Background: an optimization exercise with open tools, aiming at small area. Do not read the settings as production practice.
The RTL was checked by simulation tests, not by an equivalence proof against the original design.
No activity file was given, so power comes from the tool's default toggle rates.

**Zoomed window**

Bar = 10 um. Region (112, 112) to (152, 152) um. Cells in gray, sequential cells in the stronger gray; small squares are vias.
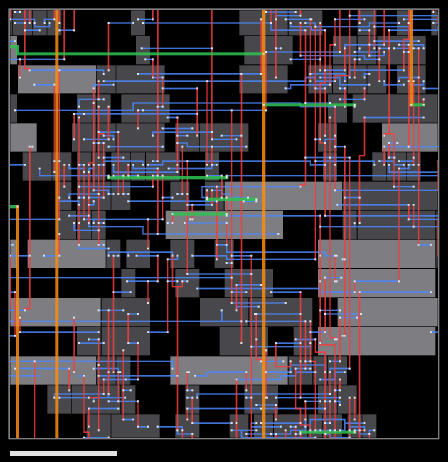
**Power grid**

Pins as bars on the die edge. Tap cells in gray.
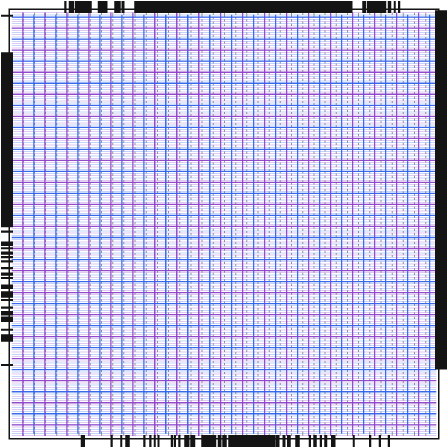
**The metal 4 layer**

Supply wires on this layer in gray.
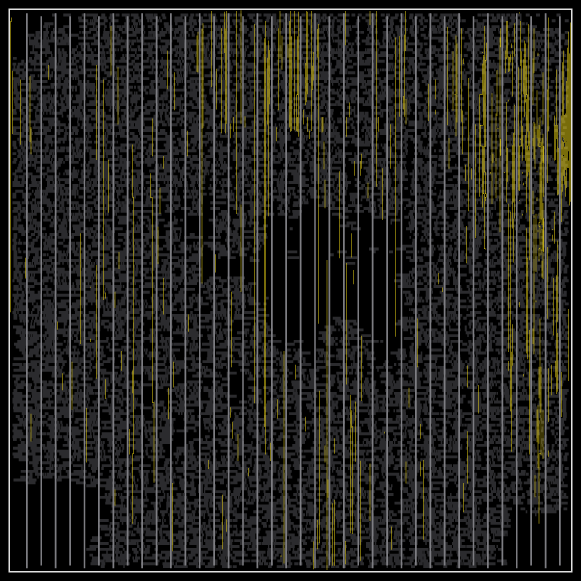
===== flow/run.sh =====
#!/bin/bash
# synth_recipe.tcl (not shown) runs the flow's synth.tcl, then flattens the netlist and writes it again
# the make line also repeats each setting of config.mk as NAME=value (left out here)
make -C /OpenROAD-flow-scripts/flow DESIGN_CONFIG=/design/flow/config.mk WORK_HOME=/design/flow/orfs CLKGATE_MAP_FILE= SYNTH_SCRIPT=/design/flow/synth_recipe.tcl finish

===== flow/constraint.sdc =====
create_clock -name core_clock -period 12.0 [get_ports {clk}]
set_input_delay 2.4000 -clock core_clock [delete_from_list [all_inputs] [get_ports {clk}]]
set_output_delay 2.4000 -clock core_clock [all_outputs]
set_load 0.01 [all_outputs]

===== flow/design.v =====
module M_SIDEADD #(parameter N_inputs = 3, NB_out = 3) (EN,IN,OUT);
input EN;
input [N_inputs -1:0] IN;
output [NB_out-1:0] OUT;
wire [NB_out-1:0] OUT_temp;
wire [NB_out-1:0] temp [N_inputs-1:0];
genvar n;
generate 
	case (N_inputs)
		1: begin
				assign OUT_temp = IN[0];
		   end
		2: begin
				assign OUT_temp = IN[0] + IN[1];
		   end
		default: begin
					assign temp[0] = IN[0];
					assign OUT_temp = temp[N_inputs-1][NB_out-1:0];
					for (n=1; n<(N_inputs);n=n+1) begin : TempAdd
						assign temp[n][NB_out-1:0] =  temp[n-1][NB_out-1:0] + IN[n];
					end
				end
	endcase
endgenerate
assign OUT = (EN) ? OUT_temp : 1'b0;
endmodule
module M_AND(EN,IN,OUT);
parameter N = 3;  
input [N-1:0] IN;
input EN;
output OUT; 
wire OUT_temp;
wire [N-3:0] Temp;
and Ustart (Temp[0],IN[0],IN[1]);		 
genvar n;
generate 
	case (N)
		1: begin
				assign OUT_temp = IN[0];
		   end
		2: begin
				and U_single(OUT_temp,IN[0],IN[1]);
		   end
		default: begin
					assign OUT_temp = Temp[N-3]&IN[N-1];
					for (n=0; n<(N-3);n=n+1) begin : COR1 
						and U (Temp[n+1],Temp[n],IN[n+2]);
					end
				end
	endcase
endgenerate
assign OUT = (EN) ? OUT_temp : 1'b0;
endmodule
module M_OR(EN,IN,OUT);
parameter N = 3;  
input [N-1:0] IN;
input EN;
output OUT; 
wire OUT_temp;
wire [N-3:0] Temp;
or Ustart (Temp[0],IN[0],IN[1]);		 
genvar n;
generate 
	case (N)
		1: begin
				assign OUT_temp = IN[0];
		   end
		2: begin
				or U_single(OUT_temp,IN[0],IN[1]);
		   end
		default: begin
					assign OUT_temp = Temp[N-3]|IN[N-1];
					for (n=0; n<(N-3);n=n+1) begin : COR1 
						or U (Temp[n+1],Temp[n],IN[n+2]);
					end
				end
	endcase
endgenerate
assign OUT = (EN) ? OUT_temp : 1'b0;
endmodule
module M_OR_CARRY #(parameter N = 3, N_CARRY = 2) (EN,IN,OUT,CARRY);
input [N-1:0] IN;
input EN;
output OUT;
output [N_CARRY-1:0] CARRY; 
wire OUT_temp;
wire [N-3:0] Temp;
wire [7:0] N_HIGH;
M_SIDEADD #(.N_inputs(N),.NB_out(8)) SIDEADD_CARRY(.EN(EN),.IN(IN),.OUT(N_HIGH));
or Ustart (Temp[0],IN[0],IN[1]);		 
genvar n;
generate 
	case (N)
		1: begin
				assign OUT_temp = IN[0];
		   end
		2: begin
				or U_single(OUT_temp,IN[0],IN[1]);
		   end
		default: begin
					assign OUT_temp = Temp[N-3]|IN[N-1];
					for (n=0; n<(N-3);n=n+1) begin : COR1 
						or U (Temp[n+1],Temp[n],IN[n+2]);
					end
				end
	endcase
endgenerate
assign OUT = (EN) ? OUT_temp : 1'b0;
generate 
	for (n=0; n<N_CARRY;n=n+1) begin : CARRY_THRESH 
		assign CARRY[n] = N_HIGH>n+1;
	end
endgenerate
endmodule
module DEC2STCH(CLK,D,LFSR,S,INIT);
parameter ND = 8; 					 
parameter LFSR_S = ND; 			 
input [ND-1:0] D; 					 
input [LFSR_S-1:0] LFSR;  
input CLK,INIT; 
output S; 								 
wire [ND-1:0] maxOut;
assign maxOut = 1'b0-1'b1;
assign S = (D>LFSR)|(D==maxOut);
endmodule
module SS_RERANDOMIZER(CLK,INIT,IN,OUT);
parameter N = 3;  
input CLK, INIT;
input IN;
output reg [N-1:0] OUT;
always @(posedge CLK or posedge INIT) begin
	if (INIT) OUT <= 1'b0;
	else OUT <= {OUT[N-2:0],IN};
end
endmodule
module SS_ADDSUB2_POS(CLK,INIT,IN,SIGN,OUT);
parameter N = 2;
parameter DIFFCOUNTER_SIZE = 2;
input CLK,INIT;
input [N-1:0] IN,SIGN;
output OUT;
wire INPUT_SUM_pos, INPUT_SUM_neg;
wire OUTPUT_pos, OUT;
wire COUNT_ACTIVE;
reg [DIFFCOUNTER_SIZE-1:0] DIFFCOUNT;
reg DIFFCOUNT_SIGN;
wire [DIFFCOUNTER_SIZE-1:0] DIFFCOUNT_LIMIT = {DIFFCOUNTER_SIZE{1'b1}};
wire [N-1:0] N_INPUTS_pos;
wire [N-1:0] N_INPUTS_neg;
assign INPUT_SUM_pos = (IN[0]&(~SIGN[0]))|(IN[1]&(~SIGN[1]));
assign INPUT_SUM_neg = (IN[0]&(SIGN[0]))|(IN[1]&(SIGN[1]));
assign OUTPUT_pos = INPUT_SUM_pos&(~INPUT_SUM_neg);
assign OUT = OUTPUT_pos;
endmodule
module SS_ADDSUB_CARRY_N #(parameter N=6, N_CARRY=2, DIFFCOUNTER_SIZE = 1, DIFFCOUNT_LOWERLIM = 0, OR_CALC = 2'b01, MUX_CALC = 2'b10, CALC_METHOD = OR_CALC) (CLK,INIT,IN,SIGN,R_condition,OUT,SIGN_out);
input CLK,INIT;
input [N-1:0] IN,SIGN;
input R_condition;
output reg OUT,SIGN_out;
wire INPUT_SUM_pos, INPUT_SUM_neg;
wire [N_CARRY-1:0] INPUT_CARRY_pos, INPUT_CARRY_neg;
wire OUTPUT_pos, OUTPUT_neg, OUT_temp;
reg [DIFFCOUNTER_SIZE-1:0] DIFFCOUNT;
reg DIFFCOUNT_SIGN;
wire [DIFFCOUNTER_SIZE-1:0] DIFFCOUNT_LIMIT = {DIFFCOUNTER_SIZE{1'b1}};
wire [N-1:0] N_INPUTS_pos;
wire [N-1:0] N_INPUTS_neg;
M_SIDEADD #(.N_inputs(N), .NB_out(N)) SIDEADDpos(.EN(1'b1),.IN(IN&(~SIGN)),.OUT(N_INPUTS_pos));
M_SIDEADD #(.N_inputs(N), .NB_out(N)) SIDEADDneg(.EN(1'b1),.IN(IN&(SIGN)),.OUT(N_INPUTS_neg));
wire EQUAL, INPUT_SIGN;
assign EQUAL = (N_INPUTS_pos==N_INPUTS_neg);
assign INPUT_SIGN = (R_condition) ?  (N_INPUTS_neg>=N_INPUTS_pos) : (N_INPUTS_neg>N_INPUTS_pos);
always @(posedge CLK or posedge INIT) begin
	if (INIT) begin
		DIFFCOUNT_SIGN = 1'b0; 
		DIFFCOUNT <= 1'b0;
	end else if (EQUAL) DIFFCOUNT <= DIFFCOUNT;
	else if ((!INPUT_SIGN)&(DIFFCOUNT_SIGN)&(DIFFCOUNT<N_INPUTS_pos)) begin  
		DIFFCOUNT_SIGN = 1'b0;
		DIFFCOUNT <= N_INPUTS_pos; 
	end else if ((!INPUT_SIGN)&(DIFFCOUNT<DIFFCOUNT_LIMIT)&(!DIFFCOUNT_SIGN)) begin  
			DIFFCOUNT_SIGN <= DIFFCOUNT_SIGN;
			DIFFCOUNT <= DIFFCOUNT + 1'b1;
	end else if ((!INPUT_SIGN)&(!DIFFCOUNT_SIGN)) begin  
			DIFFCOUNT_SIGN <= DIFFCOUNT_SIGN;
			DIFFCOUNT <= DIFFCOUNT_LIMIT;
	end else if ((!INPUT_SIGN)&(DIFFCOUNT_SIGN)) begin  
			DIFFCOUNT_SIGN <= DIFFCOUNT_SIGN;
			DIFFCOUNT <= DIFFCOUNT - N_INPUTS_pos; 
	end else if ((INPUT_SIGN)&(!DIFFCOUNT_SIGN)&(DIFFCOUNT<N_INPUTS_neg)) begin  
			DIFFCOUNT_SIGN = 1'b1;
			DIFFCOUNT <= N_INPUTS_neg; 
	end else if ((INPUT_SIGN)&(DIFFCOUNT<DIFFCOUNT_LIMIT)&(DIFFCOUNT_SIGN)) begin  
			DIFFCOUNT_SIGN <= DIFFCOUNT_SIGN;
			DIFFCOUNT <= DIFFCOUNT + 1'b1; 
	end else if ((INPUT_SIGN)&(DIFFCOUNT_SIGN)) begin  
			DIFFCOUNT_SIGN <= DIFFCOUNT_SIGN;
			DIFFCOUNT <= DIFFCOUNT_LIMIT; 
	end else if ((INPUT_SIGN)&(!DIFFCOUNT_SIGN)) begin  
			DIFFCOUNT_SIGN <= DIFFCOUNT_SIGN;
			DIFFCOUNT <= DIFFCOUNT - N_INPUTS_neg; 
	end else begin 
			DIFFCOUNT_SIGN <= DIFFCOUNT_SIGN;
			DIFFCOUNT <= DIFFCOUNT;
	end
end
generate
	case(CALC_METHOD)
		OR_CALC : begin
			M_OR_CARRY #(.N(N), .N_CARRY(N_CARRY)) OR_pos(.EN(1'b1),.IN(IN&(~SIGN)),.OUT(INPUT_SUM_pos),.CARRY(INPUT_CARRY_pos));
			M_OR_CARRY #(.N(N), .N_CARRY(N_CARRY)) OR_neg(.EN(1'b1),.IN(IN&(SIGN)),.OUT(INPUT_SUM_neg),.CARRY(INPUT_CARRY_neg));
		end
		default	: begin
			M_OR_CARRY #(.N(N), .N_CARRY(N_CARRY)) OR_pos(.EN(1'b1),.IN(IN&(~SIGN)),.OUT(INPUT_SUM_pos),.CARRY(INPUT_CARRY_pos));
			M_OR_CARRY #(.N(N), .N_CARRY(N_CARRY)) OR_neg(.EN(1'b1),.IN(IN&(SIGN)),.OUT(INPUT_SUM_neg),.CARRY(INPUT_CARRY_neg));
		end
	endcase
endgenerate
assign OUTPUT_pos = INPUT_SUM_pos&(~INPUT_SUM_neg);
assign OUTPUT_neg = INPUT_SUM_neg&(~INPUT_SUM_pos);
assign OUT_temp = (SIGN_out) ? (OUTPUT_neg) : (OUTPUT_pos);
genvar n;
generate 
    case (N_CARRY)
		2 : begin
			always @(posedge CLK or posedge INIT) begin
				if (INIT) begin
					OUT <= 1'b0;
					SIGN_out <= 1'b0;
				end	else if (INPUT_CARRY_pos[1]&INPUT_CARRY_neg[1]) begin
					OUT <= 1'b0;
					SIGN_out <= 1'b0;
				end else if (INPUT_CARRY_pos[1]&(~INPUT_CARRY_neg[1])) begin
					OUT <= 1'b1;
					SIGN_out <= 1'b0;
				end else if ((~INPUT_CARRY_pos[1])&INPUT_CARRY_neg[1]) begin
					OUT <= 1'b1;
					SIGN_out <= 1'b1;
				end else if (INPUT_CARRY_pos[0]&INPUT_CARRY_neg[0]) begin
					OUT <= 1'b0;
					SIGN_out <= 1'b0;
				end else if (INPUT_CARRY_pos[0]&(~INPUT_CARRY_neg[0])) begin
					OUT <= 1'b1;
					SIGN_out <= 1'b0;
				end else if ((~INPUT_CARRY_pos[0])&INPUT_CARRY_neg[0]) begin
					OUT <= 1'b1;
					SIGN_out <= 1'b1;
				end else if (DIFFCOUNT > (DIFFCOUNT_LOWERLIM)) begin
					OUT <= OUT_temp;
					SIGN_out <= DIFFCOUNT_SIGN;
				end else begin
					OUT <= 1'b0;
					SIGN_out <= SIGN_out;
				end
			end
		end
		3 : begin
			always @(posedge CLK or posedge INIT) begin
				if (INIT) begin
					OUT <= 1'b0;
					SIGN_out <= 1'b0;
				end	else if (INPUT_CARRY_pos[2]&INPUT_CARRY_neg[2]) begin
					OUT <= 1'b0;
					SIGN_out <= 1'b0;
				end else if (INPUT_CARRY_pos[2]&(~INPUT_CARRY_neg[2])) begin
					OUT <= 1'b1;
					SIGN_out <= 1'b0;
				end else if ((~INPUT_CARRY_pos[2])&INPUT_CARRY_neg[2]) begin
					OUT <= 1'b1;
					SIGN_out <= 1'b1;
				end	else if (INPUT_CARRY_pos[1]&INPUT_CARRY_neg[1]) begin
					OUT <= 1'b0;
					SIGN_out <= 1'b0;
				end else if (INPUT_CARRY_pos[1]&(~INPUT_CARRY_neg[1])) begin
					OUT <= 1'b1;
					SIGN_out <= 1'b0;
				end else if ((~INPUT_CARRY_pos[1])&INPUT_CARRY_neg[1]) begin
					OUT <= 1'b1;
					SIGN_out <= 1'b1;
				end else if (INPUT_CARRY_pos[0]&INPUT_CARRY_neg[0]) begin
					OUT <= 1'b0;
					SIGN_out <= 1'b0;
				end else if (INPUT_CARRY_pos[0]&(~INPUT_CARRY_neg[0])) begin
					OUT <= 1'b1;
					SIGN_out <= 1'b0;
				end else if ((~INPUT_CARRY_pos[0])&INPUT_CARRY_neg[0]) begin
					OUT <= 1'b1;
					SIGN_out <= 1'b1;
				end else if (DIFFCOUNT > (DIFFCOUNT_LOWERLIM)) begin
					OUT <= OUT_temp;
					SIGN_out <= DIFFCOUNT_SIGN;
				end else begin
					OUT <= 1'b0;
					SIGN_out <= SIGN_out;
				end
			end
		end
		4 : begin
			always @(posedge CLK or posedge INIT) begin
				if (INIT) begin
					OUT <= 1'b0;
					SIGN_out <= 1'b0;
				end	else if (INPUT_CARRY_pos[3]&INPUT_CARRY_neg[3]) begin
					OUT <= 1'b0;
					SIGN_out <= 1'b0;
				end else if (INPUT_CARRY_pos[3]&(~INPUT_CARRY_neg[3])) begin
					OUT <= 1'b1;
					SIGN_out <= 1'b0;
				end else if ((~INPUT_CARRY_pos[3])&INPUT_CARRY_neg[3]) begin
					OUT <= 1'b1;
					SIGN_out <= 1'b1;
				end	else if (INPUT_CARRY_pos[2]&INPUT_CARRY_neg[2]) begin
					OUT <= 1'b0;
					SIGN_out <= 1'b0;
				end else if (INPUT_CARRY_pos[2]&(~INPUT_CARRY_neg[2])) begin
					OUT <= 1'b1;
					SIGN_out <= 1'b0;
				end else if ((~INPUT_CARRY_pos[2])&INPUT_CARRY_neg[2]) begin
					OUT <= 1'b1;
					SIGN_out <= 1'b1;
				end	else if (INPUT_CARRY_pos[1]&INPUT_CARRY_neg[1]) begin
					OUT <= 1'b0;
					SIGN_out <= 1'b0;
				end else if (INPUT_CARRY_pos[1]&(~INPUT_CARRY_neg[1])) begin
					OUT <= 1'b1;
					SIGN_out <= 1'b0;
				end else if ((~INPUT_CARRY_pos[1])&INPUT_CARRY_neg[1]) begin
					OUT <= 1'b1;
					SIGN_out <= 1'b1;
				end else if (INPUT_CARRY_pos[0]&INPUT_CARRY_neg[0]) begin
					OUT <= 1'b0;
					SIGN_out <= 1'b0;
				end else if (INPUT_CARRY_pos[0]&(~INPUT_CARRY_neg[0])) begin
					OUT <= 1'b1;
					SIGN_out <= 1'b0;
				end else if ((~INPUT_CARRY_pos[0])&INPUT_CARRY_neg[0]) begin
					OUT <= 1'b1;
					SIGN_out <= 1'b1;
				end else if (DIFFCOUNT > (DIFFCOUNT_LOWERLIM)) begin
					OUT <= OUT_temp;
					SIGN_out <= DIFFCOUNT_SIGN;
				end else begin
					OUT <= 1'b0;
					SIGN_out <= SIGN_out;
				end
			end
		end
		8 : begin
			always @(posedge CLK or posedge INIT) begin
				if (INIT) begin
					OUT <= 1'b0;
					SIGN_out <= 1'b0;
				end	else if (INPUT_CARRY_pos[7]&INPUT_CARRY_neg[7]) begin
					OUT <= 1'b0;
					SIGN_out <= 1'b0;
				end else if (INPUT_CARRY_pos[7]&(~INPUT_CARRY_neg[7])) begin
					OUT <= 1'b1;
					SIGN_out <= 1'b0;
				end else if ((~INPUT_CARRY_pos[7])&INPUT_CARRY_neg[7]) begin
					OUT <= 1'b1;
					SIGN_out <= 1'b1;
				end	else if (INPUT_CARRY_pos[6]&INPUT_CARRY_neg[6]) begin
					OUT <= 1'b0;
					SIGN_out <= 1'b0;
				end else if (INPUT_CARRY_pos[6]&(~INPUT_CARRY_neg[6])) begin
					OUT <= 1'b1;
					SIGN_out <= 1'b0;
				end else if ((~INPUT_CARRY_pos[6])&INPUT_CARRY_neg[6]) begin
					OUT <= 1'b1;
					SIGN_out <= 1'b1;
				end	else if (INPUT_CARRY_pos[5]&INPUT_CARRY_neg[5]) begin
					OUT <= 1'b0;
					SIGN_out <= 1'b0;
				end else if (INPUT_CARRY_pos[5]&(~INPUT_CARRY_neg[5])) begin
					OUT <= 1'b1;
					SIGN_out <= 1'b0;
				end else if ((~INPUT_CARRY_pos[5])&INPUT_CARRY_neg[5]) begin
					OUT <= 1'b1;
					SIGN_out <= 1'b1;
				end	else if (INPUT_CARRY_pos[4]&INPUT_CARRY_neg[4]) begin
					OUT <= 1'b0;
					SIGN_out <= 1'b0;
				end else if (INPUT_CARRY_pos[4]&(~INPUT_CARRY_neg[4])) begin
					OUT <= 1'b1;
					SIGN_out <= 1'b0;
				end else if ((~INPUT_CARRY_pos[4])&INPUT_CARRY_neg[4]) begin
					OUT <= 1'b1;
					SIGN_out <= 1'b1;
				end	else if (INPUT_CARRY_pos[3]&INPUT_CARRY_neg[3]) begin
					OUT <= 1'b0;
					SIGN_out <= 1'b0;
				end else if (INPUT_CARRY_pos[3]&(~INPUT_CARRY_neg[3])) begin
					OUT <= 1'b1;
					SIGN_out <= 1'b0;
				end else if ((~INPUT_CARRY_pos[3])&INPUT_CARRY_neg[3]) begin
					OUT <= 1'b1;
					SIGN_out <= 1'b1;
				end	else if (INPUT_CARRY_pos[2]&INPUT_CARRY_neg[2]) begin
					OUT <= 1'b0;
					SIGN_out <= 1'b0;
				end else if (INPUT_CARRY_pos[2]&(~INPUT_CARRY_neg[2])) begin
					OUT <= 1'b1;
					SIGN_out <= 1'b0;
				end else if ((~INPUT_CARRY_pos[2])&INPUT_CARRY_neg[2]) begin
					OUT <= 1'b1;
					SIGN_out <= 1'b1;
				end	else if (INPUT_CARRY_pos[1]&INPUT_CARRY_neg[1]) begin
					OUT <= 1'b0;
					SIGN_out <= 1'b0;
				end else if (INPUT_CARRY_pos[1]&(~INPUT_CARRY_neg[1])) begin
					OUT <= 1'b1;
					SIGN_out <= 1'b0;
				end else if ((~INPUT_CARRY_pos[1])&INPUT_CARRY_neg[1]) begin
					OUT <= 1'b1;
					SIGN_out <= 1'b1;
				end else if (INPUT_CARRY_pos[0]&INPUT_CARRY_neg[0]) begin
					OUT <= 1'b0;
					SIGN_out <= 1'b0;
				end else if (INPUT_CARRY_pos[0]&(~INPUT_CARRY_neg[0])) begin
					OUT <= 1'b1;
					SIGN_out <= 1'b0;
				end else if ((~INPUT_CARRY_pos[0])&INPUT_CARRY_neg[0]) begin
					OUT <= 1'b1;
					SIGN_out <= 1'b1;
				end else if (DIFFCOUNT > (DIFFCOUNT_LOWERLIM)) begin
					OUT <= OUT_temp;
					SIGN_out <= DIFFCOUNT_SIGN;
				end else begin
					OUT <= 1'b0;
					SIGN_out <= SIGN_out;
				end
			end
		end
		default : begin
			always @(posedge CLK or posedge INIT) begin
				if (INIT) begin
					OUT <= 1'b0;
					SIGN_out <= 1'b0;
				end	else if (INPUT_CARRY_pos[1]&INPUT_CARRY_neg[1]) begin
					OUT <= 1'b0;
					SIGN_out <= 1'b0;
				end else if (INPUT_CARRY_pos[1]&(~INPUT_CARRY_neg[1])) begin
					OUT <= 1'b1;
					SIGN_out <= 1'b0;
				end else if ((~INPUT_CARRY_pos[1])&INPUT_CARRY_neg[1]) begin
					OUT <= 1'b1;
					SIGN_out <= 1'b1;
				end else if (INPUT_CARRY_pos[0]&INPUT_CARRY_neg[0]) begin
					OUT <= 1'b0;
					SIGN_out <= 1'b0;
				end else if (INPUT_CARRY_pos[0]&(~INPUT_CARRY_neg[0])) begin
					OUT <= 1'b1;
					SIGN_out <= 1'b0;
				end else if ((~INPUT_CARRY_pos[0])&INPUT_CARRY_neg[0]) begin
					OUT <= 1'b1;
					SIGN_out <= 1'b1;
				end else if (DIFFCOUNT > (DIFFCOUNT_LOWERLIM)) begin
					OUT <= OUT_temp;
					SIGN_out <= DIFFCOUNT_SIGN;
				end else begin
					OUT <= 1'b0;
					SIGN_out <= SIGN_out;
				end
			end
		end
	endcase
endgenerate
endmodule
module NN_InputWeight_POLAR(a,alpha,SIGN_alpha,zp_pos,zp_neg);
input a,alpha,SIGN_alpha;
output zp_pos,zp_neg;
wire zp;
assign zp = a&alpha;
assign zp_pos = (SIGN_alpha) ? 1'b0 : zp;
assign zp_neg = (SIGN_alpha) ? zp : 1'b0;
endmodule
module NN_ZOFFSET(CLK,INIT,z,SIGN_z,d,zd);
input CLK,INIT;
input z, SIGN_z, d;
output zd;
SS_ADDSUB2_POS ADDSUB0(.CLK(CLK), .INIT(INIT), .IN({z,d}), .SIGN({SIGN_z,1'b0}), .OUT(zd));
endmodule
module NN_ReLU(z, SIGN_z, a, CLK, INIT);
input CLK, INIT;
input z, SIGN_z;
output a;
assign a = (SIGN_z) ? 1'b0 : z;
endmodule
module BURST(IN,OUT,INIT_STATE,CLK,EN,INIT);
parameter MEMSIZE = 6;
input IN;
input INIT_STATE;
input CLK, INIT;
input EN;  
output reg OUT;
reg MODE;  
reg [MEMSIZE-1:0] MEM;
wire MEMsig1,MEMsig0;
M_AND AND0(.EN(1'b1),.IN(~MEM),.OUT(MEMsig0));
defparam AND0.N = MEMSIZE;
M_AND AND1(.EN(1'b1),.IN(MEM),.OUT(MEMsig1));
defparam AND1.N = MEMSIZE;
always @(posedge CLK) begin  
	if (INIT) begin 
		OUT <= INIT_STATE;
		MODE <= INIT_STATE;
		MEM <= INIT_STATE;
	end
	else if (!EN) begin
		OUT <= OUT;
		MODE <= MODE;
		MEM <= MEM;
	end
	else if ((MODE==1'b1)&(IN==1'b1)) begin  
		OUT <= 1'b1;
		MODE <= MODE;
		MEM <= {MEM[MEMSIZE-2:0],IN};
	end 
	else if ((MODE==1'b0)&(IN==1'b0)) begin  
		OUT <= 1'b0;
		MODE <= MODE;
		MEM <= {MEM[MEMSIZE-2:0],IN};
	end
	else if ((MODE==1'b1)&(IN==1'b0)&(MEMsig0==1'b0)) begin  
		OUT <= 1'b1;
		MODE <= MODE;
		MEM <= {MEM[MEMSIZE-2:0],IN};
	end
	else if ((MODE==1'b0)&(IN==1'b1)&(MEMsig1==1'b0)) begin  
		OUT <= 1'b0;
		MODE <= MODE;
		MEM <= {MEM[MEMSIZE-2:0],IN};
	end
	else if ((MODE==1'b1)&(IN==1'b0)&(MEMsig0==1'b1)) begin  
		OUT <= 1'b0;
		MODE <= 1'b0;
		MEM <= {MEM[MEMSIZE-2:0],IN};
	end
	else if ((MODE==1'b0)&(IN==1'b1)&(MEMsig1==1'b1)) begin  
		OUT <= 1'b1;
		MODE <= 1'b1;
		MEM <= {MEM[MEMSIZE-2:0],IN};
	end
end
endmodule
module NN_BGCluster(IN,OUT,INIT_STATE,CLK,INIT);
parameter MEMSIZE = 16;
parameter Ngates = 3;
input IN;
input INIT_STATE;
input CLK, INIT;
output reg OUT;
wire [Ngates-1:0] OUTburst; 
wire CLK0,CLK1,CLK2;
reg [2:0] CLKcounter;
assign CLK0 = (CLKcounter == 3'd0);
assign CLK1 = (CLKcounter == 3'd1);
assign CLK2 = (CLKcounter == 3'd2);
BURST BURST0(.IN(IN),.OUT(OUTburst[0]),.INIT_STATE(INIT_STATE),.CLK(CLK),.EN(CLK0),.INIT(INIT));
defparam BURST0.MEMSIZE = MEMSIZE;
BURST BURST1(.IN(IN),.OUT(OUTburst[1]),.INIT_STATE(INIT_STATE),.CLK(CLK),.EN(CLK1),.INIT(INIT));
defparam BURST1.MEMSIZE = MEMSIZE;
BURST BURST2(.IN(IN),.OUT(OUTburst[2]),.INIT_STATE(INIT_STATE),.CLK(CLK),.EN(CLK2),.INIT(INIT));
defparam BURST2.MEMSIZE = MEMSIZE;
always @(posedge CLK or posedge INIT) begin
	if (INIT) CLKcounter <= 3'd0;
	else if (CLKcounter > (Ngates-1)) CLKcounter <= 1'd0;
	else CLKcounter <= CLKcounter + 1'b1;
end
always @(posedge CLK) begin
	if (INIT) OUT <= INIT_STATE;
	else if (OUTburst[0]&OUTburst[1]&OUTburst[2]) OUT <= 1'b1;
	else if (~OUTburst[0]&~OUTburst[1]&~OUTburst[2]) OUT <= 1'b0;
	else OUT <= OUT;
end
endmodule
module NN_BGPRIME(z,zp,CLK,INIT);
parameter MEMSIZE = 6;
input z;
input CLK, INIT;
output wire zp;
reg zp_temp;
reg [MEMSIZE-1:0] MEM;
wire [4-1:0] MEM_SUM;
M_SIDEADD SIDEADD0(.EN(1'b1),.IN(MEM),.OUT(MEM_SUM));
defparam SIDEADD0.N_inputs = MEMSIZE;
defparam SIDEADD0.NB_out = 4;
always @(posedge INIT or posedge CLK) begin
	if (INIT) begin 
		zp_temp <= 1'b0;
		MEM <= 1'b0;
	end
	else if (MEM_SUM<8'd3) begin
		zp_temp <= 1'b0;
		MEM <= {MEM[MEMSIZE-2:0],z};
	end
	else if (MEM_SUM>8'd5) begin
		zp_temp <= 1'b0;
		MEM <= {MEM[MEMSIZE-2:0],z};
	end
	else begin  
		zp_temp <= 1'b1;
		MEM <= {MEM[MEMSIZE-2:0],z};
	end
end
assign zp = zp_temp;
endmodule
module NN_NODE_BGPOLAR(a,alpha,beta,SIGN_alpha,SIGN_beta,z,a_out,d,INIT_STATE,r,CLK,INIT);
parameter ACT_F_BGCLUSTER = 3'b001,ACT_F_BG = 3'b010,ACT_F_RELU = 3'b100 ;
parameter ACT_F = ACT_F_BGCLUSTER;
parameter N = 4;
parameter MEMSIZE = 3;
input CLK, INIT;
input [N-1:0] a,alpha;
input [N-1:0] SIGN_alpha;
input SIGN_beta;
input beta;
input d;
input INIT_STATE;
input r;
output a_out,z;
wire [N-1:0] zp_pos;
wire [N-1:0] zp_neg;
wire z_pos,z_neg,z_temp,SIGN_z;
genvar n;
generate 
	for (n=0; n<N;n=n+1) begin : NN0
		NN_InputWeight_POLAR NN (.a(a[n]),.alpha(alpha[n]),.SIGN_alpha(SIGN_alpha[n]), .zp_pos(zp_pos[n]), .zp_neg(zp_neg[n]));
	end
endgenerate
M_OR OR0_pos(.EN(1'b1),.IN({zp_pos,beta&(~SIGN_beta)}),.OUT(z_pos));
defparam OR0_pos.N = N+1;
M_OR OR0_neg(.EN(1'b1),.IN({zp_neg,beta&(SIGN_beta)}),.OUT(z_neg));
defparam OR0_neg.N = N+1;
SS_ADDSUB_CARRY_N #(.N(N+1), .N_CARRY(2), .DIFFCOUNTER_SIZE(2), .DIFFCOUNT_LOWERLIM(1)) ADDSUB0(.CLK(CLK),.INIT(INIT),.IN({a&alpha,beta}),.SIGN({SIGN_alpha,SIGN_beta}),.R_condition(r),.OUT(z_temp),.SIGN_out(SIGN_z));
NN_ZOFFSET NN_ZOFFSET0(.CLK(CLK),.INIT(INIT),.z(z_temp),.SIGN_z(SIGN_z),.d(d),.zd(z));
generate
	case(ACT_F)
		ACT_F_BGCLUSTER : begin  
			NN_BGCluster BURST0(.IN(z),.OUT(a_out),.INIT_STATE(INIT_STATE),.CLK(CLK),.INIT(INIT));
			defparam BURST0.MEMSIZE = MEMSIZE;
		end 
		ACT_F_BG : begin  
			BURST BURST0(.IN(z),.OUT(a_out),.CLK(CLK),.EN(1'b1),.INIT_STATE(INIT_STATE),.INIT(INIT));
		end
		ACT_F_RELU : begin  
			NN_ReLU NN_ReLU0(.z(z), .SIGN_z(SIGN_z), .a(a_out), .CLK(CLK), .INIT(INIT));
		end
		default : begin  
			NN_BGCluster BURST0(.IN(z),.OUT(a_out),.INIT_STATE(INIT_STATE),.CLK(CLK),.INIT(INIT));
			defparam BURST0.MEMSIZE = MEMSIZE;
		end
	endcase
endgenerate
endmodule
module FULLCONNBLOCK_L1(
	a_input,
	a_MEM_ACTIVE,
	alpha_j_0, alpha_j_1, alpha_j_2, alpha_j_3, alpha_j_4, alpha_j_5, alpha_j_6, alpha_j_7, alpha_j_8, alpha_j_9, alpha_j_10, alpha_j_11, alpha_j_12, alpha_j_13, alpha_j_14, alpha_j_15, alpha_j_16, alpha_j_17, alpha_j_18, alpha_j_19, alpha_j_20, alpha_j_21, alpha_j_22, alpha_j_23, alpha_j_24,
	beta,
	SIGN_alpha_j_0, SIGN_alpha_j_1, SIGN_alpha_j_2, SIGN_alpha_j_3, SIGN_alpha_j_4, SIGN_alpha_j_5, SIGN_alpha_j_6, SIGN_alpha_j_7, SIGN_alpha_j_8, SIGN_alpha_j_9, SIGN_alpha_j_10, SIGN_alpha_j_11, SIGN_alpha_j_12, SIGN_alpha_j_13, SIGN_alpha_j_14, SIGN_alpha_j_15, SIGN_alpha_j_16, SIGN_alpha_j_17, SIGN_alpha_j_18, SIGN_alpha_j_19, SIGN_alpha_j_20, SIGN_alpha_j_21, SIGN_alpha_j_22, SIGN_alpha_j_23, SIGN_alpha_j_24,
	SIGN_beta,
	z,
	zp,
	a_out,
	R_FPsource, zeroCenterSource,
	CLK, INIT, CLK_TRAINING_flag
);
parameter MEMSIZE = 3;
parameter DP_in = 8;
parameter DP_out = 16;
input wire [5 - 1:0] a_input;
input wire [25-1:0] a_MEM_ACTIVE;
input wire [5-1:0] alpha_j_0, alpha_j_1, alpha_j_2, alpha_j_3, alpha_j_4, alpha_j_5, alpha_j_6, alpha_j_7, alpha_j_8, alpha_j_9, alpha_j_10, alpha_j_11, alpha_j_12, alpha_j_13, alpha_j_14, alpha_j_15, alpha_j_16, alpha_j_17, alpha_j_18, alpha_j_19, alpha_j_20, alpha_j_21, alpha_j_22, alpha_j_23, alpha_j_24;
input wire [25-1:0] beta;
input wire [5-1:0] SIGN_alpha_j_0, SIGN_alpha_j_1, SIGN_alpha_j_2, SIGN_alpha_j_3, SIGN_alpha_j_4, SIGN_alpha_j_5, SIGN_alpha_j_6, SIGN_alpha_j_7, SIGN_alpha_j_8, SIGN_alpha_j_9, SIGN_alpha_j_10, SIGN_alpha_j_11, SIGN_alpha_j_12, SIGN_alpha_j_13, SIGN_alpha_j_14, SIGN_alpha_j_15, SIGN_alpha_j_16, SIGN_alpha_j_17, SIGN_alpha_j_18, SIGN_alpha_j_19, SIGN_alpha_j_20, SIGN_alpha_j_21, SIGN_alpha_j_22, SIGN_alpha_j_23, SIGN_alpha_j_24;
input wire [25-1:0] SIGN_beta;
input wire R_FPsource, zeroCenterSource;
input wire CLK, INIT, CLK_TRAINING_flag;
output wire [25-1:0] z;
output wire [25-1:0] zp;
output wire [25-1:0] a_out;
wire [25-1:0] zeroCenter, R_FP;
SS_RERANDOMIZER RERANDOMIZER_zC(.CLK(CLK), .INIT(INIT), .IN(zeroCenterSource), .OUT(zeroCenter));
defparam RERANDOMIZER_zC.N = 25; 
SS_RERANDOMIZER RERANDOMIZER_FP(.CLK(CLK), .INIT(INIT), .IN(R_FPsource), .OUT(R_FP));
defparam RERANDOMIZER_FP.N = 25; 
NN_NODE_BGPOLAR NODE_0(.a(a_input), .alpha(alpha_j_0), .beta(beta[0]), .SIGN_alpha(SIGN_alpha_j_0), .SIGN_beta(SIGN_beta[0]), .z(z[0]), .d(zeroCenter[0]), .r(R_FP[0]), .a_out(a_out[0]), .INIT_STATE(a_MEM_ACTIVE[0]), .CLK(CLK), .INIT(INIT | CLK_TRAINING_flag));  
NN_NODE_BGPOLAR NODE_1(.a(a_input), .alpha(alpha_j_1), .beta(beta[1]), .SIGN_alpha(SIGN_alpha_j_1), .SIGN_beta(SIGN_beta[1]), .z(z[1]), .d(zeroCenter[1]), .r(R_FP[1]), .a_out(a_out[1]), .INIT_STATE(a_MEM_ACTIVE[1]), .CLK(CLK), .INIT(INIT | CLK_TRAINING_flag));  
NN_NODE_BGPOLAR NODE_2(.a(a_input), .alpha(alpha_j_2), .beta(beta[2]), .SIGN_alpha(SIGN_alpha_j_2), .SIGN_beta(SIGN_beta[2]), .z(z[2]), .d(zeroCenter[2]), .r(R_FP[2]), .a_out(a_out[2]), .INIT_STATE(a_MEM_ACTIVE[2]), .CLK(CLK), .INIT(INIT | CLK_TRAINING_flag));  
NN_NODE_BGPOLAR NODE_3(.a(a_input), .alpha(alpha_j_3), .beta(beta[3]), .SIGN_alpha(SIGN_alpha_j_3), .SIGN_beta(SIGN_beta[3]), .z(z[3]), .d(zeroCenter[3]), .r(R_FP[3]), .a_out(a_out[3]), .INIT_STATE(a_MEM_ACTIVE[3]), .CLK(CLK), .INIT(INIT | CLK_TRAINING_flag));  
NN_NODE_BGPOLAR NODE_4(.a(a_input), .alpha(alpha_j_4), .beta(beta[4]), .SIGN_alpha(SIGN_alpha_j_4), .SIGN_beta(SIGN_beta[4]), .z(z[4]), .d(zeroCenter[4]), .r(R_FP[4]), .a_out(a_out[4]), .INIT_STATE(a_MEM_ACTIVE[4]), .CLK(CLK), .INIT(INIT | CLK_TRAINING_flag));  
NN_NODE_BGPOLAR NODE_5(.a(a_input), .alpha(alpha_j_5), .beta(beta[5]), .SIGN_alpha(SIGN_alpha_j_5), .SIGN_beta(SIGN_beta[5]), .z(z[5]), .d(zeroCenter[5]), .r(R_FP[5]), .a_out(a_out[5]), .INIT_STATE(a_MEM_ACTIVE[5]), .CLK(CLK), .INIT(INIT | CLK_TRAINING_flag));  
NN_NODE_BGPOLAR NODE_6(.a(a_input), .alpha(alpha_j_6), .beta(beta[6]), .SIGN_alpha(SIGN_alpha_j_6), .SIGN_beta(SIGN_beta[6]), .z(z[6]), .d(zeroCenter[6]), .r(R_FP[6]), .a_out(a_out[6]), .INIT_STATE(a_MEM_ACTIVE[6]), .CLK(CLK), .INIT(INIT | CLK_TRAINING_flag));  
NN_NODE_BGPOLAR NODE_7(.a(a_input), .alpha(alpha_j_7), .beta(beta[7]), .SIGN_alpha(SIGN_alpha_j_7), .SIGN_beta(SIGN_beta[7]), .z(z[7]), .d(zeroCenter[7]), .r(R_FP[7]), .a_out(a_out[7]), .INIT_STATE(a_MEM_ACTIVE[7]), .CLK(CLK), .INIT(INIT | CLK_TRAINING_flag));  
NN_NODE_BGPOLAR NODE_8(.a(a_input), .alpha(alpha_j_8), .beta(beta[8]), .SIGN_alpha(SIGN_alpha_j_8), .SIGN_beta(SIGN_beta[8]), .z(z[8]), .d(zeroCenter[8]), .r(R_FP[8]), .a_out(a_out[8]), .INIT_STATE(a_MEM_ACTIVE[8]), .CLK(CLK), .INIT(INIT | CLK_TRAINING_flag));  
NN_NODE_BGPOLAR NODE_9(.a(a_input), .alpha(alpha_j_9), .beta(beta[9]), .SIGN_alpha(SIGN_alpha_j_9), .SIGN_beta(SIGN_beta[9]), .z(z[9]), .d(zeroCenter[9]), .r(R_FP[9]), .a_out(a_out[9]), .INIT_STATE(a_MEM_ACTIVE[9]), .CLK(CLK), .INIT(INIT | CLK_TRAINING_flag));  
NN_NODE_BGPOLAR NODE_10(.a(a_input), .alpha(alpha_j_10), .beta(beta[10]), .SIGN_alpha(SIGN_alpha_j_10), .SIGN_beta(SIGN_beta[10]), .z(z[10]), .d(zeroCenter[10]), .r(R_FP[10]), .a_out(a_out[10]), .INIT_STATE(a_MEM_ACTIVE[10]), .CLK(CLK), .INIT(INIT | CLK_TRAINING_flag));  
NN_NODE_BGPOLAR NODE_11(.a(a_input), .alpha(alpha_j_11), .beta(beta[11]), .SIGN_alpha(SIGN_alpha_j_11), .SIGN_beta(SIGN_beta[11]), .z(z[11]), .d(zeroCenter[11]), .r(R_FP[11]), .a_out(a_out[11]), .INIT_STATE(a_MEM_ACTIVE[11]), .CLK(CLK), .INIT(INIT | CLK_TRAINING_flag));  
NN_NODE_BGPOLAR NODE_12(.a(a_input), .alpha(alpha_j_12), .beta(beta[12]), .SIGN_alpha(SIGN_alpha_j_12), .SIGN_beta(SIGN_beta[12]), .z(z[12]), .d(zeroCenter[12]), .r(R_FP[12]), .a_out(a_out[12]), .INIT_STATE(a_MEM_ACTIVE[12]), .CLK(CLK), .INIT(INIT | CLK_TRAINING_flag));  
NN_NODE_BGPOLAR NODE_13(.a(a_input), .alpha(alpha_j_13), .beta(beta[13]), .SIGN_alpha(SIGN_alpha_j_13), .SIGN_beta(SIGN_beta[13]), .z(z[13]), .d(zeroCenter[13]), .r(R_FP[13]), .a_out(a_out[13]), .INIT_STATE(a_MEM_ACTIVE[13]), .CLK(CLK), .INIT(INIT | CLK_TRAINING_flag));  
NN_NODE_BGPOLAR NODE_14(.a(a_input), .alpha(alpha_j_14), .beta(beta[14]), .SIGN_alpha(SIGN_alpha_j_14), .SIGN_beta(SIGN_beta[14]), .z(z[14]), .d(zeroCenter[14]), .r(R_FP[14]), .a_out(a_out[14]), .INIT_STATE(a_MEM_ACTIVE[14]), .CLK(CLK), .INIT(INIT | CLK_TRAINING_flag));  
NN_NODE_BGPOLAR NODE_15(.a(a_input), .alpha(alpha_j_15), .beta(beta[15]), .SIGN_alpha(SIGN_alpha_j_15), .SIGN_beta(SIGN_beta[15]), .z(z[15]), .d(zeroCenter[15]), .r(R_FP[15]), .a_out(a_out[15]), .INIT_STATE(a_MEM_ACTIVE[15]), .CLK(CLK), .INIT(INIT | CLK_TRAINING_flag));  
NN_NODE_BGPOLAR NODE_16(.a(a_input), .alpha(alpha_j_16), .beta(beta[16]), .SIGN_alpha(SIGN_alpha_j_16), .SIGN_beta(SIGN_beta[16]), .z(z[16]), .d(zeroCenter[16]), .r(R_FP[16]), .a_out(a_out[16]), .INIT_STATE(a_MEM_ACTIVE[16]), .CLK(CLK), .INIT(INIT | CLK_TRAINING_flag));  
NN_NODE_BGPOLAR NODE_17(.a(a_input), .alpha(alpha_j_17), .beta(beta[17]), .SIGN_alpha(SIGN_alpha_j_17), .SIGN_beta(SIGN_beta[17]), .z(z[17]), .d(zeroCenter[17]), .r(R_FP[17]), .a_out(a_out[17]), .INIT_STATE(a_MEM_ACTIVE[17]), .CLK(CLK), .INIT(INIT | CLK_TRAINING_flag));  
NN_NODE_BGPOLAR NODE_18(.a(a_input), .alpha(alpha_j_18), .beta(beta[18]), .SIGN_alpha(SIGN_alpha_j_18), .SIGN_beta(SIGN_beta[18]), .z(z[18]), .d(zeroCenter[18]), .r(R_FP[18]), .a_out(a_out[18]), .INIT_STATE(a_MEM_ACTIVE[18]), .CLK(CLK), .INIT(INIT | CLK_TRAINING_flag));  
NN_NODE_BGPOLAR NODE_19(.a(a_input), .alpha(alpha_j_19), .beta(beta[19]), .SIGN_alpha(SIGN_alpha_j_19), .SIGN_beta(SIGN_beta[19]), .z(z[19]), .d(zeroCenter[19]), .r(R_FP[19]), .a_out(a_out[19]), .INIT_STATE(a_MEM_ACTIVE[19]), .CLK(CLK), .INIT(INIT | CLK_TRAINING_flag));  
NN_NODE_BGPOLAR NODE_20(.a(a_input), .alpha(alpha_j_20), .beta(beta[20]), .SIGN_alpha(SIGN_alpha_j_20), .SIGN_beta(SIGN_beta[20]), .z(z[20]), .d(zeroCenter[20]), .r(R_FP[20]), .a_out(a_out[20]), .INIT_STATE(a_MEM_ACTIVE[20]), .CLK(CLK), .INIT(INIT | CLK_TRAINING_flag));  
NN_NODE_BGPOLAR NODE_21(.a(a_input), .alpha(alpha_j_21), .beta(beta[21]), .SIGN_alpha(SIGN_alpha_j_21), .SIGN_beta(SIGN_beta[21]), .z(z[21]), .d(zeroCenter[21]), .r(R_FP[21]), .a_out(a_out[21]), .INIT_STATE(a_MEM_ACTIVE[21]), .CLK(CLK), .INIT(INIT | CLK_TRAINING_flag));  
NN_NODE_BGPOLAR NODE_22(.a(a_input), .alpha(alpha_j_22), .beta(beta[22]), .SIGN_alpha(SIGN_alpha_j_22), .SIGN_beta(SIGN_beta[22]), .z(z[22]), .d(zeroCenter[22]), .r(R_FP[22]), .a_out(a_out[22]), .INIT_STATE(a_MEM_ACTIVE[22]), .CLK(CLK), .INIT(INIT | CLK_TRAINING_flag));  
NN_NODE_BGPOLAR NODE_23(.a(a_input), .alpha(alpha_j_23), .beta(beta[23]), .SIGN_alpha(SIGN_alpha_j_23), .SIGN_beta(SIGN_beta[23]), .z(z[23]), .d(zeroCenter[23]), .r(R_FP[23]), .a_out(a_out[23]), .INIT_STATE(a_MEM_ACTIVE[23]), .CLK(CLK), .INIT(INIT | CLK_TRAINING_flag));  
NN_NODE_BGPOLAR NODE_24(.a(a_input), .alpha(alpha_j_24), .beta(beta[24]), .SIGN_alpha(SIGN_alpha_j_24), .SIGN_beta(SIGN_beta[24]), .z(z[24]), .d(zeroCenter[24]), .r(R_FP[24]), .a_out(a_out[24]), .INIT_STATE(a_MEM_ACTIVE[24]), .CLK(CLK), .INIT(INIT | CLK_TRAINING_flag));  
defparam NODE_0.N = 5;
defparam NODE_0.MEMSIZE = MEMSIZE;
defparam NODE_1.N = 5;
defparam NODE_1.MEMSIZE = MEMSIZE;
defparam NODE_2.N = 5;
defparam NODE_2.MEMSIZE = MEMSIZE;
defparam NODE_3.N = 5;
defparam NODE_3.MEMSIZE = MEMSIZE;
defparam NODE_4.N = 5;
defparam NODE_4.MEMSIZE = MEMSIZE;
defparam NODE_5.N = 5;
defparam NODE_5.MEMSIZE = MEMSIZE;
defparam NODE_6.N = 5;
defparam NODE_6.MEMSIZE = MEMSIZE;
defparam NODE_7.N = 5;
defparam NODE_7.MEMSIZE = MEMSIZE;
defparam NODE_8.N = 5;
defparam NODE_8.MEMSIZE = MEMSIZE;
defparam NODE_9.N = 5;
defparam NODE_9.MEMSIZE = MEMSIZE;
defparam NODE_10.N = 5;
defparam NODE_10.MEMSIZE = MEMSIZE;
defparam NODE_11.N = 5;
defparam NODE_11.MEMSIZE = MEMSIZE;
defparam NODE_12.N = 5;
defparam NODE_12.MEMSIZE = MEMSIZE;
defparam NODE_13.N = 5;
defparam NODE_13.MEMSIZE = MEMSIZE;
defparam NODE_14.N = 5;
defparam NODE_14.MEMSIZE = MEMSIZE;
defparam NODE_15.N = 5;
defparam NODE_15.MEMSIZE = MEMSIZE;
defparam NODE_16.N = 5;
defparam NODE_16.MEMSIZE = MEMSIZE;
defparam NODE_17.N = 5;
defparam NODE_17.MEMSIZE = MEMSIZE;
defparam NODE_18.N = 5;
defparam NODE_18.MEMSIZE = MEMSIZE;
defparam NODE_19.N = 5;
defparam NODE_19.MEMSIZE = MEMSIZE;
defparam NODE_20.N = 5;
defparam NODE_20.MEMSIZE = MEMSIZE;
defparam NODE_21.N = 5;
defparam NODE_21.MEMSIZE = MEMSIZE;
defparam NODE_22.N = 5;
defparam NODE_22.MEMSIZE = MEMSIZE;
defparam NODE_23.N = 5;
defparam NODE_23.MEMSIZE = MEMSIZE;
defparam NODE_24.N = 5;
defparam NODE_24.MEMSIZE = MEMSIZE;
NN_BGPRIME BGPRIME_0(.z(z[0]), .zp(zp[0]), .CLK(CLK), .INIT(INIT));
NN_BGPRIME BGPRIME_1(.z(z[1]), .zp(zp[1]), .CLK(CLK), .INIT(INIT));
NN_BGPRIME BGPRIME_2(.z(z[2]), .zp(zp[2]), .CLK(CLK), .INIT(INIT));
NN_BGPRIME BGPRIME_3(.z(z[3]), .zp(zp[3]), .CLK(CLK), .INIT(INIT));
NN_BGPRIME BGPRIME_4(.z(z[4]), .zp(zp[4]), .CLK(CLK), .INIT(INIT));
NN_BGPRIME BGPRIME_5(.z(z[5]), .zp(zp[5]), .CLK(CLK), .INIT(INIT));
NN_BGPRIME BGPRIME_6(.z(z[6]), .zp(zp[6]), .CLK(CLK), .INIT(INIT));
NN_BGPRIME BGPRIME_7(.z(z[7]), .zp(zp[7]), .CLK(CLK), .INIT(INIT));
NN_BGPRIME BGPRIME_8(.z(z[8]), .zp(zp[8]), .CLK(CLK), .INIT(INIT));
NN_BGPRIME BGPRIME_9(.z(z[9]), .zp(zp[9]), .CLK(CLK), .INIT(INIT));
NN_BGPRIME BGPRIME_10(.z(z[10]), .zp(zp[10]), .CLK(CLK), .INIT(INIT));
NN_BGPRIME BGPRIME_11(.z(z[11]), .zp(zp[11]), .CLK(CLK), .INIT(INIT));
NN_BGPRIME BGPRIME_12(.z(z[12]), .zp(zp[12]), .CLK(CLK), .INIT(INIT));
NN_BGPRIME BGPRIME_13(.z(z[13]), .zp(zp[13]), .CLK(CLK), .INIT(INIT));
NN_BGPRIME BGPRIME_14(.z(z[14]), .zp(zp[14]), .CLK(CLK), .INIT(INIT));
NN_BGPRIME BGPRIME_15(.z(z[15]), .zp(zp[15]), .CLK(CLK), .INIT(INIT));
NN_BGPRIME BGPRIME_16(.z(z[16]), .zp(zp[16]), .CLK(CLK), .INIT(INIT));
NN_BGPRIME BGPRIME_17(.z(z[17]), .zp(zp[17]), .CLK(CLK), .INIT(INIT));
NN_BGPRIME BGPRIME_18(.z(z[18]), .zp(zp[18]), .CLK(CLK), .INIT(INIT));
NN_BGPRIME BGPRIME_19(.z(z[19]), .zp(zp[19]), .CLK(CLK), .INIT(INIT));
NN_BGPRIME BGPRIME_20(.z(z[20]), .zp(zp[20]), .CLK(CLK), .INIT(INIT));
NN_BGPRIME BGPRIME_21(.z(z[21]), .zp(zp[21]), .CLK(CLK), .INIT(INIT));
NN_BGPRIME BGPRIME_22(.z(z[22]), .zp(zp[22]), .CLK(CLK), .INIT(INIT));
NN_BGPRIME BGPRIME_23(.z(z[23]), .zp(zp[23]), .CLK(CLK), .INIT(INIT));
NN_BGPRIME BGPRIME_24(.z(z[24]), .zp(zp[24]), .CLK(CLK), .INIT(INIT));
endmodule
module FULLCONNBLOCK_L2(
	a_input,
	a_MEM_ACTIVE,
	alpha_j_0, alpha_j_1, alpha_j_2, alpha_j_3, alpha_j_4, alpha_j_5, alpha_j_6, alpha_j_7,
	beta,
	SIGN_alpha_j_0, SIGN_alpha_j_1, SIGN_alpha_j_2, SIGN_alpha_j_3, SIGN_alpha_j_4, SIGN_alpha_j_5, SIGN_alpha_j_6, SIGN_alpha_j_7,
	SIGN_beta,
	z,
	zp,
	a_out,
	R_FPsource, zeroCenterSource,
	CLK, INIT, CLK_TRAINING_flag
);
parameter MEMSIZE = 3;
parameter DP_in = 8;
parameter DP_out = 16;
input wire [25 - 1:0] a_input;
input wire [8-1:0] a_MEM_ACTIVE;
input wire [25-1:0] alpha_j_0, alpha_j_1, alpha_j_2, alpha_j_3, alpha_j_4, alpha_j_5, alpha_j_6, alpha_j_7;
input wire [8-1:0] beta;
input wire [25-1:0] SIGN_alpha_j_0, SIGN_alpha_j_1, SIGN_alpha_j_2, SIGN_alpha_j_3, SIGN_alpha_j_4, SIGN_alpha_j_5, SIGN_alpha_j_6, SIGN_alpha_j_7;
input wire [8-1:0] SIGN_beta;
input wire R_FPsource, zeroCenterSource;
input wire CLK, INIT, CLK_TRAINING_flag;
output wire [8-1:0] z;
output wire [8-1:0] zp;
output wire [8-1:0] a_out;
wire [8-1:0] zeroCenter, R_FP;
SS_RERANDOMIZER RERANDOMIZER_zC(.CLK(CLK), .INIT(INIT), .IN(zeroCenterSource), .OUT(zeroCenter));
defparam RERANDOMIZER_zC.N = 8; 
SS_RERANDOMIZER RERANDOMIZER_FP(.CLK(CLK), .INIT(INIT), .IN(R_FPsource), .OUT(R_FP));
defparam RERANDOMIZER_FP.N = 8; 
NN_NODE_BGPOLAR NODE_0(.a(a_input), .alpha(alpha_j_0), .beta(beta[0]), .SIGN_alpha(SIGN_alpha_j_0), .SIGN_beta(SIGN_beta[0]), .z(z[0]), .d(zeroCenter[0]), .r(R_FP[0]), .a_out(a_out[0]), .INIT_STATE(a_MEM_ACTIVE[0]), .CLK(CLK), .INIT(INIT | CLK_TRAINING_flag));  
NN_NODE_BGPOLAR NODE_1(.a(a_input), .alpha(alpha_j_1), .beta(beta[1]), .SIGN_alpha(SIGN_alpha_j_1), .SIGN_beta(SIGN_beta[1]), .z(z[1]), .d(zeroCenter[1]), .r(R_FP[1]), .a_out(a_out[1]), .INIT_STATE(a_MEM_ACTIVE[1]), .CLK(CLK), .INIT(INIT | CLK_TRAINING_flag));  
NN_NODE_BGPOLAR NODE_2(.a(a_input), .alpha(alpha_j_2), .beta(beta[2]), .SIGN_alpha(SIGN_alpha_j_2), .SIGN_beta(SIGN_beta[2]), .z(z[2]), .d(zeroCenter[2]), .r(R_FP[2]), .a_out(a_out[2]), .INIT_STATE(a_MEM_ACTIVE[2]), .CLK(CLK), .INIT(INIT | CLK_TRAINING_flag));  
NN_NODE_BGPOLAR NODE_3(.a(a_input), .alpha(alpha_j_3), .beta(beta[3]), .SIGN_alpha(SIGN_alpha_j_3), .SIGN_beta(SIGN_beta[3]), .z(z[3]), .d(zeroCenter[3]), .r(R_FP[3]), .a_out(a_out[3]), .INIT_STATE(a_MEM_ACTIVE[3]), .CLK(CLK), .INIT(INIT | CLK_TRAINING_flag));  
NN_NODE_BGPOLAR NODE_4(.a(a_input), .alpha(alpha_j_4), .beta(beta[4]), .SIGN_alpha(SIGN_alpha_j_4), .SIGN_beta(SIGN_beta[4]), .z(z[4]), .d(zeroCenter[4]), .r(R_FP[4]), .a_out(a_out[4]), .INIT_STATE(a_MEM_ACTIVE[4]), .CLK(CLK), .INIT(INIT | CLK_TRAINING_flag));  
NN_NODE_BGPOLAR NODE_5(.a(a_input), .alpha(alpha_j_5), .beta(beta[5]), .SIGN_alpha(SIGN_alpha_j_5), .SIGN_beta(SIGN_beta[5]), .z(z[5]), .d(zeroCenter[5]), .r(R_FP[5]), .a_out(a_out[5]), .INIT_STATE(a_MEM_ACTIVE[5]), .CLK(CLK), .INIT(INIT | CLK_TRAINING_flag));  
NN_NODE_BGPOLAR NODE_6(.a(a_input), .alpha(alpha_j_6), .beta(beta[6]), .SIGN_alpha(SIGN_alpha_j_6), .SIGN_beta(SIGN_beta[6]), .z(z[6]), .d(zeroCenter[6]), .r(R_FP[6]), .a_out(a_out[6]), .INIT_STATE(a_MEM_ACTIVE[6]), .CLK(CLK), .INIT(INIT | CLK_TRAINING_flag));  
NN_NODE_BGPOLAR NODE_7(.a(a_input), .alpha(alpha_j_7), .beta(beta[7]), .SIGN_alpha(SIGN_alpha_j_7), .SIGN_beta(SIGN_beta[7]), .z(z[7]), .d(zeroCenter[7]), .r(R_FP[7]), .a_out(a_out[7]), .INIT_STATE(a_MEM_ACTIVE[7]), .CLK(CLK), .INIT(INIT | CLK_TRAINING_flag));  
defparam NODE_0.N = 25;
defparam NODE_0.MEMSIZE = MEMSIZE;
defparam NODE_1.N = 25;
defparam NODE_1.MEMSIZE = MEMSIZE;
defparam NODE_2.N = 25;
defparam NODE_2.MEMSIZE = MEMSIZE;
defparam NODE_3.N = 25;
defparam NODE_3.MEMSIZE = MEMSIZE;
defparam NODE_4.N = 25;
defparam NODE_4.MEMSIZE = MEMSIZE;
defparam NODE_5.N = 25;
defparam NODE_5.MEMSIZE = MEMSIZE;
defparam NODE_6.N = 25;
defparam NODE_6.MEMSIZE = MEMSIZE;
defparam NODE_7.N = 25;
defparam NODE_7.MEMSIZE = MEMSIZE;
NN_BGPRIME BGPRIME_0(.z(z[0]), .zp(zp[0]), .CLK(CLK), .INIT(INIT));
NN_BGPRIME BGPRIME_1(.z(z[1]), .zp(zp[1]), .CLK(CLK), .INIT(INIT));
NN_BGPRIME BGPRIME_2(.z(z[2]), .zp(zp[2]), .CLK(CLK), .INIT(INIT));
NN_BGPRIME BGPRIME_3(.z(z[3]), .zp(zp[3]), .CLK(CLK), .INIT(INIT));
NN_BGPRIME BGPRIME_4(.z(z[4]), .zp(zp[4]), .CLK(CLK), .INIT(INIT));
NN_BGPRIME BGPRIME_5(.z(z[5]), .zp(zp[5]), .CLK(CLK), .INIT(INIT));
NN_BGPRIME BGPRIME_6(.z(z[6]), .zp(zp[6]), .CLK(CLK), .INIT(INIT));
NN_BGPRIME BGPRIME_7(.z(z[7]), .zp(zp[7]), .CLK(CLK), .INIT(INIT));
endmodule
module FULLCONNBLOCK_L3(
	a_input,
	a_MEM_ACTIVE,
	alpha_j_0, alpha_j_1, alpha_j_2, alpha_j_3, alpha_j_4,
	beta,
	SIGN_alpha_j_0, SIGN_alpha_j_1, SIGN_alpha_j_2, SIGN_alpha_j_3, SIGN_alpha_j_4,
	SIGN_beta,
	z,
	zp,
	a_out,
	R_FPsource, zeroCenterSource,
	CLK, INIT, CLK_TRAINING_flag
);
parameter MEMSIZE = 3;
parameter DP_in = 8;
parameter DP_out = 16;
input wire [8 - 1:0] a_input;
input wire [5-1:0] a_MEM_ACTIVE;
input wire [8-1:0] alpha_j_0, alpha_j_1, alpha_j_2, alpha_j_3, alpha_j_4;
input wire [5-1:0] beta;
input wire [8-1:0] SIGN_alpha_j_0, SIGN_alpha_j_1, SIGN_alpha_j_2, SIGN_alpha_j_3, SIGN_alpha_j_4;
input wire [5-1:0] SIGN_beta;
input wire R_FPsource, zeroCenterSource;
input wire CLK, INIT, CLK_TRAINING_flag;
output wire [5-1:0] z;
output wire [5-1:0] zp;
output wire [5-1:0] a_out;
wire [5-1:0] zeroCenter, R_FP;
SS_RERANDOMIZER RERANDOMIZER_zC(.CLK(CLK), .INIT(INIT), .IN(zeroCenterSource), .OUT(zeroCenter));
defparam RERANDOMIZER_zC.N = 5; 
SS_RERANDOMIZER RERANDOMIZER_FP(.CLK(CLK), .INIT(INIT), .IN(R_FPsource), .OUT(R_FP));
defparam RERANDOMIZER_FP.N = 5; 
NN_NODE_BGPOLAR NODE_0(.a(a_input), .alpha(alpha_j_0), .beta(beta[0]), .SIGN_alpha(SIGN_alpha_j_0), .SIGN_beta(SIGN_beta[0]), .z(z[0]), .d(zeroCenter[0]), .r(R_FP[0]), .a_out(a_out[0]), .INIT_STATE(a_MEM_ACTIVE[0]), .CLK(CLK), .INIT(INIT | CLK_TRAINING_flag));  
NN_NODE_BGPOLAR NODE_1(.a(a_input), .alpha(alpha_j_1), .beta(beta[1]), .SIGN_alpha(SIGN_alpha_j_1), .SIGN_beta(SIGN_beta[1]), .z(z[1]), .d(zeroCenter[1]), .r(R_FP[1]), .a_out(a_out[1]), .INIT_STATE(a_MEM_ACTIVE[1]), .CLK(CLK), .INIT(INIT | CLK_TRAINING_flag));  
NN_NODE_BGPOLAR NODE_2(.a(a_input), .alpha(alpha_j_2), .beta(beta[2]), .SIGN_alpha(SIGN_alpha_j_2), .SIGN_beta(SIGN_beta[2]), .z(z[2]), .d(zeroCenter[2]), .r(R_FP[2]), .a_out(a_out[2]), .INIT_STATE(a_MEM_ACTIVE[2]), .CLK(CLK), .INIT(INIT | CLK_TRAINING_flag));  
NN_NODE_BGPOLAR NODE_3(.a(a_input), .alpha(alpha_j_3), .beta(beta[3]), .SIGN_alpha(SIGN_alpha_j_3), .SIGN_beta(SIGN_beta[3]), .z(z[3]), .d(zeroCenter[3]), .r(R_FP[3]), .a_out(a_out[3]), .INIT_STATE(a_MEM_ACTIVE[3]), .CLK(CLK), .INIT(INIT | CLK_TRAINING_flag));  
NN_NODE_BGPOLAR NODE_4(.a(a_input), .alpha(alpha_j_4), .beta(beta[4]), .SIGN_alpha(SIGN_alpha_j_4), .SIGN_beta(SIGN_beta[4]), .z(z[4]), .d(zeroCenter[4]), .r(R_FP[4]), .a_out(a_out[4]), .INIT_STATE(a_MEM_ACTIVE[4]), .CLK(CLK), .INIT(INIT | CLK_TRAINING_flag));  
defparam NODE_0.N = 8;
defparam NODE_0.MEMSIZE = MEMSIZE;
defparam NODE_1.N = 8;
defparam NODE_1.MEMSIZE = MEMSIZE;
defparam NODE_2.N = 8;
defparam NODE_2.MEMSIZE = MEMSIZE;
defparam NODE_3.N = 8;
defparam NODE_3.MEMSIZE = MEMSIZE;
defparam NODE_4.N = 8;
defparam NODE_4.MEMSIZE = MEMSIZE;
NN_BGPRIME BGPRIME_0(.z(z[0]), .zp(zp[0]), .CLK(CLK), .INIT(INIT));
NN_BGPRIME BGPRIME_1(.z(z[1]), .zp(zp[1]), .CLK(CLK), .INIT(INIT));
NN_BGPRIME BGPRIME_2(.z(z[2]), .zp(zp[2]), .CLK(CLK), .INIT(INIT));
NN_BGPRIME BGPRIME_3(.z(z[3]), .zp(zp[3]), .CLK(CLK), .INIT(INIT));
NN_BGPRIME BGPRIME_4(.z(z[4]), .zp(zp[4]), .CLK(CLK), .INIT(INIT));
endmodule
module FWDPROP(
	alpha_L1_j_0, alpha_L1_j_1, alpha_L1_j_2, alpha_L1_j_3, alpha_L1_j_4, alpha_L1_j_5, alpha_L1_j_6, alpha_L1_j_7, alpha_L1_j_8, alpha_L1_j_9, alpha_L1_j_10, alpha_L1_j_11, alpha_L1_j_12, alpha_L1_j_13, alpha_L1_j_14, alpha_L1_j_15, alpha_L1_j_16, alpha_L1_j_17, alpha_L1_j_18, alpha_L1_j_19, alpha_L1_j_20, alpha_L1_j_21, alpha_L1_j_22, alpha_L1_j_23, alpha_L1_j_24,
	beta_L1,
	alpha_L2_j_0, alpha_L2_j_1, alpha_L2_j_2, alpha_L2_j_3, alpha_L2_j_4, alpha_L2_j_5, alpha_L2_j_6, alpha_L2_j_7,
	beta_L2,
	alpha_L3_j_0, alpha_L3_j_1, alpha_L3_j_2, alpha_L3_j_3, alpha_L3_j_4,
	beta_L3,
	SIGN_alpha_L1_j_0, SIGN_alpha_L1_j_1, SIGN_alpha_L1_j_2, SIGN_alpha_L1_j_3, SIGN_alpha_L1_j_4, SIGN_alpha_L1_j_5, SIGN_alpha_L1_j_6, SIGN_alpha_L1_j_7, SIGN_alpha_L1_j_8, SIGN_alpha_L1_j_9, SIGN_alpha_L1_j_10, SIGN_alpha_L1_j_11, SIGN_alpha_L1_j_12, SIGN_alpha_L1_j_13, SIGN_alpha_L1_j_14, SIGN_alpha_L1_j_15, SIGN_alpha_L1_j_16, SIGN_alpha_L1_j_17, SIGN_alpha_L1_j_18, SIGN_alpha_L1_j_19, SIGN_alpha_L1_j_20, SIGN_alpha_L1_j_21, SIGN_alpha_L1_j_22, SIGN_alpha_L1_j_23, SIGN_alpha_L1_j_24,
	SIGN_beta_L1,
	SIGN_alpha_L2_j_0, SIGN_alpha_L2_j_1, SIGN_alpha_L2_j_2, SIGN_alpha_L2_j_3, SIGN_alpha_L2_j_4, SIGN_alpha_L2_j_5, SIGN_alpha_L2_j_6, SIGN_alpha_L2_j_7,
	SIGN_beta_L2,
	SIGN_alpha_L3_j_0, SIGN_alpha_L3_j_1, SIGN_alpha_L3_j_2, SIGN_alpha_L3_j_3, SIGN_alpha_L3_j_4,
	SIGN_beta_L3,
	R_FP0, R_FP1, R_FP2, R_FP3, R_FP4, R_FP5, R_FP6, R_FP7, R_FP8,
	zeroCenterSource,
	a_L0,
	a_L1,
	a_L2,
	a_L3,
	z_L0,
	z_L1,
	z_L2,
	z_L3,
	zp_L0,
	zp_L1,
	zp_L2,
	zp_L3,
	a_MEM_ACTIVE_L1,
	a_MEM_ACTIVE_L2,
	a_MEM_ACTIVE_L3,
	CLK, INIT, CLK_TRAINING_flag
);
parameter MEMSIZE = 3;
parameter DP_in = 8;
parameter DP_out = 16;
input wire CLK, INIT, CLK_TRAINING_flag;
input wire [5 - 1:0] alpha_L1_j_0, alpha_L1_j_1, alpha_L1_j_2, alpha_L1_j_3, alpha_L1_j_4, alpha_L1_j_5, alpha_L1_j_6, alpha_L1_j_7, alpha_L1_j_8, alpha_L1_j_9, alpha_L1_j_10, alpha_L1_j_11, alpha_L1_j_12, alpha_L1_j_13, alpha_L1_j_14, alpha_L1_j_15, alpha_L1_j_16, alpha_L1_j_17, alpha_L1_j_18, alpha_L1_j_19, alpha_L1_j_20, alpha_L1_j_21, alpha_L1_j_22, alpha_L1_j_23, alpha_L1_j_24;
input wire [25 - 1:0] beta_L1;
input wire [25 - 1:0] alpha_L2_j_0, alpha_L2_j_1, alpha_L2_j_2, alpha_L2_j_3, alpha_L2_j_4, alpha_L2_j_5, alpha_L2_j_6, alpha_L2_j_7;
input wire [8 - 1:0] beta_L2;
input wire [8 - 1:0] alpha_L3_j_0, alpha_L3_j_1, alpha_L3_j_2, alpha_L3_j_3, alpha_L3_j_4;
input wire [5 - 1:0] beta_L3;
input wire [5 - 1:0] SIGN_alpha_L1_j_0, SIGN_alpha_L1_j_1, SIGN_alpha_L1_j_2, SIGN_alpha_L1_j_3, SIGN_alpha_L1_j_4, SIGN_alpha_L1_j_5, SIGN_alpha_L1_j_6, SIGN_alpha_L1_j_7, SIGN_alpha_L1_j_8, SIGN_alpha_L1_j_9, SIGN_alpha_L1_j_10, SIGN_alpha_L1_j_11, SIGN_alpha_L1_j_12, SIGN_alpha_L1_j_13, SIGN_alpha_L1_j_14, SIGN_alpha_L1_j_15, SIGN_alpha_L1_j_16, SIGN_alpha_L1_j_17, SIGN_alpha_L1_j_18, SIGN_alpha_L1_j_19, SIGN_alpha_L1_j_20, SIGN_alpha_L1_j_21, SIGN_alpha_L1_j_22, SIGN_alpha_L1_j_23, SIGN_alpha_L1_j_24;
input wire [25 - 1:0] SIGN_beta_L1;
input wire [25 - 1:0] SIGN_alpha_L2_j_0, SIGN_alpha_L2_j_1, SIGN_alpha_L2_j_2, SIGN_alpha_L2_j_3, SIGN_alpha_L2_j_4, SIGN_alpha_L2_j_5, SIGN_alpha_L2_j_6, SIGN_alpha_L2_j_7;
input wire [8 - 1:0] SIGN_beta_L2;
input wire [8 - 1:0] SIGN_alpha_L3_j_0, SIGN_alpha_L3_j_1, SIGN_alpha_L3_j_2, SIGN_alpha_L3_j_3, SIGN_alpha_L3_j_4;
input wire [5 - 1:0] SIGN_beta_L3;
input wire [5 - 1:0] a_L0;
output wire [25 - 1:0] a_L1;
output wire [8 - 1:0] a_L2;
output wire [5 - 1:0] a_L3;
output wire [5 - 1:0] z_L0;
output wire [25 - 1:0] z_L1;
output wire [8 - 1:0] z_L2;
output wire [5 - 1:0] z_L3;
output wire [5 - 1:0] zp_L0;
output wire [25 - 1:0] zp_L1;
output wire [8 - 1:0] zp_L2;
output wire [5 - 1:0] zp_L3;
input wire [25 - 1:0] a_MEM_ACTIVE_L1;
input wire [8 - 1:0] a_MEM_ACTIVE_L2;
input wire [5 - 1:0] a_MEM_ACTIVE_L3;
input wire [7:0] R_FP0, R_FP1, R_FP2, R_FP3, R_FP4, R_FP5, R_FP6, R_FP7, R_FP8;
input wire [39-1:0] zeroCenterSource;
wire [8:0] R_FP_source;
DEC2STCH DSRFP0(.CLK(CLK), .INIT(INIT), .D(8'd127),.LFSR(R_FP0),.S(R_FP_source[0]));
DEC2STCH DSRFP1(.CLK(CLK), .INIT(INIT), .D(8'd127),.LFSR(R_FP1),.S(R_FP_source[1]));
DEC2STCH DSRFP2(.CLK(CLK), .INIT(INIT), .D(8'd127),.LFSR(R_FP2),.S(R_FP_source[2]));
FULLCONNBLOCK_L1 FULLCONNBLOCK_L1_0(
	.a_input(a_L0),
	.a_MEM_ACTIVE(a_MEM_ACTIVE_L1),
	.alpha_j_0(alpha_L1_j_0), .alpha_j_1(alpha_L1_j_1), .alpha_j_2(alpha_L1_j_2), .alpha_j_3(alpha_L1_j_3), .alpha_j_4(alpha_L1_j_4), .alpha_j_5(alpha_L1_j_5), .alpha_j_6(alpha_L1_j_6), .alpha_j_7(alpha_L1_j_7), .alpha_j_8(alpha_L1_j_8), .alpha_j_9(alpha_L1_j_9), .alpha_j_10(alpha_L1_j_10), .alpha_j_11(alpha_L1_j_11), .alpha_j_12(alpha_L1_j_12), .alpha_j_13(alpha_L1_j_13), .alpha_j_14(alpha_L1_j_14), .alpha_j_15(alpha_L1_j_15), .alpha_j_16(alpha_L1_j_16), .alpha_j_17(alpha_L1_j_17), .alpha_j_18(alpha_L1_j_18), .alpha_j_19(alpha_L1_j_19), .alpha_j_20(alpha_L1_j_20), .alpha_j_21(alpha_L1_j_21), .alpha_j_22(alpha_L1_j_22), .alpha_j_23(alpha_L1_j_23), .alpha_j_24(alpha_L1_j_24), 
	.beta(beta_L1),
	.SIGN_alpha_j_0(SIGN_alpha_L1_j_0), .SIGN_alpha_j_1(SIGN_alpha_L1_j_1), .SIGN_alpha_j_2(SIGN_alpha_L1_j_2), .SIGN_alpha_j_3(SIGN_alpha_L1_j_3), .SIGN_alpha_j_4(SIGN_alpha_L1_j_4), .SIGN_alpha_j_5(SIGN_alpha_L1_j_5), .SIGN_alpha_j_6(SIGN_alpha_L1_j_6), .SIGN_alpha_j_7(SIGN_alpha_L1_j_7), .SIGN_alpha_j_8(SIGN_alpha_L1_j_8), .SIGN_alpha_j_9(SIGN_alpha_L1_j_9), .SIGN_alpha_j_10(SIGN_alpha_L1_j_10), .SIGN_alpha_j_11(SIGN_alpha_L1_j_11), .SIGN_alpha_j_12(SIGN_alpha_L1_j_12), .SIGN_alpha_j_13(SIGN_alpha_L1_j_13), .SIGN_alpha_j_14(SIGN_alpha_L1_j_14), .SIGN_alpha_j_15(SIGN_alpha_L1_j_15), .SIGN_alpha_j_16(SIGN_alpha_L1_j_16), .SIGN_alpha_j_17(SIGN_alpha_L1_j_17), .SIGN_alpha_j_18(SIGN_alpha_L1_j_18), .SIGN_alpha_j_19(SIGN_alpha_L1_j_19), .SIGN_alpha_j_20(SIGN_alpha_L1_j_20), .SIGN_alpha_j_21(SIGN_alpha_L1_j_21), .SIGN_alpha_j_22(SIGN_alpha_L1_j_22), .SIGN_alpha_j_23(SIGN_alpha_L1_j_23), .SIGN_alpha_j_24(SIGN_alpha_L1_j_24), 
	.SIGN_beta(SIGN_beta_L1),
	.z(z_L1),
	.zp(zp_L1),
	.a_out(a_L1),
	.R_FPsource(R_FP_source[0]), .zeroCenterSource(zeroCenterSource[0]),
	.CLK(CLK), .INIT(INIT), .CLK_TRAINING_flag(CLK_TRAINING_flag)
);
FULLCONNBLOCK_L2 FULLCONNBLOCK_L2_0(
	.a_input(a_L1),
	.a_MEM_ACTIVE(a_MEM_ACTIVE_L2),
	.alpha_j_0(alpha_L2_j_0), .alpha_j_1(alpha_L2_j_1), .alpha_j_2(alpha_L2_j_2), .alpha_j_3(alpha_L2_j_3), .alpha_j_4(alpha_L2_j_4), .alpha_j_5(alpha_L2_j_5), .alpha_j_6(alpha_L2_j_6), .alpha_j_7(alpha_L2_j_7), 
	.beta(beta_L2),
	.SIGN_alpha_j_0(SIGN_alpha_L2_j_0), .SIGN_alpha_j_1(SIGN_alpha_L2_j_1), .SIGN_alpha_j_2(SIGN_alpha_L2_j_2), .SIGN_alpha_j_3(SIGN_alpha_L2_j_3), .SIGN_alpha_j_4(SIGN_alpha_L2_j_4), .SIGN_alpha_j_5(SIGN_alpha_L2_j_5), .SIGN_alpha_j_6(SIGN_alpha_L2_j_6), .SIGN_alpha_j_7(SIGN_alpha_L2_j_7), 
	.SIGN_beta(SIGN_beta_L2),
	.z(z_L2),
	.zp(zp_L2),
	.a_out(a_L2),
	.R_FPsource(R_FP_source[1]), .zeroCenterSource(zeroCenterSource[1]),
	.CLK(CLK), .INIT(INIT), .CLK_TRAINING_flag(CLK_TRAINING_flag)
);
FULLCONNBLOCK_L3 FULLCONNBLOCK_L3_0(
	.a_input(a_L2),
	.a_MEM_ACTIVE(a_MEM_ACTIVE_L3),
	.alpha_j_0(alpha_L3_j_0), .alpha_j_1(alpha_L3_j_1), .alpha_j_2(alpha_L3_j_2), .alpha_j_3(alpha_L3_j_3), .alpha_j_4(alpha_L3_j_4), 
	.beta(beta_L3),
	.SIGN_alpha_j_0(SIGN_alpha_L3_j_0), .SIGN_alpha_j_1(SIGN_alpha_L3_j_1), .SIGN_alpha_j_2(SIGN_alpha_L3_j_2), .SIGN_alpha_j_3(SIGN_alpha_L3_j_3), .SIGN_alpha_j_4(SIGN_alpha_L3_j_4), 
	.SIGN_beta(SIGN_beta_L3),
	.z(z_L3),
	.zp(zp_L3),
	.a_out(a_L3),
	.R_FPsource(R_FP_source[2]), .zeroCenterSource(zeroCenterSource[2]),
	.CLK(CLK), .INIT(INIT), .CLK_TRAINING_flag(CLK_TRAINING_flag)
);
endmodule
module snn_fwdprop(
	input  wire         clk,
	input  wire         init,
	input  wire         train_flag,
	input  wire [4:0]   a_in,
	input  wire [124:0] alpha_l1,
	input  wire [124:0] sign_alpha_l1,
	input  wire [24:0]  beta_l1,
	input  wire [24:0]  sign_beta_l1,
	input  wire [199:0] alpha_l2,
	input  wire [199:0] sign_alpha_l2,
	input  wire [7:0]   beta_l2,
	input  wire [7:0]   sign_beta_l2,
	input  wire [39:0]  alpha_l3,
	input  wire [39:0]  sign_alpha_l3,
	input  wire [4:0]   beta_l3,
	input  wire [4:0]   sign_beta_l3,
	input  wire [23:0]  r_fp,
	input  wire [2:0]   zero_center,
	input  wire [24:0]  mem_active_l1,
	input  wire [7:0]   mem_active_l2,
	input  wire [4:0]   mem_active_l3,
	output wire [24:0]  a_l1,
	output wire [7:0]   a_l2,
	output wire [4:0]   a_l3,
	output wire [24:0]  z_l1,
	output wire [7:0]   z_l2,
	output wire [4:0]   z_l3,
	output wire [24:0]  zp_l1,
	output wire [7:0]   zp_l2,
	output wire [4:0]   zp_l3
);
wire [4:0] z_l0_unused, zp_l0_unused;
FWDPROP FWDPROP0(
	.alpha_L1_j_0(alpha_l1[4:0]), .alpha_L1_j_1(alpha_l1[9:5]), .alpha_L1_j_2(alpha_l1[14:10]), .alpha_L1_j_3(alpha_l1[19:15]), .alpha_L1_j_4(alpha_l1[24:20]), .alpha_L1_j_5(alpha_l1[29:25]), .alpha_L1_j_6(alpha_l1[34:30]), .alpha_L1_j_7(alpha_l1[39:35]), .alpha_L1_j_8(alpha_l1[44:40]), .alpha_L1_j_9(alpha_l1[49:45]), .alpha_L1_j_10(alpha_l1[54:50]), .alpha_L1_j_11(alpha_l1[59:55]), .alpha_L1_j_12(alpha_l1[64:60]), .alpha_L1_j_13(alpha_l1[69:65]), .alpha_L1_j_14(alpha_l1[74:70]), .alpha_L1_j_15(alpha_l1[79:75]), .alpha_L1_j_16(alpha_l1[84:80]), .alpha_L1_j_17(alpha_l1[89:85]), .alpha_L1_j_18(alpha_l1[94:90]), .alpha_L1_j_19(alpha_l1[99:95]), .alpha_L1_j_20(alpha_l1[104:100]), .alpha_L1_j_21(alpha_l1[109:105]), .alpha_L1_j_22(alpha_l1[114:110]), .alpha_L1_j_23(alpha_l1[119:115]), .alpha_L1_j_24(alpha_l1[124:120]),
	.beta_L1(beta_l1),
	.alpha_L2_j_0(alpha_l2[24:0]), .alpha_L2_j_1(alpha_l2[49:25]), .alpha_L2_j_2(alpha_l2[74:50]), .alpha_L2_j_3(alpha_l2[99:75]), .alpha_L2_j_4(alpha_l2[124:100]), .alpha_L2_j_5(alpha_l2[149:125]), .alpha_L2_j_6(alpha_l2[174:150]), .alpha_L2_j_7(alpha_l2[199:175]),
	.beta_L2(beta_l2),
	.alpha_L3_j_0(alpha_l3[7:0]), .alpha_L3_j_1(alpha_l3[15:8]), .alpha_L3_j_2(alpha_l3[23:16]), .alpha_L3_j_3(alpha_l3[31:24]), .alpha_L3_j_4(alpha_l3[39:32]),
	.beta_L3(beta_l3),
	.SIGN_alpha_L1_j_0(sign_alpha_l1[4:0]), .SIGN_alpha_L1_j_1(sign_alpha_l1[9:5]), .SIGN_alpha_L1_j_2(sign_alpha_l1[14:10]), .SIGN_alpha_L1_j_3(sign_alpha_l1[19:15]), .SIGN_alpha_L1_j_4(sign_alpha_l1[24:20]), .SIGN_alpha_L1_j_5(sign_alpha_l1[29:25]), .SIGN_alpha_L1_j_6(sign_alpha_l1[34:30]), .SIGN_alpha_L1_j_7(sign_alpha_l1[39:35]), .SIGN_alpha_L1_j_8(sign_alpha_l1[44:40]), .SIGN_alpha_L1_j_9(sign_alpha_l1[49:45]), .SIGN_alpha_L1_j_10(sign_alpha_l1[54:50]), .SIGN_alpha_L1_j_11(sign_alpha_l1[59:55]), .SIGN_alpha_L1_j_12(sign_alpha_l1[64:60]), .SIGN_alpha_L1_j_13(sign_alpha_l1[69:65]), .SIGN_alpha_L1_j_14(sign_alpha_l1[74:70]), .SIGN_alpha_L1_j_15(sign_alpha_l1[79:75]), .SIGN_alpha_L1_j_16(sign_alpha_l1[84:80]), .SIGN_alpha_L1_j_17(sign_alpha_l1[89:85]), .SIGN_alpha_L1_j_18(sign_alpha_l1[94:90]), .SIGN_alpha_L1_j_19(sign_alpha_l1[99:95]), .SIGN_alpha_L1_j_20(sign_alpha_l1[104:100]), .SIGN_alpha_L1_j_21(sign_alpha_l1[109:105]), .SIGN_alpha_L1_j_22(sign_alpha_l1[114:110]), .SIGN_alpha_L1_j_23(sign_alpha_l1[119:115]), .SIGN_alpha_L1_j_24(sign_alpha_l1[124:120]),
	.SIGN_beta_L1(sign_beta_l1),
	.SIGN_alpha_L2_j_0(sign_alpha_l2[24:0]), .SIGN_alpha_L2_j_1(sign_alpha_l2[49:25]), .SIGN_alpha_L2_j_2(sign_alpha_l2[74:50]), .SIGN_alpha_L2_j_3(sign_alpha_l2[99:75]), .SIGN_alpha_L2_j_4(sign_alpha_l2[124:100]), .SIGN_alpha_L2_j_5(sign_alpha_l2[149:125]), .SIGN_alpha_L2_j_6(sign_alpha_l2[174:150]), .SIGN_alpha_L2_j_7(sign_alpha_l2[199:175]),
	.SIGN_beta_L2(sign_beta_l2),
	.SIGN_alpha_L3_j_0(sign_alpha_l3[7:0]), .SIGN_alpha_L3_j_1(sign_alpha_l3[15:8]), .SIGN_alpha_L3_j_2(sign_alpha_l3[23:16]), .SIGN_alpha_L3_j_3(sign_alpha_l3[31:24]), .SIGN_alpha_L3_j_4(sign_alpha_l3[39:32]),
	.SIGN_beta_L3(sign_beta_l3),
	.R_FP0(r_fp[7:0]), .R_FP1(r_fp[15:8]), .R_FP2(r_fp[23:16]), .R_FP3(8'd0), .R_FP4(8'd0), .R_FP5(8'd0), .R_FP6(8'd0), .R_FP7(8'd0), .R_FP8(8'd0),
	.zeroCenterSource({36'd0, zero_center}),
	.a_L0(a_in), .a_L1(a_l1), .a_L2(a_l2), .a_L3(a_l3),
	.z_L0(z_l0_unused), .z_L1(z_l1), .z_L2(z_l2), .z_L3(z_l3),
	.zp_L0(zp_l0_unused), .zp_L1(zp_l1), .zp_L2(zp_l2), .zp_L3(zp_l3),
	.a_MEM_ACTIVE_L1(mem_active_l1), .a_MEM_ACTIVE_L2(mem_active_l2), .a_MEM_ACTIVE_L3(mem_active_l3),
	.CLK(clk), .INIT(init), .CLK_TRAINING_flag(train_flag)
);
endmodule

===== flow/config.mk =====
export PLATFORM = sky130hd
export DESIGN_NAME = snn_fwdprop
export DESIGN_NICKNAME = snn_fwdprop
export VERILOG_FILES = /design/flow/design.v
export SDC_FILE = /design/flow/constraint.sdc
export NUM_CORES = 4
export LEC_CHECK = 0
export CAP_MARGIN = 20
export CORE_MARGIN = 2
export CORE_UTILIZATION = 45
export SLEW_MARGIN = 20

==> metrics.md <==
| Metric | Value |
|---|---|
| Outcome | finished clean |
| Fmax | 116 MHz |
| I/O Buffers | 992 |
| WP buf/inv | 4 |
| GP Congestion | 0.977 |
| Cell repeated most along the worst path | fa_1 |
| Combinational power share | 0.601 |
| Switch Pwr | 12.5 mW |
| Max-slew violation count | 0 |
| DRC | 0 |
| Most common cell in the netlist | inv_1 |
| Post-CTS sizing | 0 |
| Via-to-Cell Ratio | 5.23 |
| Simple-gate portion of the synthesized area | 0.172 |
| Synth Area in Adders | 0.347 |
| DR WL met3 | 25300 um |
| Hold Crit Depth | 0 |
| Max Cap Viol | 0 |
| Via count | 95.9k |
| Mux share of post-synthesis cell area | 0.0240 |
| Largest net degree at the start of global routing | 181 |
| Fin cells | 18.3k |
| Fin. Hold Viols | 0 |
| Number of non-clock inverters | 2651 |
| Worst slew pin tran | 1.03 ns |
| Final setup viols | 0 |
| Setup Crit Path Kind | in2reg |
| Synth Warn # | 16 |
| WL met1 | 148000 um |
| Critical path depth | 22 |
| Worst path top cell family by delay | adder cells |
| Multi-input gates | 9390 |
| Hold WS | 0.340 ns |
| Clock-cell share of area | 0.0367 |
| Iteration-0 DRC Markers | 5973 |
| Global-route wire length before repair | 555000 um |
| Top cell type's share of synthesized area | 0.190 |
| Synth Cell Area | 124000 um2 |
| Busiest grt layer | met2 |
| Met2 routed WL | 173000 um |
| Fill count | 25.6k |
| Synth area leaders | fa_1 (19%), ha_1 (16%), dfrtp_1 (13%) |
| Core ar. | 274000 um2 |
| CTS Hold Bufs | 0 |
| Power in sequential cells | 6.41 mW |
| Non-clk bufs | 1073 |
| Syn Nets | 17.2k |
| Total power | 28.0 mW |
| R2R Setup Slk | 4.29 ns |
| NonClk Buf Share | 0.0741 |
| Met1 Use GR | 0.319 |
Notes on 'zoomed window' above:
| color | layer |
|---|---|
| orange | metal 4 |
| green | metal 3 |
| blue | metal 1 |
| red | metal 2 |
sequential cells in the window: 12
cells with their middle in the window: 106
most frequent: nand2_1 (15), a21oi_1 (15), ha_1 (15)
netlist names of flops here include: `FWDPROP0.FULLCONNBLOCK_L1_0.NODE_2.genblk2.BURST0.BURST2.MEM` (3), `FWDPROP0.FULLCONNBLOCK_L1_0.NODE_2.genblk2.BURST0.BURST0.MEM` (2), `FWDPROP0.FULLCONNBLOCK_L1_0.NODE_2.genblk2.BURST0.CLKcounter` (2)

Notes on 'power grid' above:
| color | net |
|---|---|
| purple | VSS |
| blue | VDD |
met1 rails: 193
rows: 192

Notes on 'the metal 4 layer' above:
share of all routed wire: 4.9%
nets with wire on the layer: 192
main direction: vertical
longest straight run: 408 um

re-timing with driven ports:
How much do the figures lean on ideal ports? The routed layout below was timed once more, with nothing changed but the port constraints.
Step 1, drivers: a clkbuf_16 drives clk and a buf_2 each remaining input, both assumed.
Step 2 moves the port delays by t, midway between the first and last clock arrival at a register: inputs arrive t later, outputs are due t later. That takes back most of the time a late clock gives input paths.
a / b / c = ideal / step 1 / step 2; a / b = the first two.
shift t [ns]: 0.890
setup slack, ns: 3.352 / 3.406 / 2.516
hold WS [ns]: 0.340 / 0.340 / 0.340
latest minus earliest clock arrival (ns): 0.078 / 0.078
worst data-port slew with drivers (ns): 0.35
After both steps this run still meets setup and hold. For this run, drivers alone change the setup slack by +0.054 ns; drivers and shift together by -0.836 ns.
